What follows belongs to an exercise in optimizing a design on an open flow for small area; a production flow would make more cautious choices.
Where RTL was checked, it was by simulation tests only, not by an equivalence proof against the original.
Some runs may be left out. An edit can pass the tests and still lose a function that they never use.
For runs 11 to 15, only the layout was checked, not whether the RTL still works.
Power is estimated from default activity; no workload was simulated.

==> design/flow/design.v <==
module pwm_chan (
  input               clk_i,
  input               rst_ni,
  input               pwm_en_i,
  input               invert_i,
  input               blink_en_i,
  input               htbt_en_i,
  input        [15:0] phase_delay_i,
  input        [15:0] duty_cycle_a_i,
  input        [15:0] duty_cycle_b_i,
  input        [15:0] blink_param_x_i,
  input        [15:0] blink_param_y_i,
  input        [15:0] phase_ctr_i,
  input               phase_ovf_i,      
  input        [15:0] keep_i,           
  input               cycle_end_i,
  input               clr_chan_cntr_i,
  output logic        pwm_o
);
  function automatic logic ge16(input logic [15:0] a, input logic [15:0] b);
    logic c;
    c = 1'b1;
    for (int i = 0; i < 16; i++) c = (a[i] & ~b[i]) | ((a[i] | ~b[i]) & c);
    ge16 = c;
  endfunction
  logic blink_mode, htbt_mode;
  assign blink_mode = pwm_en_i & blink_en_i;
  assign htbt_mode  = blink_mode & htbt_en_i;
  logic [15:0] pd_m;
  logic        pd_nz;
  assign pd_m  = phase_delay_i & keep_i;
  assign pd_nz = |pd_m;
  logic [15:0] rel;
  logic        rel_brw;
  always_comb begin : p_rel
    logic br;
    br = 1'b0;
    for (int i = 0; i < 16; i++) begin
      rel[i] = phase_ctr_i[i] ^ pd_m[i] ^ br;
      br = (~phase_ctr_i[i] & pd_m[i]) | (~(phase_ctr_i[i] ^ pd_m[i]) & br);
    end
    rel_brw = br;
  end
  logic rel_top;
  assign rel_top = &(rel | ~keep_i);
  logic dc_update_pending, clr_dc_update, update;
  assign clr_dc_update = phase_ovf_i ? (~rel_brw & rel_top) : (~rel_brw | rel_top);
  assign update = pwm_en_i & (pd_nz ? (dc_update_pending & clr_dc_update) : cycle_end_i);
  always_ff @(posedge clk_i or negedge rst_ni) begin
    if (!rst_ni) begin
      dc_update_pending <= 1'b0;
    end else if (clr_chan_cntr_i) begin
      dc_update_pending <= 1'b0;
    end else if (pwm_en_i) begin
      dc_update_pending <= (dc_update_pending | (cycle_end_i & pd_nz)) & ~clr_dc_update;
    end
  end
  logic [15:0] blink_ctr_q, blink_dec;
  logic        blink_end;
  logic        blink_y_phase_q;
  logic        blink_step;
  assign blink_step = blink_mode & update;
  always_comb begin : p_blink_dec
    logic z;
    z = 1'b1;
    for (int i = 0; i < 16; i++) z = z & ~blink_ctr_q[i];
    blink_end = z;
  end
  always_comb begin : p_blink_dec2
    logic z;
    z = blink_step;
    for (int i = 0; i < 16; i++) begin
      blink_dec[i] = blink_ctr_q[i] ^ z;
      z = z & ~blink_ctr_q[i];
    end
  end
  always_ff @(posedge clk_i or negedge rst_ni) begin
    if (!rst_ni) begin
      blink_ctr_q     <= '0;
      blink_y_phase_q <= 1'b0;
    end else begin
      blink_ctr_q <= (clr_chan_cntr_i | (blink_step & blink_end & (blink_y_phase_q | htbt_en_i))) ? blink_param_x_i :
                     (blink_step & blink_end) ? blink_param_y_i : blink_dec;
      if (clr_chan_cntr_i | (blink_step & blink_end)) begin
        blink_y_phase_q <= ~(clr_chan_cntr_i | blink_y_phase_q | htbt_en_i);
      end
    end
  end
  logic [15:0] dc_htbt_q;
  logic        dc_wrap_q, htbt_falling;
  logic        pos_htbt, pattern_repeat;
  assign pos_htbt       = duty_cycle_a_i < duty_cycle_b_i;
  assign pattern_repeat = (duty_cycle_a_i == duty_cycle_b_i);
  logic [15:0] htbt_lim;
  logic        htbt_at_lim;
  assign htbt_lim = (htbt_falling == pos_htbt) ? duty_cycle_a_i : duty_cycle_b_i;
  logic htbt_ge, htbt_eq;
  assign htbt_ge     = dc_htbt_q >= htbt_lim;
  assign htbt_eq     = dc_htbt_q == htbt_lim;
  assign htbt_at_lim = htbt_falling ? (~htbt_ge | htbt_eq) : htbt_ge;
  logic htbt_reverse, htbt_sub, dc_htbt_end;
  assign htbt_reverse = htbt_at_lim | dc_wrap_q;
  assign htbt_sub     = htbt_falling ^ htbt_reverse;
  assign dc_htbt_end  = htbt_mode & update & blink_end;
  logic [16:0] htbt_sum;
  always_comb begin : p_htbt_sum
    logic c;
    logic [15:0] yy;
    yy = blink_param_y_i ^ {16{htbt_sub}};
    c  = ~htbt_sub;
    for (int i = 0; i < 16; i++) begin
      htbt_sum[i] = dc_htbt_q[i] ^ yy[i] ^ c;
      c = (dc_htbt_q[i] & yy[i]) | (c & (dc_htbt_q[i] ^ yy[i]));
    end
    htbt_sum[16] = dc_wrap_q ^ htbt_sub ^ c;
  end
  always_ff @(posedge clk_i or negedge rst_ni) begin
    if (!rst_ni) begin
      htbt_falling <= 1'b0;
      dc_wrap_q    <= 1'b0;
      dc_htbt_q    <= '0;
    end else if (clr_chan_cntr_i) begin
      htbt_falling <= ~pos_htbt;
      dc_wrap_q    <= 1'b0;
      dc_htbt_q    <= duty_cycle_a_i;
    end else if (dc_htbt_end) begin
      htbt_falling <= htbt_falling ^ htbt_reverse;
      dc_wrap_q    <= ~pattern_repeat & htbt_sum[16];
      dc_htbt_q    <= pattern_repeat ? duty_cycle_a_i : htbt_sum[15:0];
    end
  end
  logic [15:0] duty_cycle_actual, dc_m;
  assign duty_cycle_actual = htbt_mode ? (dc_wrap_q ? {16{pos_htbt}} : dc_htbt_q) :
                             (blink_en_i & blink_y_phase_q) ? duty_cycle_b_i : duty_cycle_a_i;
  assign dc_m = duty_cycle_actual & keep_i;
  logic pwm_int;
  assign pwm_int = pwm_en_i & ~ge16(rel, dc_m);
  always_ff @(posedge clk_i or negedge rst_ni) begin
    if (!rst_ni) begin
      pwm_o <= 1'b0;
    end else begin
      pwm_o <= pwm_int ^ invert_i;
    end
  end
endmodule
module pwm_core #(
  parameter int unsigned NOutputs = 6,
  parameter int unsigned PhaseCntDw = 16,
  parameter int unsigned BeatCntDw = 27,
  localparam int unsigned DcResnDw = $clog2(PhaseCntDw)
) (
  input                           clk_core_i,
  input                           rst_core_ni,
  input                           cfg_qe,
  input                           cntr_en_i,
  input [DcResnDw-1:0]            dc_resn_i,
  input [BeatCntDw-1:0]           clk_div_i,
  input                           pwm_en_qe,
  input [NOutputs-1:0]            pwm_en_i,
  input                           invert_qe,
  input [NOutputs-1:0]            invert_i,
  input [NOutputs-1:0]            param_qe,
  input [NOutputs-1:0]            blink_en_i,
  input [NOutputs-1:0]            htbt_en_i,
  input [NOutputs*PhaseCntDw-1:0] phase_delay_i,
  input [NOutputs-1:0]            duty_qe,
  input [NOutputs*PhaseCntDw-1:0] duty_a_i,
  input [NOutputs*PhaseCntDw-1:0] duty_b_i,
  input [NOutputs-1:0]            blink_qe,
  input [NOutputs*PhaseCntDw-1:0] blink_x_i,
  input [NOutputs*PhaseCntDw-1:0] blink_y_i,
  output logic [NOutputs-1:0]     pwm_o
);
  logic                 cntr_en_q;
  logic [BeatCntDw-1:0] clk_div_q;
  logic [DcResnDw-1:0]  dc_resn_q;
  logic [NOutputs-1:0]  pwm_en_q, invert_q;
  logic clr_phase_cntr;
  assign clr_phase_cntr = cfg_qe & cntr_en_i & ~cntr_en_q;
  always_ff @(posedge clk_core_i or negedge rst_core_ni) begin
    if (!rst_core_ni) begin
      pwm_en_q <= '0;
      invert_q <= '0;
    end else begin
      if (pwm_en_qe) pwm_en_q <= pwm_en_i;
      if (invert_qe) invert_q <= invert_i;
    end
  end
  logic [NOutputs-1:0] clr_chan_cntr;
  assign clr_chan_cntr = ({NOutputs{pwm_en_qe}} & pwm_en_i & ~pwm_en_q) |
                         ({NOutputs{invert_qe}} & (invert_i ^ invert_q)) |
                         param_qe | duty_qe | blink_qe;
  always_ff @(posedge clk_core_i or negedge rst_core_ni) begin
    if (!rst_core_ni) begin
      cntr_en_q <= 1'b0;
      dc_resn_q <= '0;
    end else begin
      if (cfg_qe) cntr_en_q <= cntr_en_i;
      if (clr_phase_cntr) dc_resn_q <= dc_resn_i;
    end
  end
  always_ff @(posedge clk_core_i) begin
    if (clr_phase_cntr) clk_div_q <= clk_div_i;
  end
  logic                 cntr_en;
  logic [BeatCntDw-1:0] clk_div;
  logic [DcResnDw-1:0]  dc_resn;
  assign cntr_en = cfg_qe ? cntr_en_i : cntr_en_q;
  assign dc_resn = clr_phase_cntr ? dc_resn_i : dc_resn_q;
  assign clk_div = clr_phase_cntr ? clk_div_i : clk_div_q;
  logic [BeatCntDw-1:0] beat_ctr_q, beat_ctr_d;
  logic                 beat_end;
  assign beat_end = (beat_ctr_q == clk_div);
  always_comb begin : p_beat_inc
    logic c;
    c = cntr_en;
    for (int i = 0; i < BeatCntDw; i++) begin
      beat_ctr_d[i] = (beat_ctr_q[i] ^ c) & ~(cntr_en & (clr_phase_cntr | beat_end));
      c = c & beat_ctr_q[i];
    end
  end
  always_ff @(posedge clk_core_i) begin
    beat_ctr_q <= beat_ctr_d;
  end
  logic [PhaseCntDw-1:0] keep;
  assign keep = ~({1'b0, {(PhaseCntDw-1){1'b1}}} >> dc_resn);
  logic [PhaseCntDw-1:0] phase_ctr_q, phase_ctr_next;
  logic                  phase_ctr_overflow;
  always_comb begin : p_phase_next
    logic c, t;
    c = 1'b0;
    for (int i = 0; i < PhaseCntDw; i++) begin
      t = c | (keep[i] & ((i == 0) ? 1'b1 : ~keep[i-1]));
      phase_ctr_next[i] = phase_ctr_q[i] ^ t;
      c = t & phase_ctr_q[i];
    end
    phase_ctr_overflow = c;
  end
  logic cycle_end;
  assign cycle_end = beat_end & phase_ctr_overflow;
  always_ff @(posedge clk_core_i or negedge rst_core_ni) begin
    if (!rst_core_ni) begin
      phase_ctr_q <= '0;
    end else if (clr_phase_cntr) begin
      phase_ctr_q <= '0;
    end else if (beat_end & cntr_en) begin
      phase_ctr_q <= phase_ctr_next;
    end
  end
  for (genvar ii = 0; ii < NOutputs; ii++) begin : gen_chan_insts
    pwm_chan u_chan (
      .clk_i            (clk_core_i),
      .rst_ni           (rst_core_ni),
      .pwm_en_i         (pwm_en_i[ii]),
      .invert_i         (invert_i[ii]),
      .blink_en_i       (blink_en_i[ii]),
      .htbt_en_i        (htbt_en_i[ii]),
      .phase_delay_i    (phase_delay_i[ii*PhaseCntDw +: PhaseCntDw]),
      .duty_cycle_a_i   (duty_a_i[ii*PhaseCntDw +: PhaseCntDw]),
      .duty_cycle_b_i   (duty_b_i[ii*PhaseCntDw +: PhaseCntDw]),
      .blink_param_x_i  (blink_x_i[ii*PhaseCntDw +: PhaseCntDw]),
      .blink_param_y_i  (blink_y_i[ii*PhaseCntDw +: PhaseCntDw]),
      .phase_ctr_i      (phase_ctr_q),
      .phase_ovf_i      (phase_ctr_overflow),
      .keep_i           (keep),
      .cycle_end_i      (cycle_end),
      .clr_chan_cntr_i  (clr_chan_cntr[ii]),
      .pwm_o            (pwm_o[ii])
    );
  end
endmodule
==> design/flow/flow/run.sh <==
#!/bin/bash
# Standard layout, with single-strength port buffers and no CTS dummy loads.
set -euo pipefail
export BUFFER_PORTS_ARGS="-buffer_cell sky130_fd_sc_hd__buf_1"
export CTS_ARGS="-sink_clustering_enable -repair_clock_nets -dont_use_dummy_load"
bash standard.sh > standard.log 2>&1
==> design/flow/standard.sh <==
#!/bin/bash
# synth_recipe.tcl (not shown) runs the flow's synth.tcl, then flattens the netlist and writes it again
# the make line also repeats each setting of config.mk as NAME=value (left out here)
make -C /OpenROAD-flow-scripts/flow DESIGN_CONFIG=/design/flow/config.mk WORK_HOME=/design/flow/orfs CLKGATE_MAP_FILE= SYNTH_SCRIPT=/design/flow/synth_recipe.tcl "${@:-finish}"
==> design/flow/config.mk <==
export PLATFORM = sky130hd
export DESIGN_NAME = pwm_core
export DESIGN_NICKNAME = pwm_core
export VERILOG_FILES = /design/flow/design.v
export SDC_FILE = /design/flow/constraint.sdc
export NUM_CORES = 4
export LEC_CHECK = 0
export CAP_MARGIN = 20
export CORE_MARGIN = 2
export CORE_UTILIZATION = 40
export SLEW_MARGIN = 20
==> design/flow/constraint.sdc <==
create_clock -name core_clock -period 14.0 [get_ports {clk_core_i}]
set_input_delay 2.8000 -clock core_clock [delete_from_list [all_inputs] [get_ports {clk_core_i}]]
set_output_delay 2.8000 -clock core_clock [all_outputs]
set_load 0.01 [all_outputs]
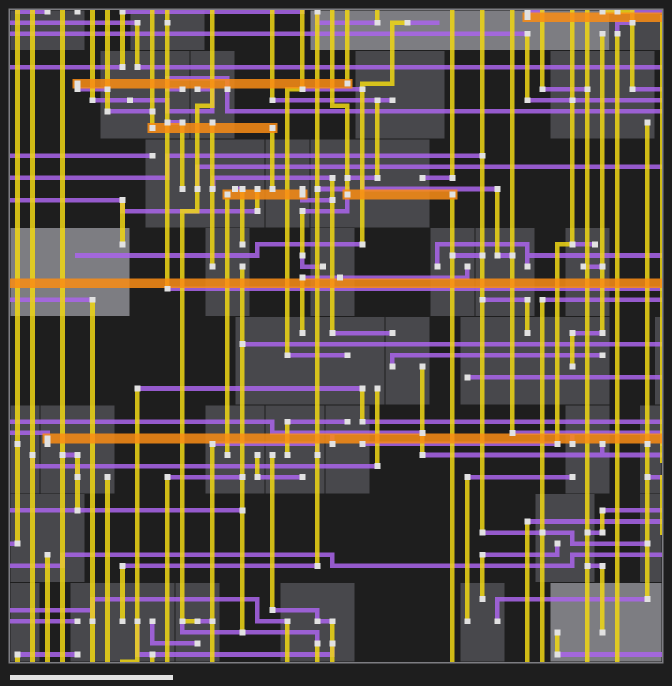
(run_1/zoom.png)
Scale bar: 5 microns. Region (207, 207) to (227, 227) microns. Cells in gray, sequential cells in the stronger gray; small squares are vias.
Key: orange = met3; purple = met1; yellow = met2
Most frequent: nor2_1 (4), nand2_1 (4), o21ai_0 (3). 26 logic cells have their middle in the window. Sequential cells in the window: 0.

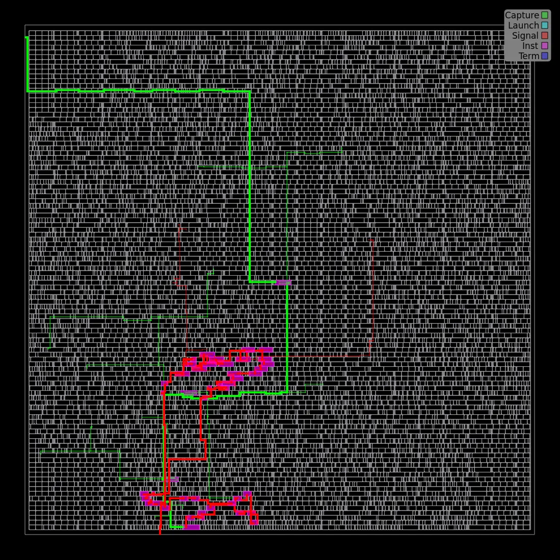
(run_1/final_worst_path.png)
Non-Filler Instances: 5,708
setup TNS: 0 ns
Util after Layout: 0.478
final worst slack: 0.395 ns
crit path time final: 13.61 ns

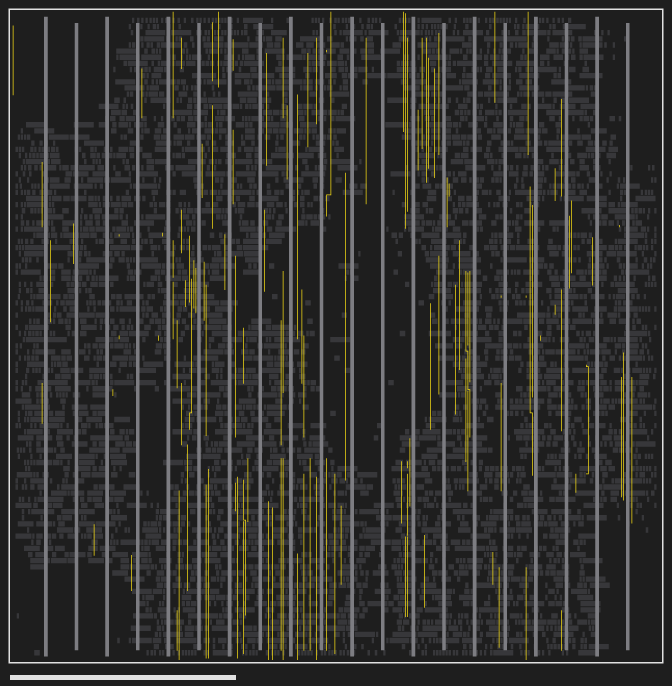
(run_1/met4.png)
Scale bar: 100 microns. Supply wires on this layer in gray. Cells faint in the background.
99 nets have wire on it. The layer carries 5,260 microns of wire. The wires run mostly vertical.
routed vias: 31,600
Post-Route WL: 125 mm

==> impl_metrics.ini, run 1 <==
[outcome]
outcome = complete, no violations

[power]
p_seq_frac = 0.235
powerDensity_mw_per_mm2 = 121
ir_drop_mv = 0.0905
p_clk_mw = 0.922
pwr-share-clk = 0.199
p_int_mw = 2.62
p_leak_nw = 17.8
p_sw_frac = 0.434
switchingPower_mw = 2.01
powerSeq_mw = 1.09
power_combinational_mw = 2.62
power-top-group = combinational cells
power_frac_comb = 0.565

[clock_tree]
htreeDepth = 2
clk_transition_reported_paths_ns = 0.06
post_cts_buffers = 0
cts_sinks = 309
cts_tree = yes
root_buffer = clkbuf_16
insertion_delay_ns = 0.61
cts_made_buffers = 41
postCtsHoldBufs = 0
clockBufferDepth = 3
cts_resized = 7

[grt]
grt_max_degree = 62
antenna_found_initial = 31
grtUsageMet1 = 0.376
gr-max-usage-layer = met2
grt_pass1_vias = 31400
grtUsageTotal = 0.294
met2_usage = 0.487
overflow = 0
grt_pass1_wl_mm = 187
groute.layer.met3.usage = 0.0580

[synthesis]
avgSynthCellArea_sq_um = 8.19
syn-instance-count = 3964
synth_area_sq_mm = 0.0325
synth.most_common_cell = nand2_1
synth_warnings = 2
synth-xor-area-share = 0.0397
muxShareOfSynthArea = 0.0427
synth_compound_area_frac = 0.202
synth_flop_cell = dfrtp_1
synth.top_cell.area_share = 0.197
synth_top_family_by_area = adder cells
synth_fa_ha_area_frac = 0.243
synthArstFlopShare = 0.825
synth_edf_count = 0
yosys_register_bits = 309
synth_simple_gate_area_frac = 0.178
synth_cell_types = 95
synth-seq-area-share = 0.230
yosys-top-cells-area = dfrtp_1 20%, ha_1 13%, fa_1 11%, nand2_1 5.5%, o21ai_0 5.2%
yosys-top-cells-count = 479 x nand2_1, 341 x inv_1, 339 x nor2_1, 336 x o21ai_0, 329 x ha_1

[detailed_routing]
wl_met1_mm = 52.1
ant_nets = 0
wl_per_cell_microns = 21.9
wl_met2_mm = 58.2
drc = 0
dr.pass1.iters = 6
drtIter0Drc = 2259
wl_met3_mm = 9.17
top_layer = met5
viasPerCell = 5.54

[floorplanning]
die_h_microns = 289
initial_utilization = 0.404
ios = 565
die_area_sq_mm = 0.0834
rows = 104
coreArea_sq_mm = 0.0804
die_x_microns = 289

[cells_and_area]
fillers = 8084
final_cell_mix = 563 x buf_1, 478 x nand2_1, 341 x inv_1
final_common_cell = buf_1
finalNetCount = 5697
area_delta_synth_final_pct = 18.3
drive_above_1_share = 0.100

[timing]
max_slew.worst_pin.slew_ns = 1.27
fmax_ghz = 0.0735
setup_viol = 0
fin_skew_ns = 0.0705
fin_crit_sh = 0.972
slew_headroom = 0.152
slew_viol_final = 0
finalHoldViolCount = 0

[setup_path]
ff2ff_setup_slack_ns = 2.31
max_stage_delay_ns = 0.52
regToRegStartpoint = dc_resn_q[2]
crit_end = gen_chan_insts[3].u_chan.blink_ctr_q[14]
crit_start = cfg_qe
timing.critical_path.slowest_stage_cell = fa_1
cpMostUsedCell = ha_1
timing.critical_path.from_type = input port
critical_path_arrival_ns = 14.09
r2r_cells = 43
rr_endpoint = gen_chan_insts[3].u_chan.blink_ctr_q[14]
critPathMaxFanout = 8
cp-end-kind = flip-flop
critPathKind = in -> reg
required_ns = 14.49

[min_path]
hold_depth = 2
min_to = clk_div_q[24]
min_from = clk_div_q[24]
worstHoldPathType = reg -> reg

[place]
io_buffers = 564
dp.cells = 5643
post-dp-hpwl_mm = 101
routabilityCongestion = 0.936
run 1: final cells by class:
type	instances	area (sq um)	share of cell area
antenna	21	52.6	0.00137
clock buffer	41	1030	0.0267
sequential	309	7460	0.194
timing repair buffer	811	4000	0.104
multi-input combinational	3121	23200	0.605
inverter	345	1290	0.0337
tap	1060	1330	0.0345
run 1: per-stage QoR:
stage / power [mW] / cell area (sq um) / hold slack [ns] / setup slack (ns)
global route: 5.02 / 38400 / 0.492 / -0.0200
finish: 4.63 / 38400 / 0.463 / 0.395
CTS: 4.63 / 38200 / 0.466 / 0.0256
floorplan: 2.81 / 32500 / 0.435 / 0.0106
global placement: 3.63 / 37100 / 0.444 / -0.524
detailed placement: 3.67 / 37100 / 0.452 / -0.688
run 1: worst max-delay path, delay by kind of cell:
family	cells	cell delay [ns]
adder cells (fa/ha/maj)	31	9.30
AND/OR/NAND/NOR	4	0.59
AO/OA/AOI/OAI	4	0.43
multiplexers	2	0.52
buffers and inverters	3	0.46
run 1: sequential cells by signal (all words and copies together) (netlist names), 16 cells and up:
signal / cells
clk_div_q: 27
beat_ctr_q: 27
phase_ctr_q: 16
gen_chan_insts.u_chan.dc_htbt_q: 96
gen_chan_insts.u_chan.blink_ctr_q: 96
==> run 2: changes to the inputs <==
==> design/flow/flow/run.sh (replaced) <==
#!/bin/bash
# Standard layout, with single-strength port buffers and a lighter clock tree.
set -euo pipefail
export BUFFER_PORTS_ARGS="-buffer_cell sky130_fd_sc_hd__buf_1"
export CTS_ARGS="-sink_clustering_enable -repair_clock_nets -dont_use_dummy_load -buf_list {sky130_fd_sc_hd__clkbuf_8} -root_buf sky130_fd_sc_hd__clkbuf_8 -sink_clustering_size 20 -sink_clustering_max_diameter 50"
bash standard.sh > standard.log 2>&1
--- a/design/flow/config.mk
+++ b/design/flow/config.mk
@@ -9,3 +9,4 @@
 export CORE_MARGIN = 2
-export CORE_UTILIZATION = 40
+export CORE_UTILIZATION = 65
+export PLACE_DENSITY = 0.75
 export SLEW_MARGIN = 20
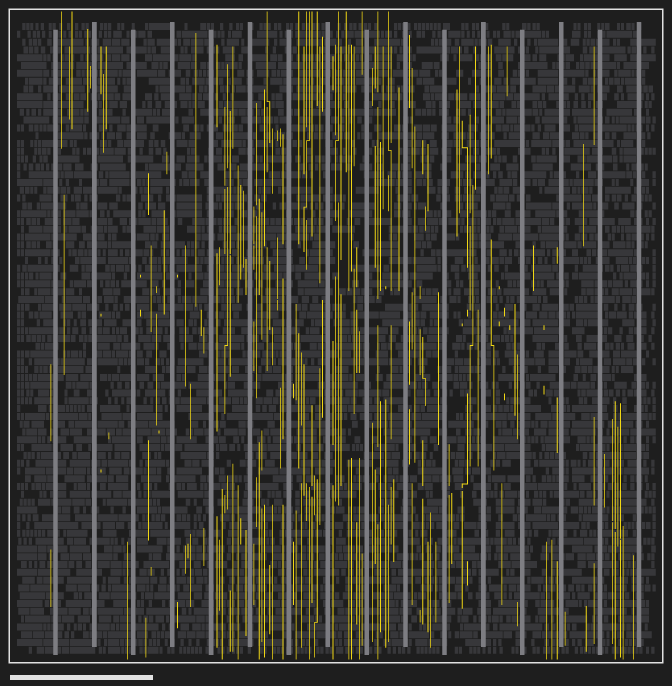
(run_2/met4.png)
Scale bar: 50 microns. Supply wires on this layer in gray. Cells faint in the background.
The layer holds 7.2% of the routed length. The longest straight run is 117 microns. The wires run mostly vertical.

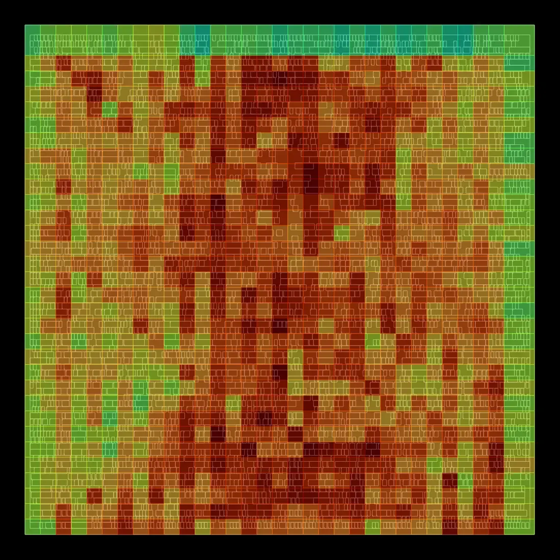
(run_2/final_congestion.png)
Util after Layout: 0.749
met2 Use GR: 0.656

==> impl_metrics.ini, run 2 <==
[outcome]
outcome = complete, no violations

[power]
switchingPower_mw = 1.95
p_leak_nw = 17.2
power_combinational_mw = 2.57
p_int_mw = 2.34
ir_drop_mv = 0.108
powerSeq_mw = 1.09
total_power_mw = 4.29
p_sw_frac = 0.454
pwr-share-clk = 0.146
power_frac_comb = 0.599
powerDensity_mw_per_mm2 = 117

[timing]
fin_skew_ns = 0.117
setup_ws_ns = 0.319
finalHoldViolCount = 0
period_minus_slack_ns = 13.68
max_slew.worst_pin.slew_ns = 1.07
slew_headroom = 0.274
setup_viol = 0
fin_crit_sh = 0.977
tns_ns = 0
fmax_ghz = 0.0731
hold_ws_ns = 0.467
slew_viol_final = 0

[clock_tree]
clockBufferDepth = 3
cts_sinks = 309
cts_tree = yes
clk_transition_reported_paths_ns = 0.06
htreeDepth = 2
cts_made_buffers = 43

[floorplanning]
die_area_sq_mm = 0.0517
ios = 565
die_h_microns = 227
die_x_microns = 227
initial_utilization = 0.660
coreArea_sq_mm = 0.0492
rows = 81

[synthesis]
synth-seq-area-share = 0.230
synth.most_common_cell = nand2_1
synth-xor-area-share = 0.0397
synth_simple_gate_area_frac = 0.178
synth_compound_area_frac = 0.202
synth_flop_cell = dfrtp_1
yosys-top-cells-count = 479 x nand2_1, 341 x inv_1, 339 x nor2_1, 336 x o21ai_0, 329 x ha_1
avgSynthCellArea_sq_um = 8.19
synth_cell_types = 95
synth_fa_ha_area_frac = 0.243
syn-instance-count = 3964
synthArstFlopShare = 0.825
synth.top_cell.area_share = 0.197
muxShareOfSynthArea = 0.0427

[grt]
grtUsageTotal = 0.428
grt_pass1_wl_mm = 170
antenna_found_initial = 45
overflow = 0
groute.layer.met3.usage = 0.103
grtUsageMet1 = 0.547
gr-max-usage-layer = met2
grt_max_degree = 159

[cells_and_area]
area_delta_synth_final_pct = 13.5
final_area_sq_mm = 0.0368
top_regs = gen_chan_insts.u_chan.blink_ctr_q x96, gen_chan_insts.u_chan.dc_htbt_q x96
final_common_cell = buf_1
final_cell_mix = 563 x buf_1, 479 x nand2_1, 341 x inv_1
drive_above_1_share = 0.0802
finalNetCount = 5610
final_cells = 5242

[setup_path]
r2r_cells = 48
regToRegStartpoint = dc_resn_q[2]
cp-end-kind = flip-flop
timing.critical_path.from_type = input port
rr_endpoint = gen_chan_insts[4].u_chan.blink_ctr_q[15]
ff2ff_setup_slack_ns = 2.14
crit_end = gen_chan_insts[4].u_chan.blink_ctr_q[15]
max_stage_delay_ns = 0.51
cpMostUsedCell = ha_1
crit_start = cfg_qe
critPathKind = in -> reg
required_ns = 14.53
critical_path_arrival_ns = 14.21
critPathMaxFanout = 9

[detailed_routing]
viasPerCell = 6.22
wl_met2_mm = 49.1
wl_met1_mm = 43.2
dr.pass1.iters = 9
routed_wl_mm = 112
wl_per_cell_microns = 21.5
drc = 0
drtIter0Drc = 3503

[place]
dpl_cell_area_sq_mm = 0.0360
io_buffers = 564
post-dp-hpwl_mm = 89.7
routabilityCongestion = 0.999
post-place-ws_ns = -0.771
dp.cells = 5159

[min_path]
worstHoldPathType = reg -> reg
==> run 2: worst min path at each step <==
stage	from	endpoint	slack, ns	depth (start not counted)
final	clk_div_q[10]	clk_div_q[10]	0.47	2
after global routing	clk_div_q[10]	clk_div_q[10]	0.49	2
after CTS	clk_div_q[10]	clk_div_q[10]	0.47	2
after detailed placement	clk_div_q[13]	clk_div_q[13]	0.45	2
after global placement	clk_div_q[8]	clk_div_q[8]	0.45	2
after floorplan	clk_div_q[10]	clk_div_q[10]	0.44	2
==> run 2: worst max-delay path: cells and delay by family <==
family | cells | cell delay (ns)
mux | 1 | 0.17
xor+xnor | 1 | 0.15
buf+inv | 3 | 0.40
fa+ha+maj | 31 | 9.19
compound gates | 6 | 0.57
simple gates | 7 | 0.95
==> run 2: repair_timing <==
action                                  4_1_cts  5_1_grt
cloned                                        0        0
endpoints found under the setup margin        3       21
pin swaps                                     2        7
resized for setup                             7       47
setup buffers                                 0        2
==> run 2: area by class of cell <==
type                       instances  area [sq um]  area share
antenna                           38          95.1     0.00258
clock buffer                      43           592      0.0161
inverter                         345          1290      0.0352
multi-input combinational       3121         23200       0.630
sequential                       309          7460       0.203
tap                              664           831      0.0226
timing repair buffer             722          3340      0.0908
==> run 3: changes to the inputs <==
--- a/design/flow/design.v
+++ b/design/flow/design.v
@@ -57,3 +57,3 @@
   end
-  logic [15:0] blink_ctr_q, blink_dec;
+  logic [15:0] blink_ctr_q, blink_dec, blink_low0;
   logic        blink_end;
@@ -65,13 +65,9 @@
     z = 1'b1;
-    for (int i = 0; i < 16; i++) z = z & ~blink_ctr_q[i];
+    for (int i = 0; i < 16; i++) begin
+      blink_low0[i] = z;
+      z = z & ~blink_ctr_q[i];
+    end
     blink_end = z;
   end
-  always_comb begin : p_blink_dec2
-    logic z;
-    z = blink_step;
-    for (int i = 0; i < 16; i++) begin
-      blink_dec[i] = blink_ctr_q[i] ^ z;
-      z = z & ~blink_ctr_q[i];
-    end
-  end
+  assign blink_dec = blink_ctr_q ^ (blink_low0 & {16{blink_step}});
   always_ff @(posedge clk_i or negedge rst_ni) begin
@@ -210,3 +206,3 @@
   assign clk_div = clr_phase_cntr ? clk_div_i : clk_div_q;
-  logic [BeatCntDw-1:0] beat_ctr_q, beat_ctr_d;
+  logic [BeatCntDw-1:0] beat_ctr_q, beat_ctr_nxt;
   logic                 beat_end;
@@ -217,3 +213,3 @@
     for (int i = 0; i < BeatCntDw; i++) begin
-      beat_ctr_d[i] = (beat_ctr_q[i] ^ c) & ~(cntr_en & (clr_phase_cntr | beat_end));
+      beat_ctr_nxt[i] = (beat_ctr_q[i] ^ c) & ~(cntr_en & (clr_phase_cntr | beat_end));
       c = c & beat_ctr_q[i];
@@ -222,3 +218,3 @@
   always_ff @(posedge clk_core_i) begin
-    beat_ctr_q <= beat_ctr_d;
+    beat_ctr_q <= beat_ctr_nxt;
   end
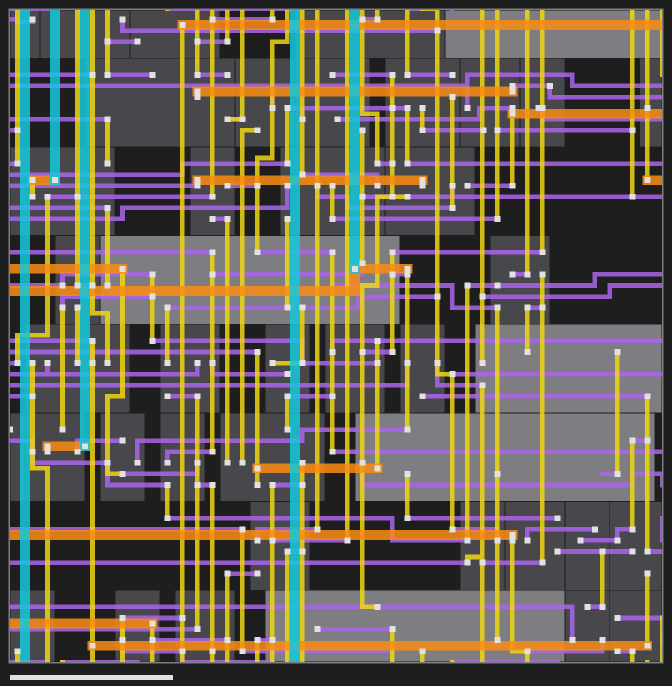
(run_3/zoom.png)
Scale bar: 5 microns. Region (161, 161) to (181, 181) microns. Cells in gray, sequential cells in the stronger gray; small squares are vias.
Key: cyan = met4; orange = met3; yellow = met2; purple = met1
Netlist names of flops here include gen_chan_insts.u_chan.dc_htbt_q (4), pwm_en_q (1). Sequential cells in the window: 5. Most frequent: nand2_1 (9), a21oi_1 (5), dfrtp_1 (5). 39 logic cells have their middle in the window.

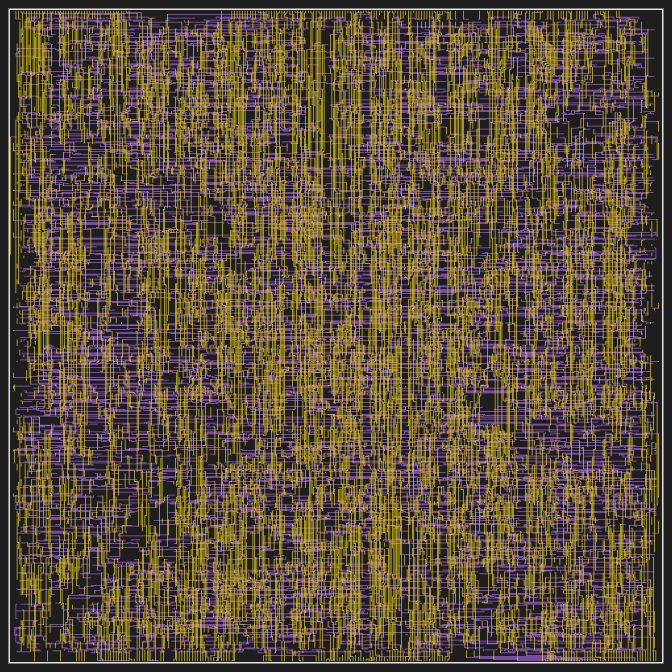
(run_3/metal_stack.png)
Two of the layers only.
Key: purple = met1 [wire length 44.1 mm]; yellow = met2 [wire length 50.1 mm]
routed vias: 33,000
Avg WL per Cell: 22.0 microns
GRT Total Usage: 0.434
Post-Route WL: 114 mm

==> impl_metrics.ini, run 3 <==
[outcome]
outcome = complete, no violations

[clock_tree]
cts_sinks = 309
insertion_delay_ns = 0.70
cts_made_buffers = 49
post_cts_buffers = 0
root_buffer = clkbuf_8
clockBufferDepth = 3
postCtsHoldBufs = 0
clk_transition_reported_paths_ns = 0.07
htreeDepth = 2
cts_resized = 0
cts_tree = yes

[synthesis]
synthArstFlopShare = 0.825
synth_edf_count = 0
syn-instance-count = 3986
yosys-top-cells-count = 439 x nand2_1, 391 x o21ai_0, 334 x inv_1, 305 x nor2_1, 299 x a21oi_1
yosys_register_bits = 309
synth-seq-area-share = 0.229
synth.most_common_cell = nand2_1
synth_warnings = 2
synth_cell_types = 96
synth.top_cell.area_share = 0.196
yosys-top-cells-area = dfrtp_1 20%, fa_1 11%, ha_1 9.4%, o21ai_0 6.0%, nand2_1 5.1%
synth_flop_cell = dfrtp_1
synth_area_sq_mm = 0.0325

[timing]
max_slew.worst_pin.slew_ns = 1.07
fin_skew_ns = 0.108
rsz0062_at_grt = no
slew_headroom = 0.290
period_minus_slack_ns = 13.36
finalHoldViolCount = 0
fin_crit_sh = 0.954
fmax_ghz = 0.0749
setup_ws_ns = 0.643
hold_ws_ns = 0.486
tns_ns = 0

[place]
dpl_cell_area_sq_mm = 0.0355
post-place-ws_ns = -0.00408
routabilityCongestion = 1.01
io_buffers = 564
dp.cells = 5118
post-dp-hpwl_mm = 90.3

[cells_and_area]
final_cell_mix = 563 x buf_1, 439 x nand2_1, 390 x o21ai_0
area_delta_synth_final_pct = 11.6
top_regs = gen_chan_insts.u_chan.blink_ctr_q x96, gen_chan_insts.u_chan.dc_htbt_q x96
final_area_sq_mm = 0.0363
fillers = 4172
multi_input_area_sq_mm = 0.0232
finalNetCount = 5481
ff_latch_area_sq_mm = 0.00746
final_util = 0.730
final_common_cell = buf_1
drive_above_1_share = 0.0567
final_cells = 5216

[power]
ir_drop_mv = 0.110
p_leak_nw = 16.1
total_power_mw = 4.34
powerDensity_mw_per_mm2 = 120

[setup_path]
regToRegStartpoint = cntr_en_q
ff2ff_setup_slack_ns = 2.84
timing.critical_path.from_type = input port
critPathKind = in -> reg
crit_end = gen_chan_insts[0].u_chan.dc_wrap_q
cp_top_family = adder cells
cp-end-kind = flip-flop
required_ns = 14.53
cpMostUsedCell = fa_1
critical_path_arrival_ns = 13.89
r2r_cells = 33
crit_start = duty_a_i[7]
crit_buf_inv = 3
rr_endpoint = gen_chan_insts[2].u_chan.blink_ctr_q[13]
timing.critical_path.slowest_stage_cell = or4b_2
crit_cells = 42
critPathMaxFanout = 6
max_stage_delay_ns = 0.63

[grt]
grt_pass1_vias = 31300
grt_pass1_wl_mm = 176
overflow = 0
grt_max_degree = 159
antenna_found_initial = 55

[detailed_routing]
drc = 0
ant_nets = 0
dr.pass1.iters = 8
drtIter0Drc = 3432

[floorplanning]
initial_utilization = 0.654
ios = 565
die_area_sq_mm = 0.0519
die_h_microns = 228
coreArea_sq_mm = 0.0498
die_x_microns = 228
rows = 82

[min_path]
worstHoldPathType = reg -> reg
min_from = clk_div_q[12]
min_to = clk_div_q[12]
hold_depth = 1
run 3: kinds of logic (layout without fill, tap and decap cells):
kind of cell	count (synthesis)	in the layout	synth area share
compound gates	1166	1166	0.221
fa+ha+maj	443	443	0.210
mux	151	151	0.0507
other cells	0	49	0
simple gates	1189	1189	0.171
xor+xnor	201	201	0.0541
flops	309	309	0.229
buf+inv	527	1036	0.0637
run 3: power by group:
| group | internal, mW | total, mW | switching, mW |
|---|---|---|---|
| logic | 1.06 | 2.55 | 1.49 |
| registers | 0.998 | 1.11 | 0.116 |
| clock network | 0.306 | 0.677 | 0.371 |
run 3: area by class of cell:
class                      instances  share of cell area
multi-input combinational       3150               0.638
sequential                       309               0.205
timing repair buffer             648              0.0768
inverter                         339              0.0350
tap                              672              0.0231
clock buffer                      49              0.0186
antenna                           49             0.00337
run 3: per-layer routing:
layer	up-vias	share of wire	routed length, microns	global-route usage
li1	15100	-	-	-
met1	15400	0.39	44100	0.564
met2	2011	0.44	50100	0.661
met3	401	0.12	13700	0.115
met4	26	0.057	6490	0.236
met5	-	0.0015	177	0
==> run 4: changes to the inputs <==
--- a/design/flow/design.v
+++ b/design/flow/design.v
@@ -92,6 +92,3 @@
   assign htbt_lim = (htbt_falling == pos_htbt) ? duty_cycle_a_i : duty_cycle_b_i;
-  logic htbt_ge, htbt_eq;
-  assign htbt_ge     = dc_htbt_q >= htbt_lim;
-  assign htbt_eq     = dc_htbt_q == htbt_lim;
-  assign htbt_at_lim = htbt_falling ? (~htbt_ge | htbt_eq) : htbt_ge;
+  assign htbt_at_lim = htbt_falling ? (htbt_lim >= dc_htbt_q) : (dc_htbt_q >= htbt_lim);
   logic htbt_reverse, htbt_sub, dc_htbt_end;
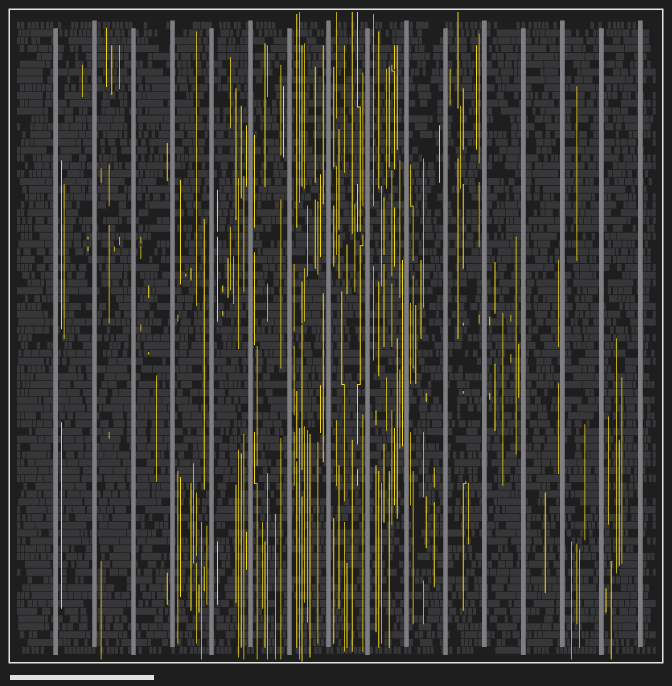
(run_4/met4.png)
Scale bar: 50 microns. Supply wires on this layer in gray. Cells faint in the background.
The layer holds 6.2% of the routed length. The layer carries 6,940 microns of wire. The longest straight run is 95.2 microns. 163 nets have wire on it.

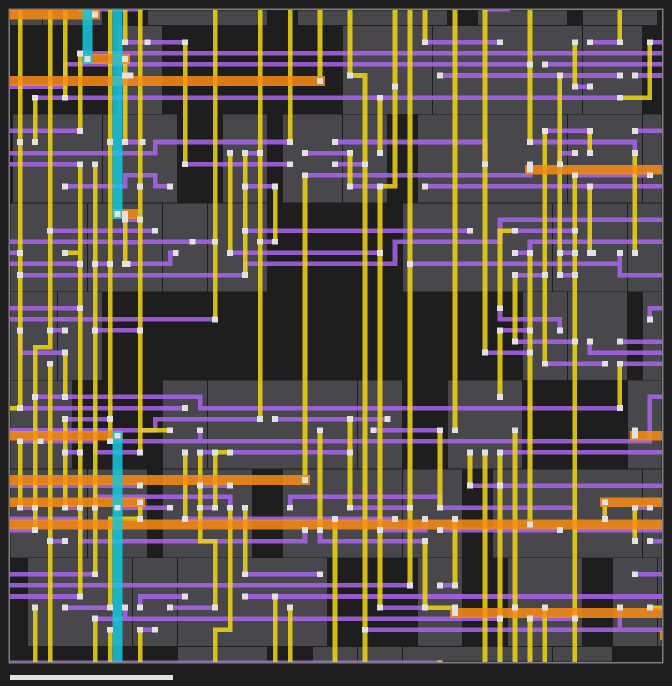
(run_4/zoom.png)
Scale bar: 5 microns. Region (160, 160) to (180, 180) microns. Cells in gray, sequential cells in the stronger gray; small squares are vias.
Key: purple = met1; yellow = met2; cyan = met4; orange = met3
38 logic cells have their middle in the window. Most frequent: nand2_1 (7), ha_1 (6), o21ai_0 (5). Sequential cells in the window: 0.

==> impl_metrics.ini, run 4 <==
[outcome]
outcome = complete, no violations

[synthesis]
synth_flop_cell = dfrtp_1
synth_edf_count = 0
muxShareOfSynthArea = 0.0462
synth_warnings = 2
synth-seq-area-share = 0.231
synth.most_common_cell = nand2_1
synth_area_sq_mm = 0.0323
avgSynthCellArea_sq_um = 8.21
yosys-top-cells-count = 495 x nand2_1, 429 x o21ai_0, 311 x inv_1, 255 x dfrtp_1, 245 x ha_1
synth_cell_types = 92
yosys-top-cells-area = dfrtp_1 20%, fa_1 11%, ha_1 9.5%, o21ai_0 6.6%, nand2_1 5.8%
synth-xor-area-share = 0.0518

[detailed_routing]
drtIter0Drc = 3092
wl_per_cell_microns = 21.9
routed_wl_mm = 113
ant_nets = 0
drc = 0
dr.pass1.iters = 8

[power]
total_power_mw = 5.32
ir_drop_mv = 0.112
p_leak_nw = 16.1

[clock_tree]
cts_sinks = 309
cts_resized = 0
htreeDepth = 2
cts_made_buffers = 42
postCtsHoldBufs = 0
post_cts_buffers = 0
root_buffer = clkbuf_8

[timing]
slew_headroom = 0.283
period_minus_slack_ns = 13.33
setup_viol = 0
fin_crit_sh = 0.952
hold_ws_ns = 0.480
finalHoldViolCount = 0
setup_ws_ns = 0.668

[setup_path]
critical_path_arrival_ns = 13.89
timing.critical_path.slowest_stage_cell = or4_1
timing.critical_path.from_type = input port
crit_end = gen_chan_insts[0].u_chan.dc_wrap_q
r2r_cells = 35
rr_endpoint = gen_chan_insts[4].u_chan.dc_htbt_q[14]
crit_start = duty_b_i[15]

[grt]
overflow = 0
grtUsageTotal = 0.431
grt_max_degree = 144

[cells_and_area]
final_cells = 5146
final_common_cell = buf_1
multi_input_area_share = 0.642
finalNetCount = 5431
ff_latch_area_sq_mm = 0.00746
numSequentialCells = 309
inverters_excl_clock = 311
drive_above_1_share = 0.0603
num-multi-input-gates = 3134
clkCellAreaFrac = 0.0160
diodes = 37
top_regs = gen_chan_insts.u_chan.blink_ctr_q x96, gen_chan_insts.u_chan.dc_htbt_q x96

[place]
dpl_cell_area_sq_mm = 0.0354
dp.cells = 5067
io_buffers = 564

[floorplanning]
die_h_microns = 227
die_x_microns = 227
coreArea_sq_mm = 0.0491
rows = 81

[min_path]
worstHoldPathType = reg -> reg
min_to = gen_chan_insts[1].u_chan.dc_htbt_q[9]
run 4: changes by cell type after synthesis, moves of 14 or more:
cell      previous run  this run
and2_1              88       110
mux2_2              46        60
inv_1              334       311
nand2_1            439       495
a211oi_1            50        35
nor2_1             305       222
xor2_1             154       140
o21ai_0            391       429
o21ai_1             24        42
a21o_1              39        56
a21oi_1            299       219
run 4: power by group through the flow:
stage	Sequential [mW]	Clock, mW	Combinational (mW)
finish	1.14	0.611	3.56
global route	1.16	0.649	3.94
CTS	1.14	0.613	3.47
detailed placement	1.15	0	3.44
global placement	1.15	0	3.37
floorplan	1.11	0	2.48
run 4: metal layers:
layer | wire (microns) | GRT usage
met5 | 228 | 0
met4 | 6940 | 0.245
met3 | 13200 | 0.127
met2 | 49100 | 0.654
met1 | 43400 | 0.550
run 4: critical path: cells and delay by family:
kind | cells | cell delay [ns]
and+or+nand+nor | 8 | 1.16
AOI/OAI and AO/OA | 9 | 1.69
buffers and inverters | 5 | 0.59
muxes | 1 | 0.20
xor gates and xnor gates | 3 | 0.83
adders and majority gates | 17 | 6.60
==> run 5: changes to the inputs <==
--- a/design/flow/config.mk
+++ b/design/flow/config.mk
@@ -7,3 +7,3 @@
 export LEC_CHECK = 0
-export CAP_MARGIN = 20
+export CAP_MARGIN = 0
 export CORE_MARGIN = 2
@@ -11,2 +11,2 @@
 export PLACE_DENSITY = 0.75
-export SLEW_MARGIN = 20
+export SLEW_MARGIN = 0
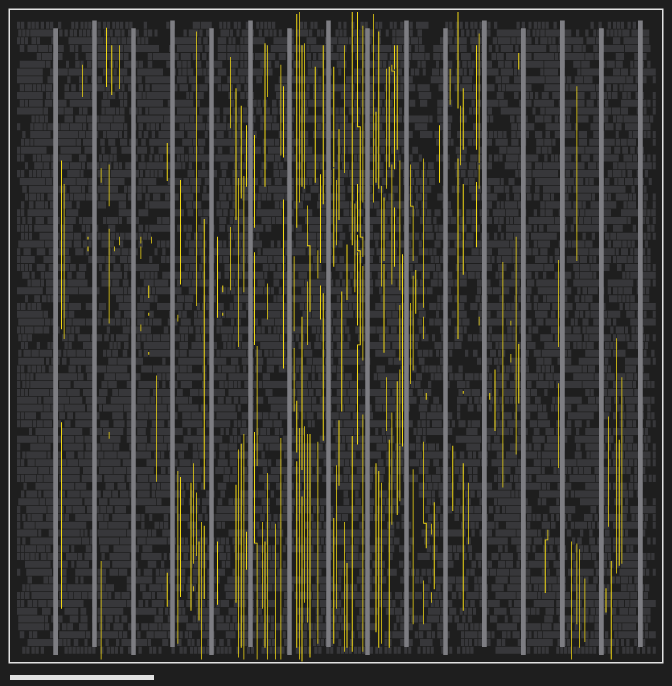
(run_5/met4.png)
Scale bar: 50 microns. Supply wires on this layer in gray. Cells faint in the background.
The layer carries 6,660 microns of wire. The layer holds 5.9% of the routed length. The wires run mostly vertical.

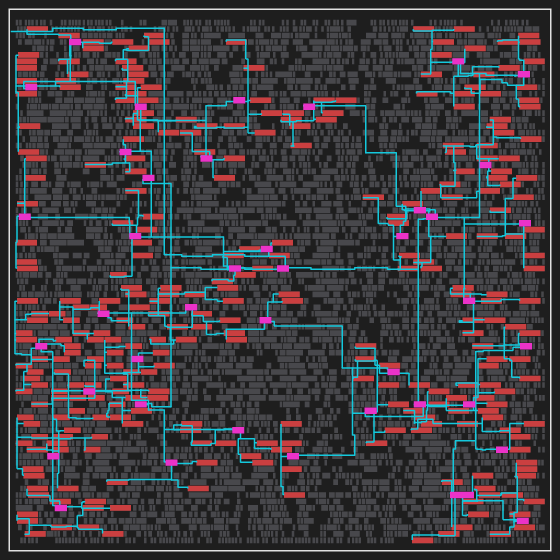
(run_5/clock_map.png)
Key: red = flip-flops [count 309]; cyan = clock wires [length 4,610 microns]; magenta = cells driving clock nets [count 42]
Position of the flops: widely spread. There are 43 routed clock nets.
P_clk: 0.611 mW
worst-skew pair later-pin latency: 0.68 ns
skew final: 0.0680 ns
Clk network pwr share: 0.115

==> impl_metrics.ini, run 5 <==
[outcome]
outcome = complete, no violations

[timing]
setup_viol = 0
tns_ns = 0
rsz0062_at_grt = no
period_minus_slack_ns = 13.33
hold_ws_ns = 0.480
slew_headroom = 0.186
finalHoldViolCount = 0

[grt]
grt_max_degree = 144
grt_pass1_vias = 30600
grtUsageTotal = 0.431
gr-max-usage-layer = met2
groute.layer.met3.usage = 0.127
grt_pass1_wl_mm = 170

[synthesis]
synth.most_common_cell = nand2_1
synth_edf_count = 0
synth-xor-area-share = 0.0518
synth_warnings = 2
syn-instance-count = 3937
synth_fa_ha_area_frac = 0.212
avgSynthCellArea_sq_um = 8.21
muxShareOfSynthArea = 0.0462
yosys-top-cells-count = 495 x nand2_1, 429 x o21ai_0, 311 x inv_1, 255 x dfrtp_1, 245 x ha_1
synthArstFlopShare = 0.825

[detailed_routing]
dr.pass1.iters = 9
num_vias = 32300
wl_met3_mm = 13.6
routed_wl_mm = 113
drtIter0Drc = 3155
wl_met2_mm = 49.1
drc = 0
viasPerCell = 6.28

[setup_path]
max_stage_delay_ns = 0.61
timing.critical_path.from_type = input port
timing.critical_path.slowest_stage_cell = or4_1
crit_buf_inv = 5
critPathMaxFanout = 11

[cells_and_area]
area_delta_synth_final_pct = 11.6
final_area_sq_mm = 0.0361
drive_above_1_share = 0.0598
top_regs = gen_chan_insts.u_chan.blink_ctr_q x96, gen_chan_insts.u_chan.dc_htbt_q x96
finalNetCount = 5431
final_common_cell = buf_1
final_util = 0.735

[floorplanning]
coreArea_sq_mm = 0.0491
rows = 81
ios = 565
die_h_microns = 227

[power]
powerDensity_mw_per_mm2 = 147
p_sw_frac = 0.482
power_combinational_mw = 3.56
p_seq_frac = 0.215
powerSeq_mw = 1.14

[clock_tree]
postCtsHoldBufs = 0
cts_sinks = 309
cts_resized = 0
root_buffer = clkbuf_8
htreeDepth = 2
post_cts_buffers = 0
cts_made_buffers = 42
clk_transition_reported_paths_ns = 0.09

[place]
dp.cells = 5067
post-dp-hpwl_mm = 89.7
io_buffers = 564
dpl_cell_area_sq_mm = 0.0354
routabilityCongestion = 1.03
post-place-ws_ns = 0.0927

[min_path]
worstHoldPathType = reg -> reg
[run 5: cell types whose count changed in the layout (fill, tap and decap cells not counted)]
cell | previous run | this run
diode_2 | 37 | 40
o31ai_2 | 2 | 0
o31ai_1 | 29 | 31
[run 5: layout make-up]
class,count,area [sq um],area share
clock buffers,42,578,0.0160
repair buffers,649,2800,0.0775
well taps,664,831,0.0230
diodes,40,100,0.00278
flip-flops and latches,309,7460,0.207
inverters,311,1170,0.0324
multi-input cells,3134,23100,0.641
[run 5: path summary, 6_finish.rpt]
kind	startpoint	to	slack, ns	cells past startpoint
worst min register to register	gen_chan_insts[1].u_chan.dc_htbt_q[9]	gen_chan_insts[1].u_chan.dc_htbt_q[9]	0.48	2
max in group asynchronous	rst_core_ni	invert_q[2]	10.31	2
worst min-delay path	gen_chan_insts[1].u_chan.dc_htbt_q[9]	gen_chan_insts[1].u_chan.dc_htbt_q[9]	0.48	2
worst max register to register	cntr_en_q	gen_chan_insts[4].u_chan.dc_htbt_q[14]	2.66	35
min in group asynchronous	rst_core_ni	gen_chan_insts[0].u_chan.blink_ctr_q[12]	2.26	1
worst max-delay path	duty_b_i[15]	gen_chan_insts[0].u_chan.dc_wrap_q	0.67	43
==> run 6: changes to the inputs <==
==> design/flow/flow/run.sh (replaced) <==
#!/bin/bash
# Standard layout, with single-strength port buffers and a lighter clock tree.
set -euo pipefail
export BUFFER_PORTS_ARGS="-buffer_cell sky130_fd_sc_hd__buf_1"
export CTS_ARGS="-sink_clustering_enable -repair_clock_nets -dont_use_dummy_load -buf_list {sky130_fd_sc_hd__clkbuf_4} -root_buf sky130_fd_sc_hd__clkbuf_8 -sink_clustering_size 10 -sink_clustering_max_diameter 40"
bash standard.sh > standard.log 2>&1
--- a/design/flow/config.mk
+++ b/design/flow/config.mk
@@ -7,3 +7,3 @@
 export LEC_CHECK = 0
-export CAP_MARGIN = 0
+export CAP_MARGIN = 20
 export CORE_MARGIN = 2
@@ -11,2 +11,2 @@
 export PLACE_DENSITY = 0.75
-export SLEW_MARGIN = 0
+export SLEW_MARGIN = 20
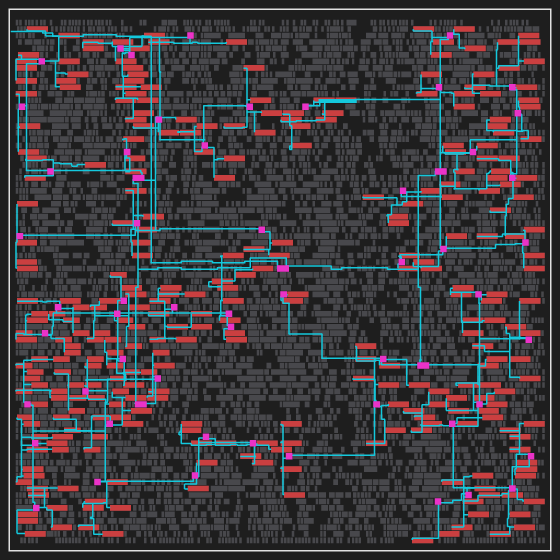
(run_6/clock_map.png)
Key: magenta = cells driving clock nets [count 59]; cyan = clock wires [length 4,530 microns]; red = flip-flops [count 309]
There are 60 routed clock nets.

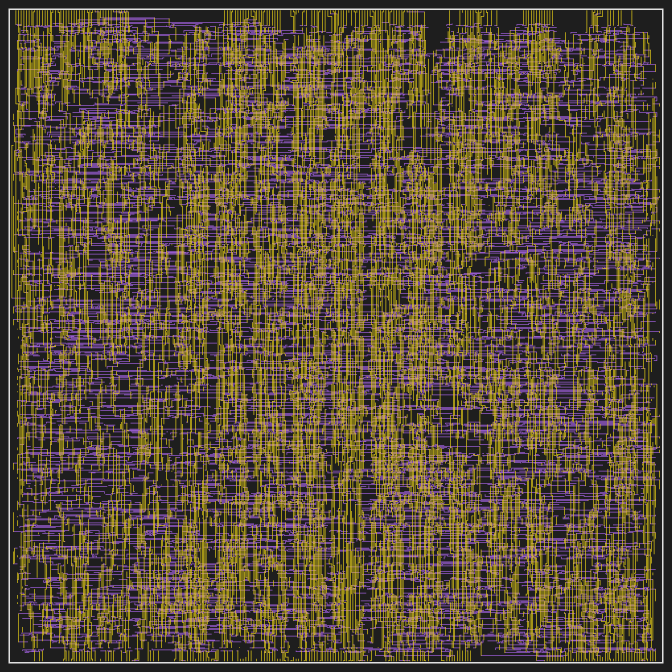
(run_6/metal_stack.png)
Two of the layers only.
Key: purple = met1 [wire length 43.1 mm]; yellow = met2 [wire length 48.7 mm]

==> impl_metrics.ini, run 6 <==
[synthesis]
syn-instance-count = 3937
yosys-top-cells-area = dfrtp_1 20%, fa_1 11%, ha_1 9.5%, o21ai_0 6.6%, nand2_1 5.8%
synth.top_cell.area_share = 0.197
yosys_register_bits = 309
synth_top_area_cell = dfrtp_1
synth_area_sq_mm = 0.0323
synth_warnings = 2
synth_cell_types = 92
synth_fp_nets = 4921
yosys-top-cells-count = 495 x nand2_1, 429 x o21ai_0, 311 x inv_1, 255 x dfrtp_1, 245 x ha_1
synthArstFlopShare = 0.825
synth-seq-area-share = 0.231
synth_edf_count = 0
synth_flop_cell = dfrtp_1

[clock_tree]
cts_made_buffers = 59
cts_resized = 0
root_buffer = clkbuf_8
cts_tree = yes
cts_sinks = 309
clk_transition_reported_paths_ns = 0.09
postCtsHoldBufs = 0
post_cts_buffers = 0
htreeDepth = 2
clockBufferDepth = 3
insertion_delay_ns = 0.69

[cells_and_area]
top_regs = gen_chan_insts.u_chan.blink_ctr_q x96, gen_chan_insts.u_chan.dc_htbt_q x96
final_cell_mix = 563 x buf_1, 495 x nand2_1, 427 x o21ai_0
final_util = 0.734
final_cells = 5170
multi_input_area_sq_mm = 0.0231
finalNetCount = 5448
drive_above_1_share = 0.0639
fillers = 4091
final_common_cell = buf_1
ff_latch_area_sq_mm = 0.00746

[setup_path]
ff2ff_setup_slack_ns = 2.69
crit_start = duty_b_i[15]
crit_end = gen_chan_insts[0].u_chan.dc_wrap_q
timing.critical_path.slowest_stage_cell = or4_1
timing.critical_path.from_type = input port
required_ns = 14.54
critPathKind = in -> reg
critPathMaxFanout = 11
cp-end-kind = flip-flop
cpMostUsedCell = fa_1
rr_endpoint = gen_chan_insts[4].u_chan.dc_wrap_q
regToRegStartpoint = cntr_en_q
critical_path_arrival_ns = 13.90
r2r_cells = 35

[grt]
gr-max-usage-layer = met2
grt_pass1_wl_mm = 169
antenna_found_initial = 52
overflow = 0
grtUsageMet1 = 0.550
grt_pass1_vias = 30600
met2_usage = 0.648

[power]
pwr-share-clk = 0.104
p_sw_frac = 0.486
p_leak_nw = 16.1
p_seq_frac = 0.218
power_combinational_mw = 3.56
total_power_mw = 5.25
ir_drop_mv = 0.0989
p_int_mw = 2.69
switchingPower_mw = 2.55
powerDensity_mw_per_mm2 = 146
p_clk_mw = 0.546
powerSeq_mw = 1.14
power_frac_comb = 0.678

[place]
io_buffers = 564
routabilityCongestion = 1.03
post-dp-hpwl_mm = 89.7
post-place-ws_ns = 0.0927
dp.cells = 5067
dpl_cell_area_sq_mm = 0.0354

[detailed_routing]
viasPerCell = 6.26
drtIter0Drc = 3118
routed_wl_mm = 112
dr.pass1.iters = 6
drc = 0
num_vias = 32400
ant_nets = 0

[min_path]
hold_depth = 1
worstHoldPathType = reg -> reg
min_to = clk_div_q[14]

[timing]
fin_skew_ns = 0.102
slew_viol_final = 0
setup_viol = 0
rsz0062_at_grt = no
tns_ns = 0
finalHoldViolCount = 0
setup_ws_ns = 0.645
fmax_ghz = 0.0749
slew_headroom = 0.263
hold_ws_ns = 0.482
period_minus_slack_ns = 13.36
fin_crit_sh = 0.954

[floorplanning]
die_h_microns = 227
die_area_sq_mm = 0.0515
initial_utilization = 0.659
rows = 81
ios = 565
coreArea_sq_mm = 0.0491
die_x_microns = 227

[outcome]
outcome = complete, no violations
==> run 6: cell type report <==
cell class	instances	area share
well taps	664	0.0231
flip-flops and latches	309	0.207
inverters	311	0.0324
multi-input cells	3134	0.643
clock buffers	59	0.0132
repair buffers	649	0.0777
diodes	44	0.00306
==> run 6: cell families (layout without fill, tap and decap cells) <==
| logic type | after synthesis | in the layout | synth area share |
|---|---|---|---|
| AOI/OAI and AO/OA | 1152 | 1152 | 0.221 |
| xor gates and xnor gates | 191 | 191 | 0.0518 |
| adders and majority gates | 444 | 444 | 0.212 |
| buffers and inverters | 494 | 1019 | 0.0597 |
| DFF | 309 | 309 | 0.231 |
| muxes | 141 | 141 | 0.0462 |
| other | 0 | 44 | 0 |
| and+or+nand+nor | 1206 | 1206 | 0.178 |
==> run 6: critical path: cells and delay by family <==
kind | cells | cell delay (ns)
compound gates | 9 | 1.72
xor+xnor | 3 | 0.83
fa+ha+maj | 17 | 6.62
buf+inv | 5 | 0.58
mux | 1 | 0.20
simple gates | 8 | 1.16
==> run 6: routing by layer <==
layer  wire (microns)  vias to the layer above
li1                 -                    15000
met1            43100                    15100
met2            48700                     1811
met3            13300                      424
met4             6980                       26
met5              172                        -
==> run 7: changes to the inputs <==
--- a/design/flow/config.mk
+++ b/design/flow/config.mk
@@ -9,4 +9,4 @@
 export CORE_MARGIN = 2
-export CORE_UTILIZATION = 65
-export PLACE_DENSITY = 0.75
+export CORE_UTILIZATION = 70
+export PLACE_DENSITY = 0.8
 export SLEW_MARGIN = 20
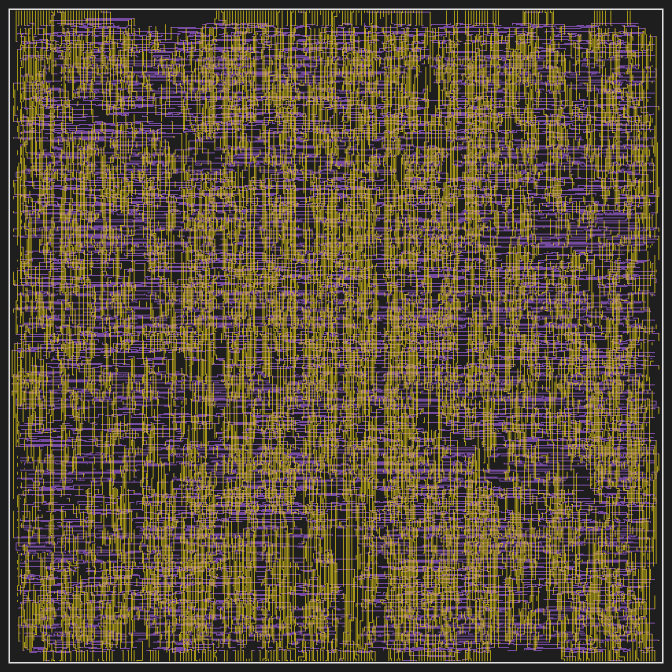
(run_7/metal_stack.png)
Two of the layers only.
Key: yellow = met2 [wire length 48.9 mm]; purple = met1 [wire length 41.8 mm]
routed vias: 33,200
Post-Route WL: 113 mm
GRT Total Usage: 0.466

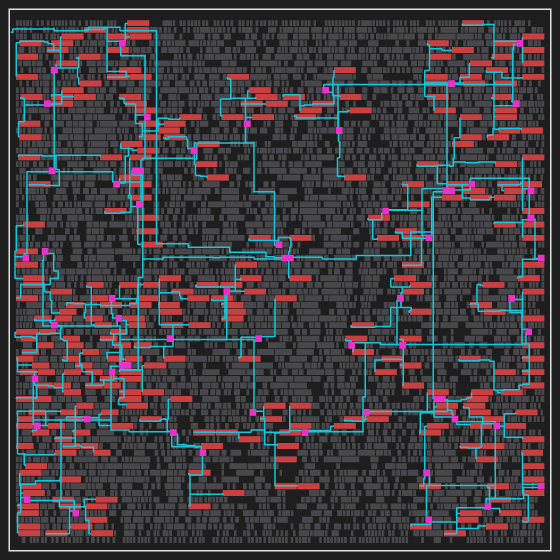
(run_7/clock_map.png)
Key: red = flip-flops [count 309]; magenta = cells driving clock nets [count 56]; cyan = clock wires [length 4,590 microns]
There are 57 routed clock nets. Position of the flops: widely spread.
P_clk: 0.541 mW
Clk network pwr share: 0.103

==> impl_metrics.ini, run 7 <==
[outcome]
outcome = complete, no violations

[cells_and_area]
finalNetCount = 5437
final_cell_mix = 563 x buf_1, 495 x nand2_1, 427 x o21ai_0
buffers_excl_clock = 641
final_util = 0.787
fillers = 3375
drive_above_1_share = 0.0618
numSequentialCells = 309
top_regs = gen_chan_insts.u_chan.blink_ctr_q x96, gen_chan_insts.u_chan.dc_htbt_q x96
multi_input_area_share = 0.646
bufAreaShareNonClock = 0.0761
clockBufferCount = 56
area_delta_synth_final_pct = 10.8
ff_latch_area_sq_mm = 0.00746
largestClassByArea = multi-input combinational cells
final_area_sq_mm = 0.0358
final_cells = 5097
multi_input_area_sq_mm = 0.0231

[synthesis]
synth_flop_cell = dfrtp_1
avgSynthCellArea_sq_um = 8.21
syn-instance-count = 3937
synth_simple_gate_area_frac = 0.178
synth_warnings = 2
synth_edf_count = 0
synth-xor-area-share = 0.0518
yosys_register_bits = 309
synth-seq-area-share = 0.231
muxShareOfSynthArea = 0.0462
synth_fp_nets = 4921
synth_area_sq_mm = 0.0323
synthArstFlopShare = 0.825
yosys-top-cells-count = 495 x nand2_1, 429 x o21ai_0, 311 x inv_1, 255 x dfrtp_1, 245 x ha_1
yosys-top-cells-area = dfrtp_1 20%, fa_1 11%, ha_1 9.5%, o21ai_0 6.6%, nand2_1 5.8%
synth.top_cell.area_share = 0.197
synth_fa_ha_area_frac = 0.212
synth_top_family_by_area = compound AO/OA/AOI/OAI gates

[clock_tree]
clk_transition_reported_paths_ns = 0.09
cts_resized = 0
post_cts_buffers = 0
postCtsHoldBufs = 0
cts_made_buffers = 56
cts_sinks = 309
clockBufferDepth = 3
htreeDepth = 2

[setup_path]
timing.critical_path.from_type = input port
critPathMaxFanout = 33
max_stage_delay_ns = 0.64
required_ns = 14.45
timing.critical_path.slowest_stage_cell = or4_1
r2r_cells = 34
critPathKind = in -> reg
cpMostUsedCell = fa_1
critical_path_arrival_ns = 13.80

[detailed_routing]
wl_per_cell_microns = 22.2
viasPerCell = 6.51
drtIter0Drc = 3697
dr.pass1.iters = 8
ant_nets = 0
drc = 0

[floorplanning]
die_h_microns = 219
die_x_microns = 219
ios = 565
die_area_sq_mm = 0.0479
rows = 78
initial_utilization = 0.710
tapCellCount = 600

[place]
post-place-ws_ns = 0.160
dpl_cell_area_sq_mm = 0.0352
io_buffers = 564
routabilityCongestion = 1.06
post-dp-hpwl_mm = 89.3
dp.cells = 4995

[grt]
grt_pass1_vias = 31400
grt_max_degree = 72
grt_pass1_wl_mm = 172
overflow = 0

[power]
ir_drop_mv = 0.106
powerDensity_mw_per_mm2 = 147
total_power_mw = 5.28

[timing]
setup_ws_ns = 0.650
setup_viol = 0
fin_crit_sh = 0.954
slew_headroom = 0.268
hold_ws_ns = 0.498
tns_ns = 0
fin_skew_ns = 0.110
period_minus_slack_ns = 13.35
rsz0062_at_grt = no

[min_path]
hold_depth = 1
-- run 7: cell counts after synthesis --
No cell type changed its count.
-- run 7: path summary, 6_finish.rpt --
kind,start,end
setup / recovery,cfg_qe,gen_chan_insts[4].u_chan.blink_ctr_q[10]
hold / removal,clk_div_q[26],clk_div_q[26]
setup reg to reg,cntr_en_q,gen_chan_insts[4].u_chan.blink_ctr_q[10]
hold reg to reg,clk_div_q[26],clk_div_q[26]
max in group asynchronous,rst_core_ni,gen_chan_insts[3].u_chan.dc_htbt_q[13]
min in group asynchronous,rst_core_ni,gen_chan_insts[0].u_chan.blink_ctr_q[3]
-- run 7: critical path, delay by kind of cell --
kind / cells / cell delay [ns]
mux: 1 / 0.25
fa+ha+maj: 16 / 6.15
simple gates: 6 / 2.06
compound gates: 7 / 1.78
buf+inv: 5 / 0.72
-- run 7: per-layer routing --
metal	part of all wire	wire length, microns	track usage	vias up
li1	-	-	-	15000
met1	0.37	41800	0.584	15500
met2	0.43	48900	0.708	2201
met3	0.13	14200	0.135	531
met4	0.071	8010	0.292	30
met5	0.0016	181	0	-
-- run 7: report_power, final --
group          switching [mW]  internal [mW]
clock network           0.342          0.199
logic                    2.12           1.48
registers               0.123           1.02
total                    2.58           2.70
==> run 8: changes to the inputs <==
--- a/design/flow/flow/run.sh
+++ b/design/flow/flow/run.sh
@@ -4,2 +4,3 @@
 export BUFFER_PORTS_ARGS="-buffer_cell sky130_fd_sc_hd__buf_1"
+export GPL_KEEP_OVERFLOW=0
 export CTS_ARGS="-sink_clustering_enable -repair_clock_nets -dont_use_dummy_load -buf_list {sky130_fd_sc_hd__clkbuf_4} -root_buf sky130_fd_sc_hd__clkbuf_8 -sink_clustering_size 10 -sink_clustering_max_diameter 40"
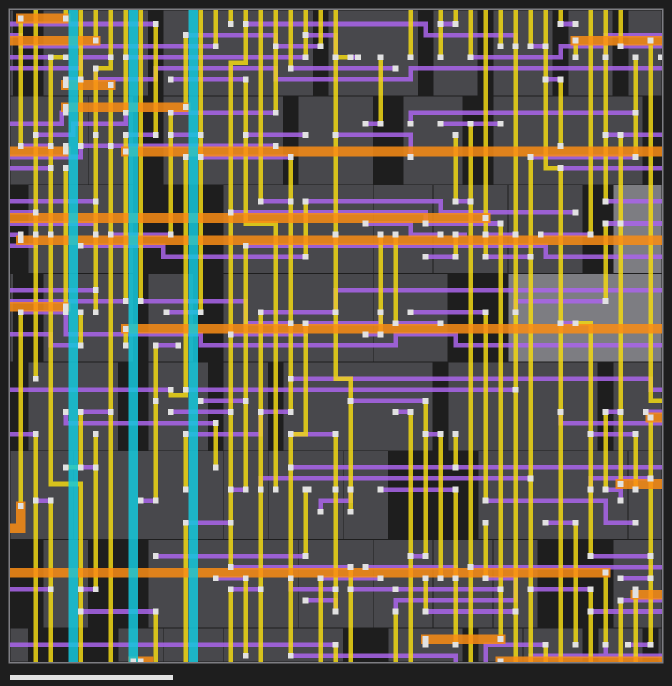
(run_8/zoom.png)
Scale bar: 5 microns. Region (154, 154) to (174, 174) microns. Cells in gray, sequential cells in the stronger gray; small squares are vias.
Key: purple = met1; cyan = met4; orange = met3; yellow = met2
Sequential cells in the window: 1. 41 logic cells have their middle in the window. Netlist names of flops here include gen_chan_insts.u_chan.dc_htbt_q (1). Most frequent: ha_1 (9), o21ai_0 (6).

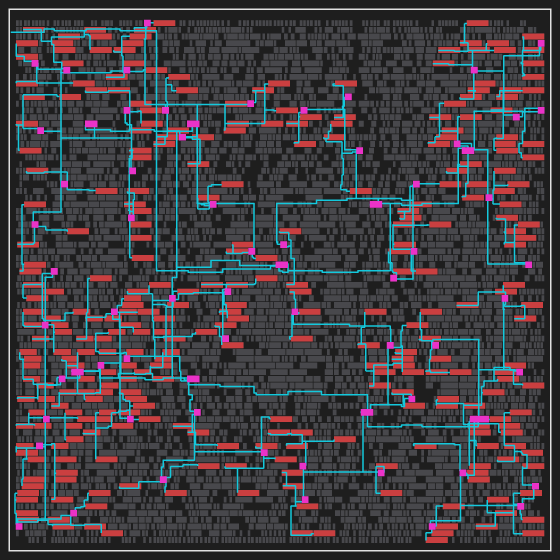
(run_8/clock_map.png)
Key: magenta = cells driving clock nets [count 69]; cyan = clock wires [length 4,990 microns]; red = flip-flops [count 309]
Position of the flops: widely spread.
Clk network pwr share: 0.115
worst-skew pair later-pin latency: 0.71 ns
P_clk: 0.622 mW

==> impl_metrics.ini, run 8 <==
[setup_path]
critPathKind = in -> reg
cp_top_family = adder cells
critPathMaxFanout = 9
critical_path_arrival_ns = 14.19
rr_endpoint = gen_chan_insts[4].u_chan.dc_htbt_q[5]
crit_cells = 41
cpMostUsedCell = fa_1
timing.critical_path.from_type = input port
max_stage_delay_ns = 0.59
r2r_cells = 41

[power]
switchingPower_mw = 2.62
power_combinational_mw = 3.63
p_sw_frac = 0.486
p_leak_nw = 16.2
ir_drop_mv = 0.0873
p_int_mw = 2.78
power_frac_comb = 0.672

[clock_tree]
cts_made_buffers = 69
cts_resized = 6
clockBufferDepth = 3
cts_sinks = 309
postCtsHoldBufs = 0

[synthesis]
synth_top_area_cell = dfrtp_1
synth_flop_cell = dfrtp_1
synth.most_common_cell = nand2_1
synthArstFlopShare = 0.825
syn-instance-count = 3937
synth_warnings = 2
synth-seq-area-share = 0.231
yosys-top-cells-area = dfrtp_1 20%, fa_1 11%, ha_1 9.5%, o21ai_0 6.6%, nand2_1 5.8%
yosys-top-cells-count = 495 x nand2_1, 429 x o21ai_0, 311 x inv_1, 255 x dfrtp_1, 245 x ha_1

[grt]
met2_usage = 0.699
antenna_found_initial = 44
grt_pass1_vias = 31400
overflow = 0
grt_max_degree = 38

[detailed_routing]
viasPerCell = 6.54
drtIter0Drc = 3909
wl_met1_mm = 41.6

[min_path]
hold_depth = 1
min_to = clk_div_q[23]
worstHoldPathType = reg -> reg

[cells_and_area]
ff_latch_area_sq_mm = 0.00746
area_delta_synth_final_pct = 12.5
sh_seq_area = 0.205
bufAreaShareNonClock = 0.0795
multi_input_area_sq_mm = 0.0234
buffers_excl_clock = 622
diodes = 40
numSequentialCells = 309

[timing]
rsz0062_at_grt = yes
slew_viol_final = 0
period_minus_slack_ns = 13.66
finalHoldViolCount = 0
fmax_ghz = 0.0732

[outcome]
outcome = complete, no violations

[floorplanning]
die_area_sq_mm = 0.0479
initial_utilization = 0.710
die_h_microns = 219
rows = 78
die_x_microns = 219

[place]
io_buffers = 564
## run 8: changes by cell type in the layout (fill, tap and decap cells not counted), sizes merged
cell | previous run | this run
o21bai | 11 | 14
diode | 46 | 40
clkbuf | 57 | 71
buf | 640 | 620
nand3b | 9 | 11
## run 8: stage by stage
stage          setup WS (ns)  utilization  std cells  setup TNS, ns  instance area [sq um]
3_5_place_dp           -1.56        0.777       4959         -88.88                  35300
3_3_place_gp           -4.75        0.757       4918       -1511.56                  34400
4_1_cts               0.0286        0.791       5033              0                  36000
5_1_grt              -0.0471        0.798       5074         -0.167                  36300
2_1_floorplan         0.0487            -       3937              0                  32300
6_report               0.344        0.799       5090              0                  36300
## run 8: logic make-up (layout without fill, tap and decap cells)
| group | count (synthesis) | in the layout | synth area share |
|---|---|---|---|
| flops | 309 | 309 | 0.231 |
| other cells | 0 | 40 | 0 |
| mux | 141 | 141 | 0.0462 |
| fa+ha+maj | 444 | 444 | 0.212 |
| buf+inv | 494 | 1002 | 0.0597 |
| xor+xnor | 191 | 191 | 0.0518 |
| simple gates | 1206 | 1208 | 0.178 |
| compound gates | 1152 | 1155 | 0.221 |
==> run 9: changes to the inputs <==
--- a/design/flow/flow/run.sh
+++ b/design/flow/flow/run.sh
@@ -4,3 +4,2 @@
 export BUFFER_PORTS_ARGS="-buffer_cell sky130_fd_sc_hd__buf_1"
-export GPL_KEEP_OVERFLOW=0
 export CTS_ARGS="-sink_clustering_enable -repair_clock_nets -dont_use_dummy_load -buf_list {sky130_fd_sc_hd__clkbuf_4} -root_buf sky130_fd_sc_hd__clkbuf_8 -sink_clustering_size 10 -sink_clustering_max_diameter 40"
--- a/design/flow/config.mk
+++ b/design/flow/config.mk
@@ -9,4 +9,4 @@
 export CORE_MARGIN = 2
-export CORE_UTILIZATION = 70
-export PLACE_DENSITY = 0.8
+export CORE_UTILIZATION = 73
+export PLACE_DENSITY = 0.85
 export SLEW_MARGIN = 20
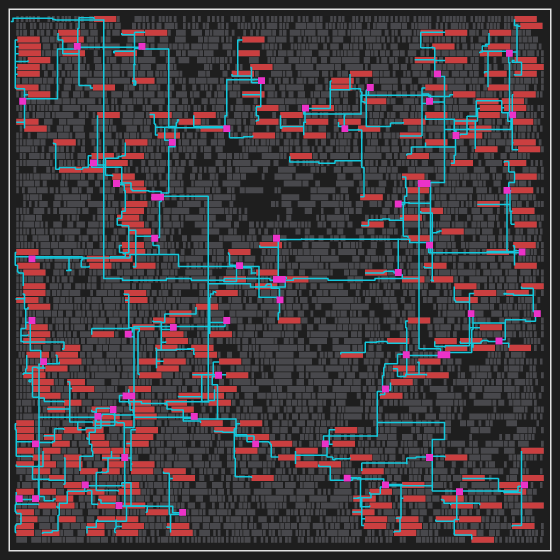
(run_9/clock_map.png)
Key: magenta = cells driving clock nets [count 59]; cyan = clock wires [length 4,660 microns]; red = flip-flops [count 309]
Position of the flops: widely spread.

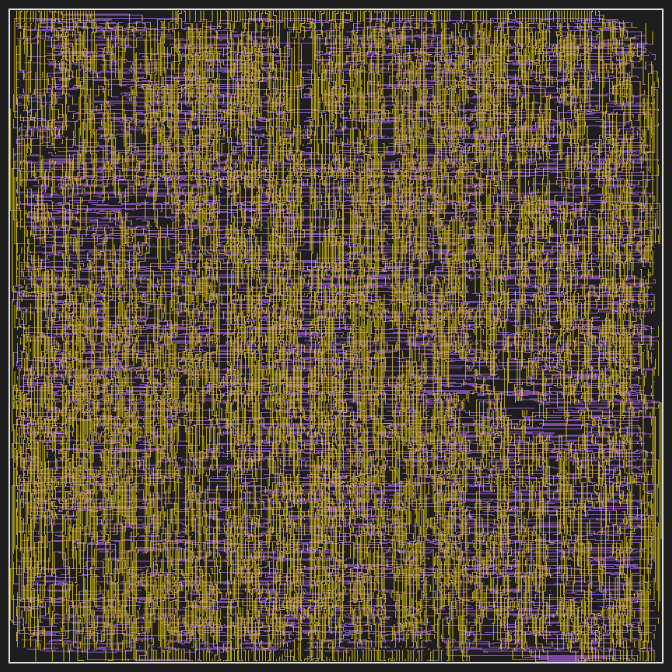
(run_9/metal_stack.png)
Two of the layers only.
Key: yellow = met2 [wire length 50.3 mm]; purple = met1 [wire length 40.7 mm]
GRT Total Usage: 0.501
Avg WL per Cell: 23.2 microns
routed vias: 34,100
Post-Route WL: 118 mm

==> impl_metrics.ini, run 9 <==
[cells_and_area]
final_cell_mix = 563 x buf_1, 495 x nand2_1, 428 x o21ai_0
final_util = 0.814
multi_input_area_sq_mm = 0.0231
numSequentialCells = 309
area_delta_synth_final_pct = 10.7
largestClassByArea = multi-input combinational cells
final_cells = 5081
top_regs = gen_chan_insts.u_chan.blink_ctr_q x96, gen_chan_insts.u_chan.dc_htbt_q x96
fillers = 3036
diodes = 35

[clock_tree]
cts_sinks = 309
root_buffer = clkbuf_8
post_cts_buffers = 0
clockBufferDepth = 3
htreeDepth = 2
cts_tree = yes
clk_transition_reported_paths_ns = 0.10

[grt]
grt_pass1_vias = 32600
antenna_found_initial = 35

[timing]
max_slew.worst_pin.slew_ns = 1.15
slew_headroom = 0.233
period_minus_slack_ns = 13.42
rsz0062_at_grt = no

[floorplanning]
die_area_sq_mm = 0.0460
initial_utilization = 0.735

[setup_path]
required_ns = 14.57
cp_top_family = adder cells
critical_path_arrival_ns = 14.00
timing.critical_path.slowest_stage_cell = a2111oi_0
critPathMaxFanout = 13

[synthesis]
synth_flop_cell = dfrtp_1
yosys_register_bits = 309
synth_compound_area_frac = 0.221
synth_fp_nets = 4921
syn-instance-count = 3937
synth_cell_types = 92

[place]
routabilityCongestion = 1.03
io_buffers = 564
dp.cells = 4985

[power]
powerDensity_mw_per_mm2 = 149

[detailed_routing]
ant_nets = 0
drtIter0Drc = 4224
dr.pass1.iters = 9

[outcome]
outcome = complete, no violations
run 9: cell counts after synthesis:
No cell type changed its count.
run 9: path summary, 6_finish.rpt:
| kind | end | from | slack, ns |
|---|---|---|---|
| setup / recovery | gen_chan_insts[1].u_chan.dc_wrap_q | duty_b_i[31] | 0.58 |
| hold / removal | gen_chan_insts[1].u_chan.dc_htbt_q[9] | gen_chan_insts[1].u_chan.dc_htbt_q[9] | 0.50 |
| setup reg to reg | gen_chan_insts[1].u_chan.blink_ctr_q[14] | cntr_en_q | 2.48 |
| hold reg to reg | gen_chan_insts[1].u_chan.dc_htbt_q[9] | gen_chan_insts[1].u_chan.dc_htbt_q[9] | 0.50 |
| max in group asynchronous | gen_chan_insts[3].u_chan.dc_update_pending | rst_core_ni | 10.23 |
| min in group asynchronous | gen_chan_insts[1].u_chan.blink_ctr_q[14] | rst_core_ni | 2.21 |
run 9: per-layer routing:
layer / wire length (microns) / vias to the layer above / part of all wire / track usage
met2: 50300 / 2726 / 0.43 / 0.747
met3: 16500 / 743 / 0.14 / 0.170
met4: 10200 / 18 / 0.086 / 0.360
met5: 115 / - / 0.00098 / 0
li1: - / 15000 / - / -
met1: 40700 / 15700 / 0.35 / 0.608
==> run 10: changes to the inputs <==
--- a/design/flow/design.v
+++ b/design/flow/design.v
@@ -92,3 +92,6 @@
   assign htbt_lim = (htbt_falling == pos_htbt) ? duty_cycle_a_i : duty_cycle_b_i;
-  assign htbt_at_lim = htbt_falling ? (htbt_lim >= dc_htbt_q) : (dc_htbt_q >= htbt_lim);
+  logic htbt_ge, htbt_eq;
+  assign htbt_ge     = dc_htbt_q >= htbt_lim;
+  assign htbt_eq     = dc_htbt_q == htbt_lim;
+  assign htbt_at_lim = htbt_falling ? (~htbt_ge | htbt_eq) : htbt_ge;
   logic htbt_reverse, htbt_sub, dc_htbt_end;
--- a/design/flow/config.mk
+++ b/design/flow/config.mk
@@ -9,4 +9,4 @@
 export CORE_MARGIN = 2
-export CORE_UTILIZATION = 73
-export PLACE_DENSITY = 0.85
+export CORE_UTILIZATION = 65
+export PLACE_DENSITY = 0.75
 export SLEW_MARGIN = 20
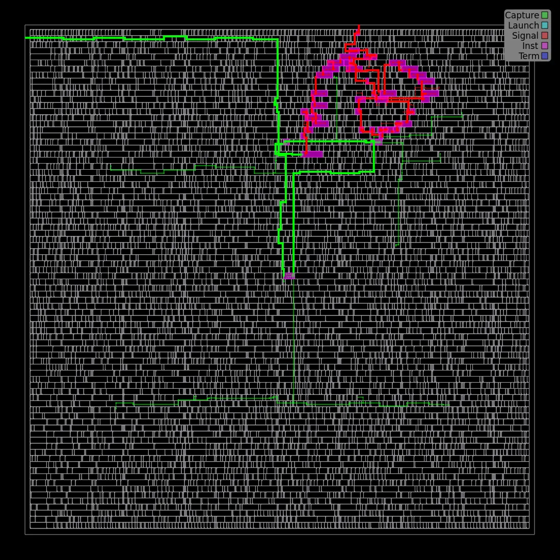
(run_10/final_worst_path.png)
final worst slack: 0.623 ns
Non-Filler Instances: 5,230
crit path time final: 13.38 ns
Util after Layout: 0.728

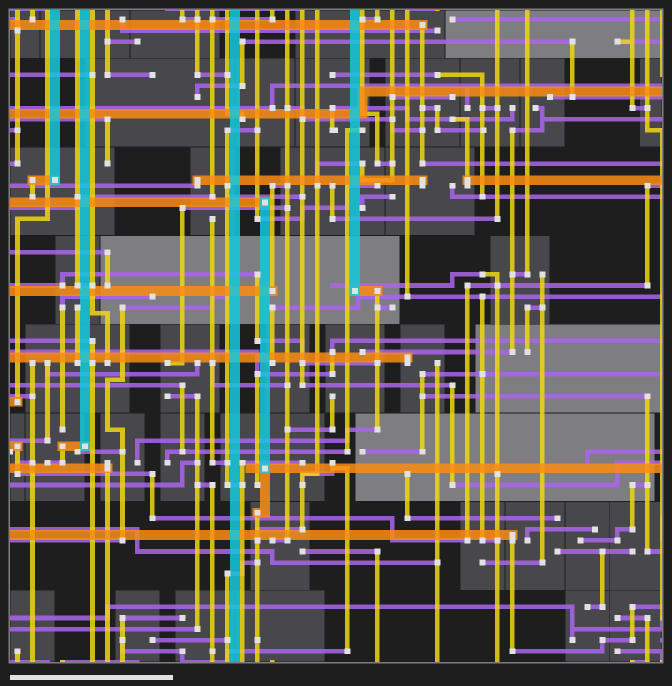
(run_10/zoom.png)
Scale bar: 5 microns. Region (161, 161) to (181, 181) microns. Cells in gray, sequential cells in the stronger gray; small squares are vias.
Key: orange = met3; yellow = met2; purple = met1; cyan = met4
39 logic cells have their middle in the window. Netlist names of flops here include gen_chan_insts.u_chan.dc_htbt_q (3), pwm_en_q (1). Most frequent: nand2_1 (9), a21oi_1 (5). Sequential cells in the window: 4.

==> impl_metrics.ini, run 10 <==
[detailed_routing]
ant_nets = 0
wl_per_cell_microns = 22.0
drc = 0
num_vias = 33200

[setup_path]
timing.critical_path.from_type = input port
max_stage_delay_ns = 0.63
crit_buf_inv = 3
critPathKind = in -> reg
critPathMaxFanout = 6
critical_path_arrival_ns = 13.89

[synthesis]
yosys-top-cells-count = 439 x nand2_1, 391 x o21ai_0, 334 x inv_1, 305 x nor2_1, 299 x a21oi_1
synth_area_sq_mm = 0.0325
synth_top_area_cell = dfrtp_1
synth.most_common_cell = nand2_1
synth-xor-area-share = 0.0541
synth_compound_area_frac = 0.221
syn-instance-count = 3986
synth_edf_count = 0
synth_fa_ha_area_frac = 0.210
synthArstFlopShare = 0.825
synth_cell_types = 96

[clock_tree]
clockBufferDepth = 3
cts_made_buffers = 68

[cells_and_area]
finalNetCount = 5500
area_delta_synth_final_pct = 11.3

[timing]
slew_viol_final = 0
setup_viol = 0
hold_ws_ns = 0.489

[power]
powerSeq_mw = 1.11
p_sw_frac = 0.462
power_combinational_mw = 2.56

[min_path]
min_from = clk_div_q[10]

[place]
io_buffers = 564
dpl_cell_area_sq_mm = 0.0355

[floorplanning]
die_area_sq_mm = 0.0519
rows = 82
die_h_microns = 228
coreArea_sq_mm = 0.0498

[grt]
overflow = 0
antenna_found_initial = 50

[outcome]
outcome = complete, no violations
[run 10: cell types whose count changed after synthesis, moves of 18 or more]
cell,before,now
nor2_1,222,305
inv_1,311,334
a21oi_1,219,299
and2_1,110,88
o21ai_1,42,24
o21ai_0,429,391
nand2_1,495,439
[run 10: per-stage QoR]
step / setup slack (ns) / TNS, ns / power (mW)
after floorplan: 0.0671 / 0 / 2.86
after global placement: 0.212 / 0 / 3.55
after detailed placement: -0.00408 / -0.00408 / 3.60
after CTS: 0.666 / 0 / 4.24
after global routing: 0.120 / 0 / 4.63
final: 0.623 / 0 / 4.29
[run 10: final cells by class]
cell class                      instances  area (sq um)  share of cell area
Antenna cell                           44           110             0.00304
Clock buffer                           68           567              0.0156
Multi-Input combinational cell       3150         23200               0.640
Sequential cell                       309          7460               0.206
Tap cell                              672           841              0.0232
Inverter                              339          1270              0.0351
Timing Repair Buffer                  648          2790              0.0770
[run 10: routing by layer]
metal	vias up	routed length, microns	track usage
met5	-	187	0
met4	28	7040	0.245
met3	477	13300	0.124
met2	2042	49900	0.658
met1	15500	44700	0.564
li1	15200	-	-
==> run 11: changes to the inputs <==
--- a/design/flow/design.v
+++ b/design/flow/design.v
@@ -57,7 +57,5 @@
   end
-  logic [15:0] blink_ctr_q, blink_dec, blink_low0;
+  logic [15:0] blink_ctr_q, blink_dec;
   logic        blink_end;
   logic        blink_y_phase_q;
-  logic        blink_step;
-  assign blink_step = blink_mode & update;
   always_comb begin : p_blink_dec
@@ -66,3 +64,3 @@
     for (int i = 0; i < 16; i++) begin
-      blink_low0[i] = z;
+      blink_dec[i] = blink_ctr_q[i] ^ z;
       z = z & ~blink_ctr_q[i];
@@ -71,3 +69,4 @@
   end
-  assign blink_dec = blink_ctr_q ^ (blink_low0 & {16{blink_step}});
+  logic blink_step;
+  assign blink_step = blink_mode & update;
   always_ff @(posedge clk_i or negedge rst_ni) begin
@@ -76,7 +75,11 @@
       blink_y_phase_q <= 1'b0;
-    end else begin
-      blink_ctr_q <= (clr_chan_cntr_i | (blink_step & blink_end & (blink_y_phase_q | htbt_en_i))) ? blink_param_x_i :
-                     (blink_step & blink_end) ? blink_param_y_i : blink_dec;
-      if (clr_chan_cntr_i | (blink_step & blink_end)) begin
-        blink_y_phase_q <= ~(clr_chan_cntr_i | blink_y_phase_q | htbt_en_i);
+    end else if (clr_chan_cntr_i) begin
+      blink_ctr_q     <= blink_param_x_i;
+      blink_y_phase_q <= 1'b0;
+    end else if (blink_step) begin
+      if (blink_end) begin
+        blink_ctr_q     <= (blink_y_phase_q | htbt_en_i) ? blink_param_x_i : blink_param_y_i;
+        blink_y_phase_q <= ~(blink_y_phase_q | htbt_en_i);
+      end else begin
+        blink_ctr_q     <= blink_dec;
       end
@@ -87,3 +90,3 @@
   logic        pos_htbt, pattern_repeat;
-  assign pos_htbt       = duty_cycle_a_i < duty_cycle_b_i;
+  assign pos_htbt       = ~ge16(duty_cycle_a_i, duty_cycle_b_i);
   assign pattern_repeat = (duty_cycle_a_i == duty_cycle_b_i);
@@ -91,7 +94,4 @@
   logic        htbt_at_lim;
-  assign htbt_lim = (htbt_falling == pos_htbt) ? duty_cycle_a_i : duty_cycle_b_i;
-  logic htbt_ge, htbt_eq;
-  assign htbt_ge     = dc_htbt_q >= htbt_lim;
-  assign htbt_eq     = dc_htbt_q == htbt_lim;
-  assign htbt_at_lim = htbt_falling ? (~htbt_ge | htbt_eq) : htbt_ge;
+  assign htbt_lim    = (htbt_falling == pos_htbt) ? duty_cycle_a_i : duty_cycle_b_i;
+  assign htbt_at_lim = htbt_falling ? ge16(htbt_lim, dc_htbt_q) : ge16(dc_htbt_q, htbt_lim);
   logic htbt_reverse, htbt_sub, dc_htbt_end;
@@ -191,2 +191,3 @@
       cntr_en_q <= 1'b0;
+      clk_div_q <= '0;
       dc_resn_q <= '0;
@@ -194,7 +195,7 @@
       if (cfg_qe) cntr_en_q <= cntr_en_i;
-      if (clr_phase_cntr) dc_resn_q <= dc_resn_i;
-    end
-  end
-  always_ff @(posedge clk_core_i) begin
-    if (clr_phase_cntr) clk_div_q <= clk_div_i;
+      if (clr_phase_cntr) begin
+        clk_div_q <= clk_div_i;
+        dc_resn_q <= dc_resn_i;
+      end
+    end
   end
@@ -206,3 +207,3 @@
   assign clk_div = clr_phase_cntr ? clk_div_i : clk_div_q;
-  logic [BeatCntDw-1:0] beat_ctr_q, beat_ctr_nxt;
+  logic [BeatCntDw-1:0] beat_ctr_q, beat_inc;
   logic                 beat_end;
@@ -211,5 +212,5 @@
     logic c;
-    c = cntr_en;
+    c = 1'b1;
     for (int i = 0; i < BeatCntDw; i++) begin
-      beat_ctr_nxt[i] = (beat_ctr_q[i] ^ c) & ~(cntr_en & (clr_phase_cntr | beat_end));
+      beat_inc[i] = beat_ctr_q[i] ^ c;
       c = c & beat_ctr_q[i];
@@ -217,4 +218,8 @@
   end
-  always_ff @(posedge clk_core_i) begin
-    beat_ctr_q <= beat_ctr_nxt;
+  always_ff @(posedge clk_core_i or negedge rst_core_ni) begin
+    if (!rst_core_ni) begin
+      beat_ctr_q <= '0;
+    end else if (cntr_en) begin
+      beat_ctr_q <= (clr_phase_cntr | beat_end) ? '0 : beat_inc;
+    end
   end
==> design/flow/flow/run.sh (replaced) <==
#!/bin/bash
# Standard layout, with single-strength port buffers and no CTS dummy loads.
set -euo pipefail
export BUFFER_PORTS_ARGS="-buffer_cell sky130_fd_sc_hd__buf_1"
export CTS_ARGS="-sink_clustering_enable -repair_clock_nets -dont_use_dummy_load"
bash standard.sh > standard.log 2>&1
--- a/design/flow/config.mk
+++ b/design/flow/config.mk
@@ -9,4 +9,3 @@
 export CORE_MARGIN = 2
-export CORE_UTILIZATION = 65
-export PLACE_DENSITY = 0.75
+export CORE_UTILIZATION = 40
 export SLEW_MARGIN = 20
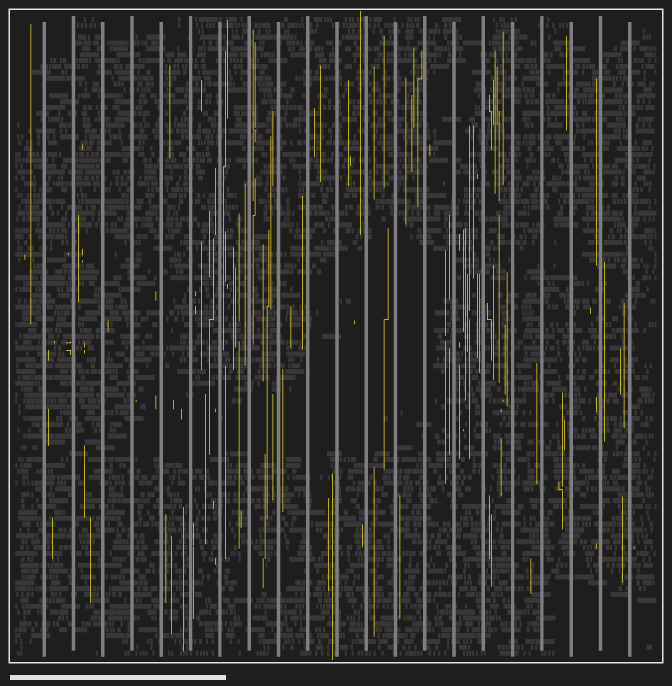
(run_11/met4.png)
Scale bar: 100 microns. Supply wires on this layer in gray. Cells faint in the background.
The layer holds 3.7% of the routed length. 100 nets have wire on it. The longest straight run is 139 microns.

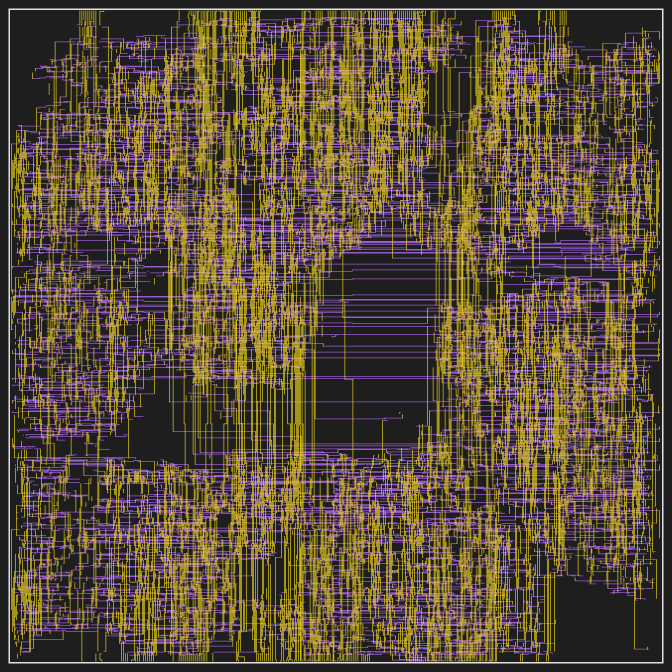
(run_11/metal_stack.png)
Two of the layers only.
Key: purple = met1 [wire length 58.8 mm]; yellow = met2 [wire length 62.5 mm]

==> impl_metrics.ini, run 11 <==
[setup_path]
rr_endpoint = gen_chan_insts[4].u_chan.dc_wrap_q
crit_start = duty_a_i[70]
required_ns = 14.48
ff2ff_setup_slack_ns = 3.57
crit_end = gen_chan_insts[4].u_chan.dc_wrap_q
critPathKind = in -> reg
max_stage_delay_ns = 0.51
cpMostUsedCell = fa_1
critical_path_arrival_ns = 13.97
cp-end-kind = flip-flop
regToRegStartpoint = gen_chan_insts[4].u_chan.htbt_falling
r2r_cells = 35

[synthesis]
yosys-top-cells-count = 565 x nand2_1, 498 x inv_1, 465 x o21ai_0, 316 x ha_1, 309 x dfrtp_1
synth_warnings = 2
synth_fp_nets = 5470
synth_top_family_by_area = adder cells
synth_area_sq_mm = 0.0356
syn-instance-count = 4415
synth_simple_gate_area_frac = 0.165
synth.top_cell.area_share = 0.217
synth_flop_cell = dfrtp_1
synthArstFlopShare = 1.00
synth_top_area_cell = dfrtp_1
synth_compound_area_frac = 0.205
synth-xor-area-share = 0.0345
avgSynthCellArea_sq_um = 8.06
synth_edf_count = 0
muxShareOfSynthArea = 0.0788
yosys_register_bits = 309
synth_fa_ha_area_frac = 0.223
synth-seq-area-share = 0.217
synth_cell_types = 94
synth.most_common_cell = nand2_1
yosys-top-cells-area = dfrtp_1 22%, ha_1 11%, fa_1 10%, o21ai_0 6.5%, nand2_1 6.0%

[clock_tree]
clk_transition_reported_paths_ns = 0.05
root_buffer = clkbuf_16
htreeDepth = 2
cts_made_buffers = 42
postCtsHoldBufs = 0
cts_tree = yes
insertion_delay_ns = 0.59
cts_sinks = 309
clockBufferDepth = 3
post_cts_buffers = 0

[min_path]
hold_depth = 2
min_to = gen_chan_insts[1].u_chan.blink_ctr_q[7]
worstHoldPathType = reg -> reg

[timing]
setup_ws_ns = 0.511
rsz0062_at_grt = no
fmax_ghz = 0.0741
setup_viol = 0
tns_ns = 0
finalHoldViolCount = 0
hold_ws_ns = 0.473
slew_viol_final = 0
max_slew.worst_pin.slew_ns = 1.02
fin_skew_ns = 0.0414
fin_crit_sh = 0.963
period_minus_slack_ns = 13.49

[detailed_routing]
drc = 0
drtIter0Drc = 2822
wl_met1_mm = 58.8
ant_nets = 0
viasPerCell = 5.58
dr.pass1.iters = 6
top_layer = met5
routed_wl_mm = 138
wl_met2_mm = 62.5

[power]
ir_drop_mv = 0.107
p_leak_nw = 18.3
total_power_mw = 5.56

[cells_and_area]
finalNetCount = 5997
area_delta_synth_final_pct = 14.2
final_area_sq_mm = 0.0406
top_regs = gen_chan_insts.u_chan.blink_ctr_q x96, gen_chan_insts.u_chan.dc_htbt_q x96
final_common_cell = nand2_1
final_cells = 6131
final_util = 0.460

[place]
routabilityCongestion = 0.939
dp.cells = 6063
post-place-ws_ns = -0.0309
io_buffers = 564
post-dp-hpwl_mm = 109
dpl_cell_area_sq_mm = 0.0395

[floorplanning]
ios = 565
coreArea_sq_mm = 0.0882
die_area_sq_mm = 0.0913
initial_utilization = 0.403
rows = 109
die_x_microns = 302
die_h_microns = 302

[grt]
antenna_found_initial = 51
gr-max-usage-layer = met2
grt_pass1_wl_mm = 204
met2_usage = 0.472
grtUsageTotal = 0.295
grt_max_degree = 75
groute.layer.met3.usage = 0.0696

[outcome]
outcome = complete, no violations
==> run 11: cells by family after synthesis <==
family,after synthesis
AOI/OAI and AO/OA,1184
xor gates and xnor gates,137
adders and majority gates,533
buffers and inverters,704
DFF,309
muxes,260
and+or+nand+nor,1288
==> run 11: layout make-up <==
class | instances | area [sq um]
Antenna cell | 26 | 65.1
Clock buffer | 42 | 1050
Fill cell | 9009 | 47600
Inverter | 502 | 1880
Multi-Input combinational cell | 3402 | 25400
Sequential cell | 309 | 7730
Tap cell | 1165 | 1460
Timing Repair Buffer | 685 | 3080
==> run 11: timing repair <==
action	in CTS	in global routing
resized for setup	0	4
setup endpoints to repair	0	2
hold endpoints to repair	0	0
==> run 11: critical path, delay by kind of cell <==
family | cells | cell delay [ns]
adders and majority gates | 17 | 6.89
AOI/OAI and AO/OA | 12 | 2.69
buffers and inverters | 4 | 0.38
and+or+nand+nor | 7 | 1.21
==> run 11: report_power, final <==
group	internal [mW]	switching, mW	leakage (nW)
Clock	0.523	0.410	0.518
Sequential	1.03	0.148	3.74
Combinational	1.41	2.04	14.0
Total	2.96	2.60	18.3
==> run 12: changes to the inputs <==
--- a/design/flow/config.mk
+++ b/design/flow/config.mk
@@ -9,3 +9,4 @@
 export CORE_MARGIN = 2
-export CORE_UTILIZATION = 40
+export CORE_UTILIZATION = 65
+export PLACE_DENSITY = 0.75
 export SLEW_MARGIN = 20
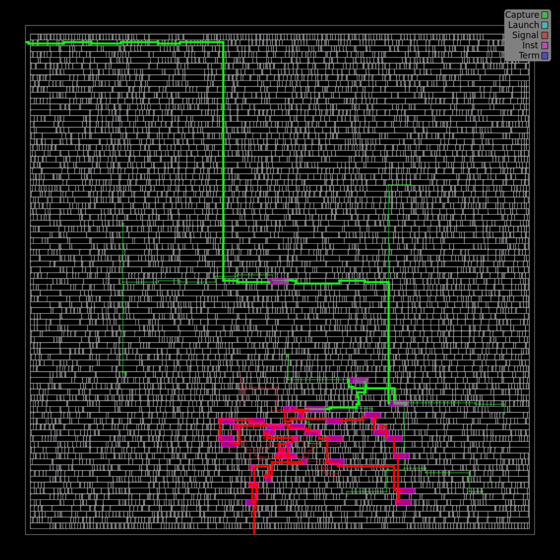
(run_12/final_worst_path.png)
Util after Layout: 0.740
crit path time final: 13.43 ns
final worst slack: 0.570 ns
Non-Filler Instances: 5,664

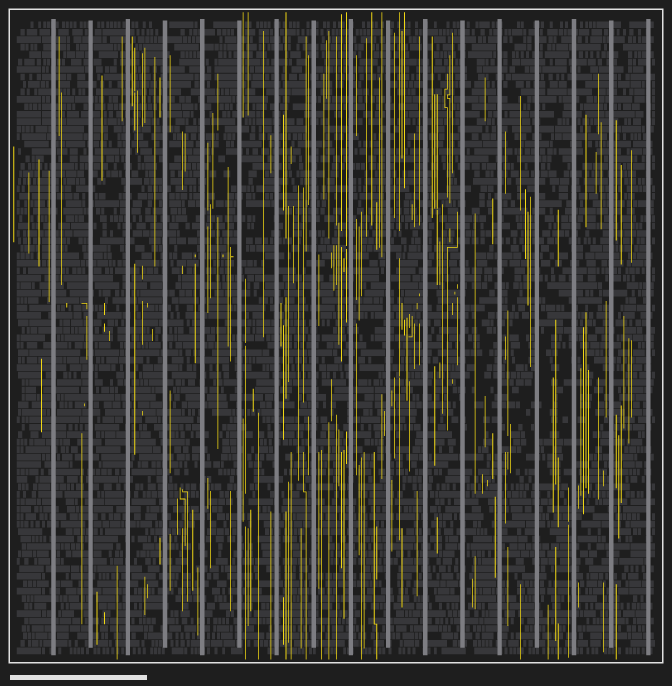
(run_12/met4.png)
Scale bar: 50 microns. Supply wires on this layer in gray. Cells faint in the background.
192 nets have wire on it. The longest straight run is 112 microns. The layer holds 6.4% of the routed length. The wires run mostly vertical. The layer carries 7,970 microns of wire.
Post-Route WL: 124 mm
routed vias: 35,500

==> impl_metrics.ini, run 12 <==
[floorplanning]
initial_utilization = 0.660

[setup_path]
cp-end-kind = flip-flop
critPathKind = in -> reg
required_ns = 14.39
crit_buf_inv = 5

[place]
routabilityCongestion = 1.01
dp.cells = 5579

[cells_and_area]
final_common_cell = nand2_1
top_regs = gen_chan_insts.u_chan.blink_ctr_q x96, gen_chan_insts.u_chan.dc_htbt_q x96
final_area_sq_mm = 0.0399
final_cell_mix = 565 x nand2_1, 561 x buf_1, 498 x inv_1

[power]
total_power_mw = 5.49
powerDensity_mw_per_mm2 = 137
p_int_mw = 2.93
p_clk_mw = 0.878
switchingPower_mw = 2.56
power-top-group = combinational cells

[synthesis]
avgSynthCellArea_sq_um = 8.06
synth.most_common_cell = nand2_1
synth.top_cell.area_share = 0.217
synthArstFlopShare = 1.00
syn-instance-count = 4415
synth_edf_count = 0

[min_path]
hold_depth = 2
worstHoldPathType = reg -> reg

[clock_tree]
insertion_delay_ns = 0.59
root_buffer = clkbuf_16
clk_transition_reported_paths_ns = 0.05
cts_resized = 0
post_cts_buffers = 0
htreeDepth = 2
postCtsHoldBufs = 0

[timing]
setup_viol = 0
max_slew.worst_pin.slew_ns = 1.17
fin_skew_ns = 0.0548
rsz0062_at_grt = no

[grt]
antenna_found_initial = 56
grt_pass1_wl_mm = 189
grt_max_degree = 68

[detailed_routing]
viasPerCell = 6.26
dr.pass1.iters = 9
wl_met3_mm = 14.4

[outcome]
outcome = complete, no violations
[run 12: cell type report]
cell class	count	area share
multi-input cells	3402	0.636
flip-flops and latches	309	0.194
repair buffers	673	0.0741
inverters	502	0.0472
clock buffers	39	0.0245
well taps	696	0.0218
diodes	43	0.00270
[run 12: path summary, 6_finish.rpt]
kind	start	to	slack [ns]
max	duty_a_i[81]	gen_chan_insts[5].u_chan.dc_wrap_q	0.57
min	gen_chan_insts[1].u_chan.blink_ctr_q[9]	gen_chan_insts[1].u_chan.blink_ctr_q[9]	0.48
max reg2reg	cntr_en_q	gen_chan_insts[2].u_chan.dc_htbt_q[11]	3.42
min reg2reg	gen_chan_insts[1].u_chan.blink_ctr_q[9]	gen_chan_insts[1].u_chan.blink_ctr_q[9]	0.48
max in group asynchronous	rst_core_ni	gen_chan_insts[1].u_chan.blink_ctr_q[10]	9.03
min in group asynchronous	rst_core_ni	gen_chan_insts[0].u_chan.blink_ctr_q[10]	2.31
[run 12: cells by family after synthesis]
group | synth area share
compound gates | 0.205
xor+xnor | 0.0345
fa+ha+maj | 0.223
buf+inv | 0.0766
flops | 0.217
mux | 0.0788
simple gates | 0.165
==> run 13: changes to the inputs <==
--- a/design/flow/config.mk
+++ b/design/flow/config.mk
@@ -9,4 +9,5 @@
 export CORE_MARGIN = 2
-export CORE_UTILIZATION = 65
-export PLACE_DENSITY = 0.75
+export CORE_UTILIZATION = 40
+export CTS_BUF_LIST = sky130_fd_sc_hd__clkbuf_4 sky130_fd_sc_hd__clkbuf_8
+export GPL_TIMING_DRIVEN = 0
 export SLEW_MARGIN = 20
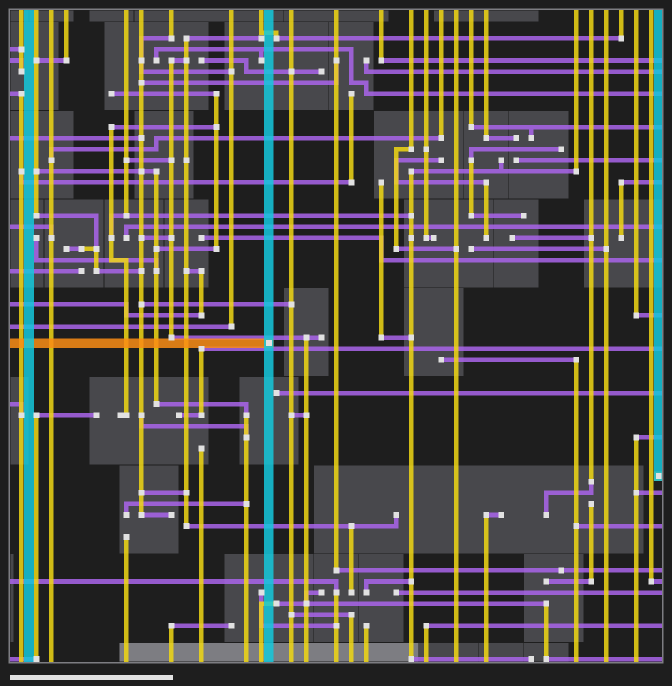
(run_13/zoom.png)
Scale bar: 5 microns. Region (217, 217) to (237, 237) microns. Cells in gray, sequential cells in the stronger gray; small squares are vias.
Key: yellow = met2; orange = met3; cyan = met4; purple = met1
Most frequent: nand2_1 (4). Sequential cells in the window: 0. 25 logic cells have their middle in the window.

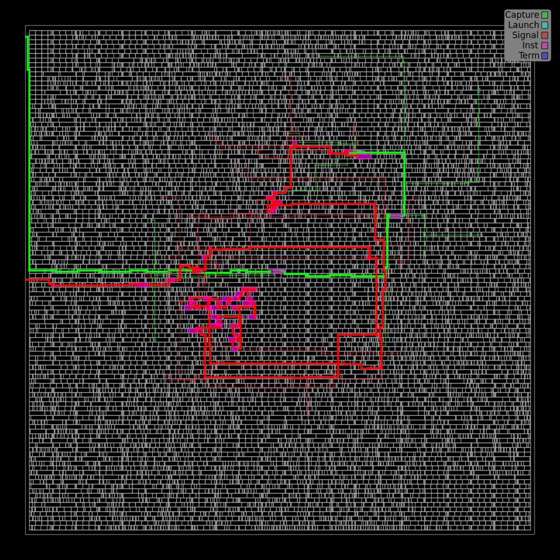
(run_13/final_worst_path.png)
Util after Layout: 0.466
Non-Filler Instances: 6,262
crit path time final: 13.61 ns
final worst slack: 0.386 ns

==> impl_metrics.ini, run 13 <==
[outcome]
outcome = complete, no violations

[floorplanning]
rows = 109
ios = 565
die_x_microns = 302

[clock_tree]
clk_transition_reported_paths_ns = 0.05
post_cts_buffers = 3
postCtsHoldBufs = 0
htreeDepth = 2
cts_tree = yes
insertion_delay_ns = 0.61

[cells_and_area]
clkCellAreaFrac = 0.0255
num-multi-input-gates = 3402
bufAreaShareNonClock = 0.0860
inverters_excl_clock = 502
drive_above_1_share = 0.0734
diodes = 32

[synthesis]
synth_simple_gate_area_frac = 0.165
yosys-top-cells-area = dfrtp_1 22%, ha_1 11%, fa_1 10%, o21ai_0 6.5%, nand2_1 6.0%
synth_top_area_cell = dfrtp_1
synth.top_cell.area_share = 0.217
synth-xor-area-share = 0.0345
synth_cell_types = 94

[timing]
tns_ns = 0
fmax_ghz = 0.0735
slew_viol_final = 0
setup_viol = 0
finalHoldViolCount = 0
fin_crit_sh = 0.972

[detailed_routing]
num_vias = 35400
dr.pass1.iters = 8

[grt]
groute.layer.met3.usage = 0.0737
grt_pass1_wl_mm = 214

[power]
pwr-share-clk = 0.167
power_frac_comb = 0.625
p_seq_frac = 0.208

[min_path]
min_from = gen_chan_insts[2].u_chan.blink_ctr_q[8]
min_to = gen_chan_insts[2].u_chan.blink_ctr_q[8]

[place]
post-dp-hpwl_mm = 118

[setup_path]
timing.critical_path.from_type = input port
critical_path_arrival_ns = 14.03
regToRegStartpoint = cntr_en_q
critPathMaxFanout = 10
==> run 13: power groups by stage <==
stage | Sequential (mW) | Combinational, mW | Clock, mW
6_report | 1.18 | 3.53 | 0.947
5_1_grt | 1.19 | 3.91 | 0.998
4_1_cts | 1.17 | 3.44 | 0.970
3_5_place_dp | 1.18 | 3.41 | 0
3_3_place_gp | 1.18 | 3.32 | 0
2_1_floorplan | 1.13 | 2.38 | 0
==> run 13: worst max-delay path: cells and delay by family <==
family	cells	cell delay, ns
simple gates	6	1.00
compound gates	21	4.07
buf+inv	7	3.31
fa+ha+maj	14	2.82
==> run 13: routing by layer <==
| metal | part of all wire | vias up |
|---|---|---|
| met5 | 0.0024 | - |
| met4 | 0.039 | 50 |
| met3 | 0.082 | 318 |
| met2 | 0.45 | 1364 |
| met1 | 0.43 | 17000 |
| li1 | - | 16600 |
==> run 13: through the flow <==
| step | instances | setup slack [ns] |
|---|---|---|
| 2_1_floorplan | 4415 | 0.581 |
| 3_3_place_gp | 6140 | -7.92 |
| 3_5_place_dp | 6157 | -1.10 |
| 4_1_cts | 6202 | -0.101 |
| 5_1_grt | 6242 | -0.0199 |
| 6_report | 6262 | 0.386 |
==> run 14: changes to the inputs <==
==> design/flow/run.sh (new file) <==
#!/bin/bash
# synth_recipe.tcl (not shown) runs the flow's synth.tcl, then flattens the netlist and writes it again
# the make line also repeats each setting of config.mk as NAME=value (left out here)
make -C /OpenROAD-flow-scripts/flow DESIGN_CONFIG=/design/flow/config.mk WORK_HOME=/design/flow/orfs CLKGATE_MAP_FILE= SYNTH_SCRIPT=/design/flow/synth_recipe.tcl finish
--- a/design/flow/config.mk
+++ b/design/flow/config.mk
@@ -10,4 +10,2 @@
 export CORE_UTILIZATION = 40
-export CTS_BUF_LIST = sky130_fd_sc_hd__clkbuf_4 sky130_fd_sc_hd__clkbuf_8
-export GPL_TIMING_DRIVEN = 0
 export SLEW_MARGIN = 20
removed: design/flow/flow/run.sh
removed: design/flow/standard.sh
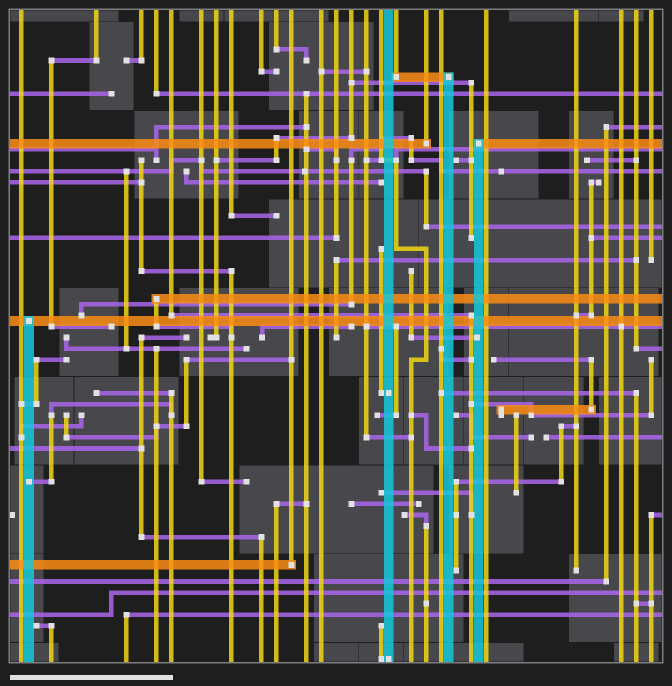
(run_14/zoom.png)
Scale bar: 5 microns. Region (217, 217) to (237, 237) microns. Cells in gray, sequential cells in the stronger gray; small squares are vias.
Key: yellow = met2; cyan = met4; purple = met1; orange = met3
Sequential cells in the window: 0. Most frequent: inv_1 (5), ha_1 (5), a21oi_1 (4). 26 logic cells have their middle in the window.

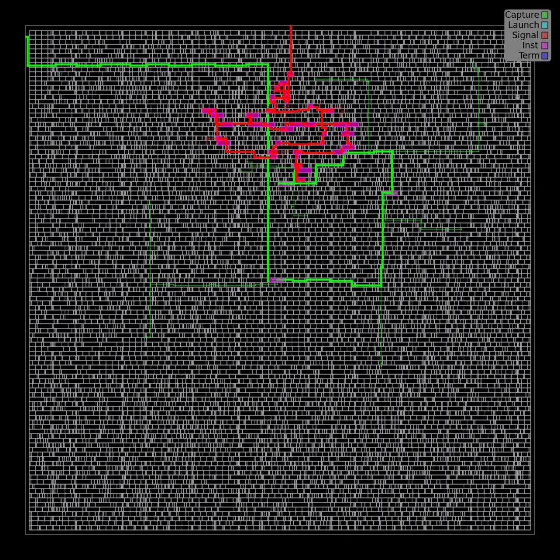
(run_14/final_worst_path.png)
crit path time final: 13.51 ns
Non-Filler Instances: 6,253
Util after Layout: 0.513

==> impl_metrics.ini, run 14 <==
[outcome]
outcome = complete, no violations

[timing]
hold_ws_ns = 0.475
fin_crit_sh = 0.965
slew_headroom = 0.230
fmax_ghz = 0.0740
slew_viol_final = 0
finalHoldViolCount = 0
setup_viol = 0
fin_skew_ns = 0.0255
setup_ws_ns = 0.490
max_slew.worst_pin.slew_ns = 1.15
rsz0062_at_grt = yes

[cells_and_area]
ff_latch_area_sq_mm = 0.00773
diodes = 21
buffers_excl_clock = 776
numSequentialCells = 309
num-multi-input-gates = 3402
multi_input_area_sq_mm = 0.0254
drive_above_1_share = 0.102
finalNetCount = 6089
clkCellAreaFrac = 0.0326
area_delta_synth_final_pct = 27.1
inverters_excl_clock = 502
top_regs = gen_chan_insts.u_chan.blink_ctr_q x96, gen_chan_insts.u_chan.dc_htbt_q x96
clockBufferCount = 58
largestClassByArea = multi-input combinational cells
sh_seq_area = 0.171
fillers = 8574
final_cell_mix = 564 x nand2_1, 562 x clkdlybuf4s50_1, 498 x inv_1
multi_input_area_share = 0.561

[detailed_routing]
drc = 0
num_vias = 34600
wl_met2_mm = 63.6
wl_per_cell_microns = 22.4
drtIter0Drc = 2466
ant_nets = 0
wl_met3_mm = 12.1
dr.pass1.iters = 8
routed_wl_mm = 140
top_layer = met5
wl_met1_mm = 59.0

[synthesis]
avgSynthCellArea_sq_um = 8.06
yosys-top-cells-count = 565 x nand2_1, 498 x inv_1, 465 x o21ai_0, 316 x ha_1, 309 x dfrtp_1
synth_area_sq_mm = 0.0356
syn-instance-count = 4415
synth_flop_cell = dfrtp_1
synth.most_common_cell = nand2_1
synth_edf_count = 0
yosys-top-cells-area = dfrtp_1 22%, ha_1 11%, fa_1 10%, o21ai_0 6.5%, nand2_1 6.0%
yosys_register_bits = 309
synth_fp_nets = 5470
synthArstFlopShare = 1.00
synth_warnings = 2
synth_cell_types = 94
synth.top_cell.area_share = 0.217

[grt]
antenna_found_initial = 47
groute.layer.met3.usage = 0.0813
gr-max-usage-layer = met2
met2_usage = 0.484
grtUsageMet1 = 0.382
grt_pass1_vias = 33800
overflow = 0
grtUsageTotal = 0.299
grt_pass1_wl_mm = 207
grt_max_degree = 86

[setup_path]
required_ns = 14.48
timing.critical_path.slowest_stage_cell = fa_1
critPathKind = in -> reg
timing.critical_path.from_type = input port
max_stage_delay_ns = 0.49
r2r_cells = 37
ff2ff_setup_slack_ns = 3.65
cp-end-kind = flip-flop
rr_endpoint = gen_chan_insts[3].u_chan.dc_wrap_q
crit_start = duty_a_i[72]
regToRegStartpoint = gen_chan_insts[3].u_chan.htbt_falling
critPathMaxFanout = 6
crit_end = gen_chan_insts[4].u_chan.dc_wrap_q

[min_path]
min_from = gen_chan_insts[0].u_chan.blink_ctr_q[10]
worstHoldPathType = reg -> reg
hold_depth = 2
min_to = gen_chan_insts[0].u_chan.blink_ctr_q[10]

[clock_tree]
cts_sinks = 309
clockBufferDepth = 3
post_cts_buffers = 0
insertion_delay_ns = 0.60
root_buffer = clkbuf_16
clk_transition_reported_paths_ns = 0.06
cts_tree = yes
cts_made_buffers = 43
htreeDepth = 2

[floorplanning]
ios = 565
die_area_sq_mm = 0.0913
rows = 109
die_h_microns = 302
initial_utilization = 0.403
tapCellCount = 1165
die_x_microns = 302
coreArea_sq_mm = 0.0882

[power]
ir_drop_mv = 0.0925
p_leak_nw = 20.5

[place]
post-dp-hpwl_mm = 111
io_buffers = 564
routabilityCongestion = 0.974
dp.cells = 6154
post-place-ws_ns = -0.213
run 14: worst max-delay path: cells and delay by family:
family          cells  cell delay (ns)
mux                 1             0.26
buf+inv             5             0.91
simple gates        7             1.09
compound gates     11             2.31
xor+xnor            1             0.12
fa+ha+maj          16             6.48
run 14: cell families (layout without fill, tap and decap cells):
logic type      Yosys count  in the layout  share of synthesized area
mux                     260            260                     0.0788
flops                   309            309                      0.217
xor+xnor                137            137                     0.0345
buf+inv                 704           1356                     0.0766
simple gates           1288           1288                      0.165
compound gates         1184           1184                      0.205
other cells               0             21                          0
fa+ha+maj               533            533                      0.223
run 14: repair_timing:
item                       4_1_cts  5_1_grt
hold buffers                     0        0
hold endpoints to repair         0        0
setup endpoints to repair        0        3
gates resized for setup          0       11
run 14: power by group:
part | switching (mW) | total [mW] | internal (mW) | leakage, nW
Clock | 0.470 | 1.17 | 0.703 | 0.714
Combinational | 2.04 | 3.61 | 1.56 | 16.0
Sequential | 0.150 | 1.18 | 1.03 | 3.74
Total | 2.66 | 5.96 | 3.30 | 20.5
run 14: stage by stage:
stage	area, sq um	power [mW]
finish	45200	5.96
global route	45200	6.44
CTS	45100	5.97
detailed placement	43700	4.76
global placement	43700	4.71
floorplan	35600	3.51
==> run 15: changes to the inputs <==
--- a/design/flow/design.v
+++ b/design/flow/design.v
@@ -13,3 +13,3 @@
   input        [15:0] phase_ctr_i,
-  input               phase_ovf_i,      
+  input        [15:0] phase_ctr_next_i,
   input        [15:0] keep_i,           
@@ -25,2 +25,12 @@
   endfunction
+  function automatic logic [15:0] sub16(input logic [15:0] a, input logic [15:0] b);
+    logic br;
+    logic [15:0] d;
+    br = 1'b0;
+    for (int i = 0; i < 16; i++) begin
+      d[i] = a[i] ^ b[i] ^ br;
+      br = (~a[i] & b[i]) | (~(a[i] ^ b[i]) & br);
+    end
+    sub16 = d;
+  endfunction
   logic blink_mode, htbt_mode;
@@ -32,17 +42,4 @@
   assign pd_nz = |pd_m;
-  logic [15:0] rel;
-  logic        rel_brw;
-  always_comb begin : p_rel
-    logic br;
-    br = 1'b0;
-    for (int i = 0; i < 16; i++) begin
-      rel[i] = phase_ctr_i[i] ^ pd_m[i] ^ br;
-      br = (~phase_ctr_i[i] & pd_m[i]) | (~(phase_ctr_i[i] ^ pd_m[i]) & br);
-    end
-    rel_brw = br;
-  end
-  logic rel_top;
-  assign rel_top = &(rel | ~keep_i);
   logic dc_update_pending, clr_dc_update, update;
-  assign clr_dc_update = phase_ovf_i ? (~rel_brw & rel_top) : (~rel_brw | rel_top);
+  assign clr_dc_update = ge16(phase_ctr_next_i, pd_m);
   assign update = pwm_en_i & (pd_nz ? (dc_update_pending & clr_dc_update) : cycle_end_i);
@@ -132,3 +129,3 @@
   logic pwm_int;
-  assign pwm_int = pwm_en_i & ~ge16(rel, dc_m);
+  assign pwm_int = pwm_en_i & ~ge16(sub16(phase_ctr_i, pd_m), dc_m);
   always_ff @(posedge clk_i or negedge rst_ni) begin
@@ -264,3 +261,3 @@
       .phase_ctr_i      (phase_ctr_q),
-      .phase_ovf_i      (phase_ctr_overflow),
+      .phase_ctr_next_i (phase_ctr_next),
       .keep_i           (keep),
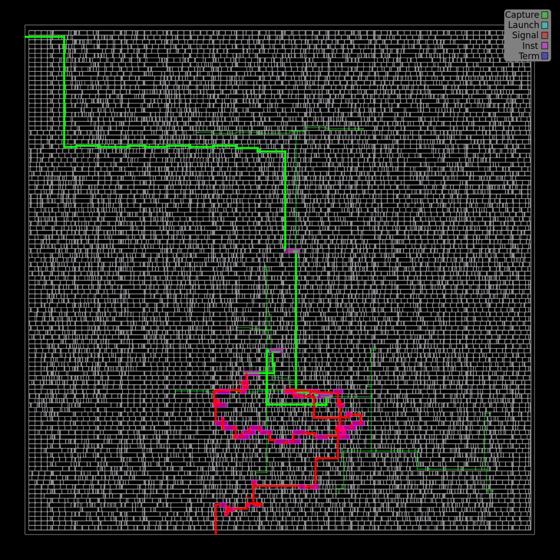
(run_15/final_worst_path.png)
Non-Filler Instances: 6,461
Util after Layout: 0.513

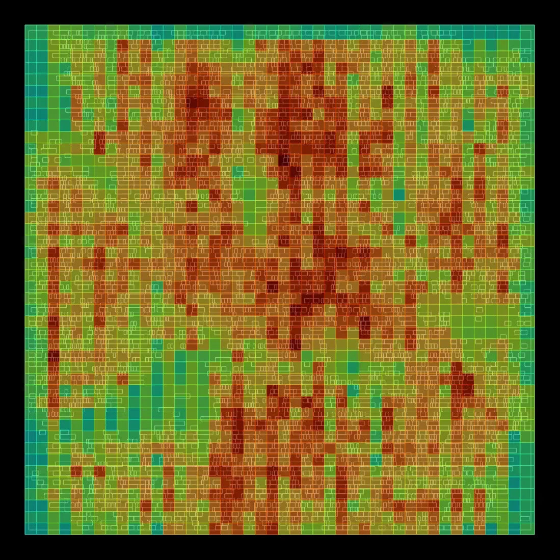
(run_15/final_congestion.png)
GRT Total Usage: 0.306
busiest grt layer: met2
met2 Use GR: 0.491
met3 Use GR: 0.0859
M1 GR Usage: 0.395

==> impl_metrics.ini, run 15 <==
[timing]
fin_skew_ns = 0.0208
period_minus_slack_ns = 13.48
tns_ns = 0
fmax_ghz = 0.0742
fin_crit_sh = 0.963
slew_headroom = 0.332
finalHoldViolCount = 0
slew_viol_final = 0
max_slew.worst_pin.slew_ns = 0.999
hold_ws_ns = 0.477

[detailed_routing]
top_layer = met5
drtIter0Drc = 3095
dr.pass1.iters = 6
num_vias = 36600
ant_nets = 0
wl_met3_mm = 13.0
drc = 0
viasPerCell = 5.66
wl_met2_mm = 66.4
wl_met1_mm = 61.0
wl_per_cell_microns = 22.6

[place]
post-place-ws_ns = -0.322
routabilityCongestion = 0.951
post-dp-hpwl_mm = 116
io_buffers = 564
dp.cells = 6365

[synthesis]
synth_fp_nets = 5626
yosys_register_bits = 309
synthArstFlopShare = 1.00
yosys-top-cells-area = dfrtp_1 21%, ha_1 11%, fa_1 9.6%, o21ai_0 6.4%, nand2_1 6.3%
synth_flop_cell = dfrtp_1
avgSynthCellArea_sq_um = 7.93
synth_cell_types = 100
synth.top_cell.area_share = 0.213
syn-instance-count = 4577
synth_area_sq_mm = 0.0363

[clock_tree]
cts_sinks = 309
htreeDepth = 2
root_buffer = clkbuf_16
clk_transition_reported_paths_ns = 0.06
insertion_delay_ns = 0.62
clockBufferDepth = 3

[cells_and_area]
finalNetCount = 6285
numSequentialCells = 309
multi_input_area_sq_mm = 0.0259
diodes = 15
final_common_cell = nand2_1
sh_seq_area = 0.167
inverters_excl_clock = 486
buffers_excl_clock = 840
drive_above_1_share = 0.0926
final_cell_mix = 606 x nand2_1, 563 x clkdlybuf4s50_1, 481 x inv_1
top_regs = gen_chan_insts.u_chan.blink_ctr_q x96, gen_chan_insts.u_chan.dc_htbt_q x96

[setup_path]
timing.critical_path.slowest_stage_cell = clkdlybuf4s50_1
critPathMaxFanout = 4
crit_buf_inv = 7
required_ns = 14.50
critical_path_arrival_ns = 13.97
cp_top_family = adder cells
cpMostUsedCell = fa_1
max_stage_delay_ns = 0.48
rr_endpoint = gen_chan_insts[4].u_chan.dc_htbt_q[15]
regToRegStartpoint = gen_chan_insts[4].u_chan.htbt_falling
timing.critical_path.from_type = input port
r2r_cells = 34
critPathKind = in -> reg

[power]
powerSeq_mw = 1.19
power-top-group = combinational cells
ir_drop_mv = 0.0880
pwr-share-clk = 0.207
power_frac_comb = 0.588
switchingPower_mw = 2.59

[grt]
overflow = 0
grt_max_degree = 84
antenna_found_initial = 53

[floorplanning]
ios = 565
die_h_microns = 305
rows = 110
coreArea_sq_mm = 0.0900

[min_path]
min_from = gen_chan_insts[3].u_chan.blink_ctr_q[1]
worstHoldPathType = reg -> reg

[outcome]
outcome = complete, no violations
==> run 15: kinds of logic (layout without fill, tap and decap cells) <==
group | after synthesis | after routing | synth area share
other | 0 | 15 | 0
flip-flops | 309 | 309 | 0.213
buffers and inverters | 713 | 1406 | 0.0771
multiplexers | 191 | 191 | 0.0560
AO/OA/AOI/OAI | 1337 | 1337 | 0.231
AND/OR/NAND/NOR | 1307 | 1307 | 0.159
XOR/XNOR | 147 | 147 | 0.0361
adder cells (fa/ha/maj) | 573 | 573 | 0.228
==> run 15: how the worst max path moves through the flow <==
stage	end	cells past startpoint	slack (ns)
2_1_floorplan	gen_chan_insts[2].u_chan.dc_wrap_q	40	0.56
3_3_place_gp	gen_chan_insts[2].u_chan.dc_wrap_q	41	-0.27
3_5_place_dp	gen_chan_insts[2].u_chan.dc_wrap_q	41	-0.32
4_1_cts	gen_chan_insts[2].u_chan.dc_wrap_q	41	0.28
5_1_grt	gen_chan_insts[4].u_chan.dc_htbt_q[15]	41	-0.02
6_report	gen_chan_insts[2].u_chan.dc_wrap_q	41	0.52
==> run 15: repair_timing <==
item,in CTS,in global routing
setup endpoints to repair,0,6
setup buffers,0,0
gates resized for setup,0,19

==> layout pictures side by side <==
Wiring by layer.
Two of the layers only.
image #1
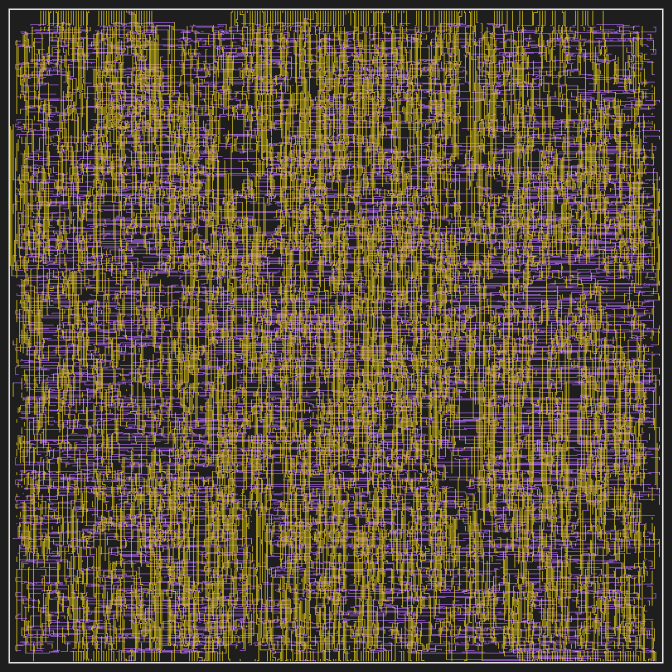
image #2
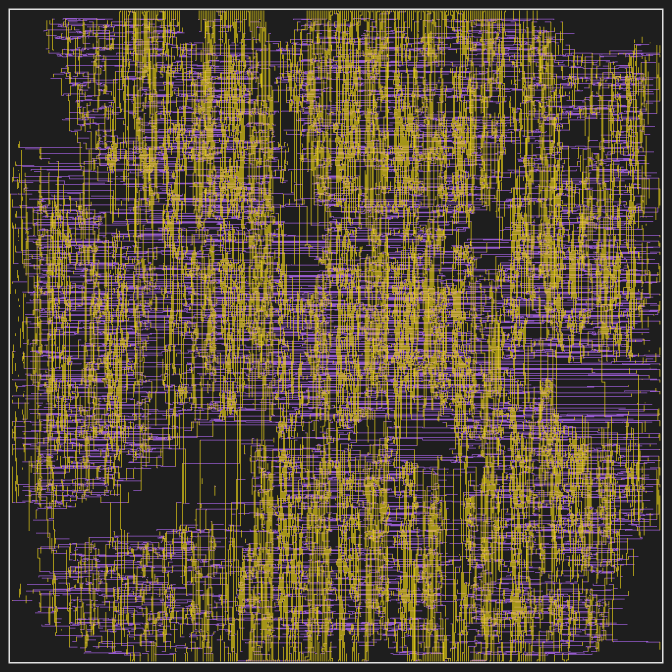
image #3
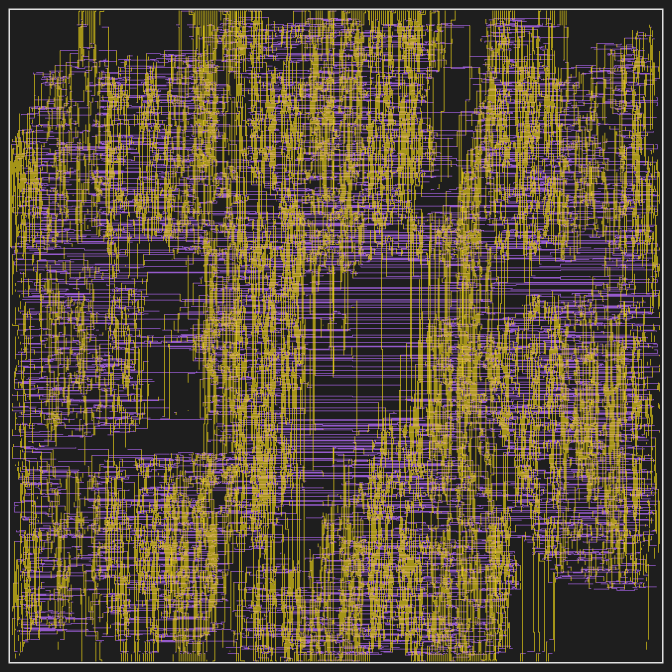
image #4
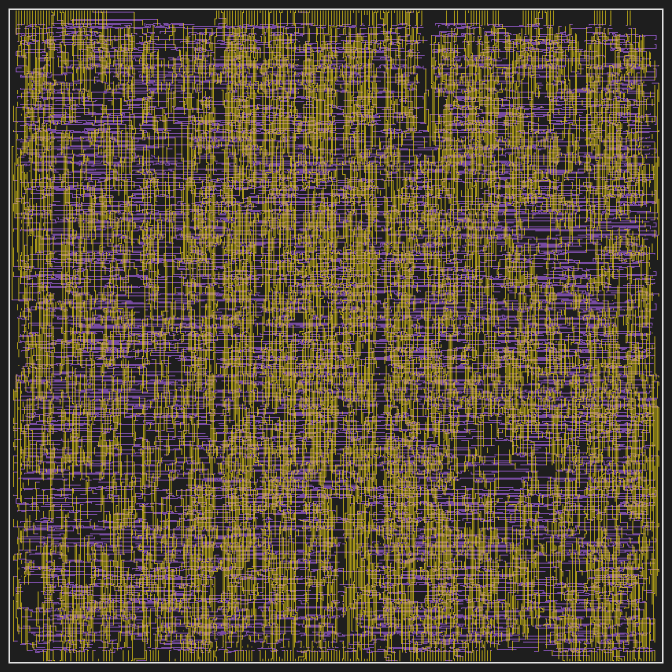
image #5
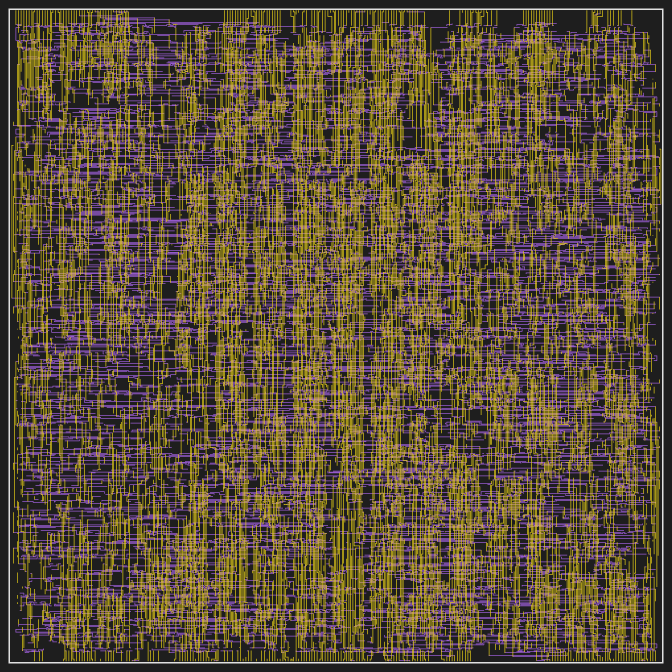
image #6
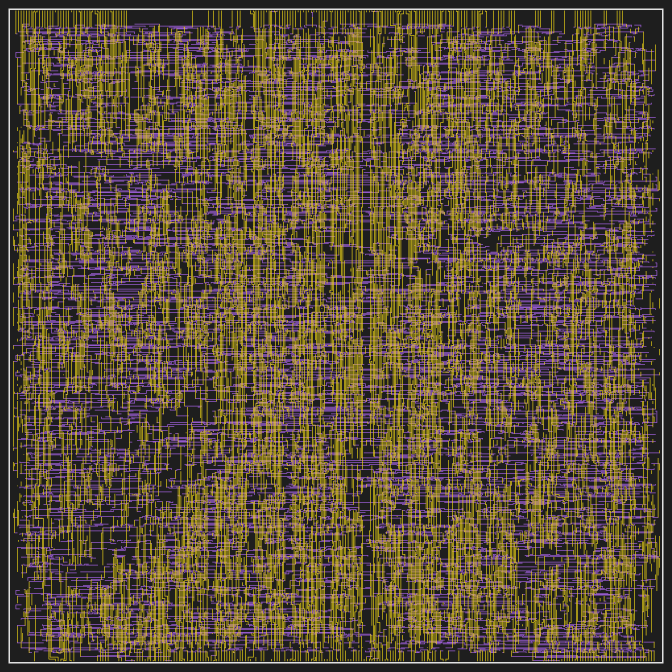
Image #1 comes from run 12.
Image #5 comes from run 4.
Image #3 comes from run 13.
Image #4 comes from run 8.
Image #6 comes from run 2.
Image #2 comes from run 15.

==> port drivers added, routing unchanged <==
In the flow no input, the clock included, has a driving cell. The finished layouts below were timed again as built, in two steps.
Step 1 assumes that a clkbuf_16 drives the clock port and a buf_2 every other input.
Step 2 also shifts input and output timing later by t, the mid clock arrival at the registers, as if the neighbouring blocks saw the same clock.
Three values: ideal ports, drivers, drivers and shift; two values: the first two.
run	t, ns	setup WS [ns]	hold slack, ns	worst setup path after step 2
run 1	0.642	0.395 / 0.399 / -0.243	0.463 / 0.463 / 0.463	input to register
run 2	0.682	0.319 / 0.326 / -0.357	0.467 / 0.467 / 0.467	input to register
run 3	0.709	0.643 / 0.685 / -0.024	0.486 / 0.486 / 0.486	input to register
run 4	0.696	0.668 / 0.708 / 0.012	0.480 / 0.480 / 0.480	input to register
run 5	0.696	0.672 / 0.712 / 0.016	0.480 / 0.480 / 0.480	input to register
run 6	0.694	0.645 / 0.682 / -0.012	0.482 / 0.482 / 0.482	input to register
run 7	0.694	0.650 / 0.685 / -0.009	0.498 / 0.498 / 0.498	input to register
run 8	0.727	0.344 / 0.371 / -0.355	0.488 / 0.488 / 0.488	input to register
run 9	0.701	0.578 / 0.612 / -0.089	0.500 / 0.500 / 0.500	input to register
run 10	0.705	0.623 / 0.662 / -0.043	0.489 / 0.489 / 0.489	input to register
run 11	0.639	0.511 / 0.560 / -0.079	0.473 / 0.473 / 0.473	input to register
run 12	0.626	0.570 / 0.603 / -0.023	0.476 / 0.476 / 0.476	input to register
run 13	0.642	0.386 / 0.403 / -0.239	0.473 / 0.473 / 0.473	input to register
run 14	0.663	0.490 / 0.529 / -0.134	0.475 / 0.475 / 0.475	input to register
run 15	0.677	0.522 / 0.558 / -0.119	0.477 / 0.477 / 0.477	input to register
With both steps, setup timing fails in 13 of these runs, where it was met with ideal ports. For run 8, which loses most, drivers alone change the setup slack by +0.027 ns; drivers and shift together by -0.699 ns.
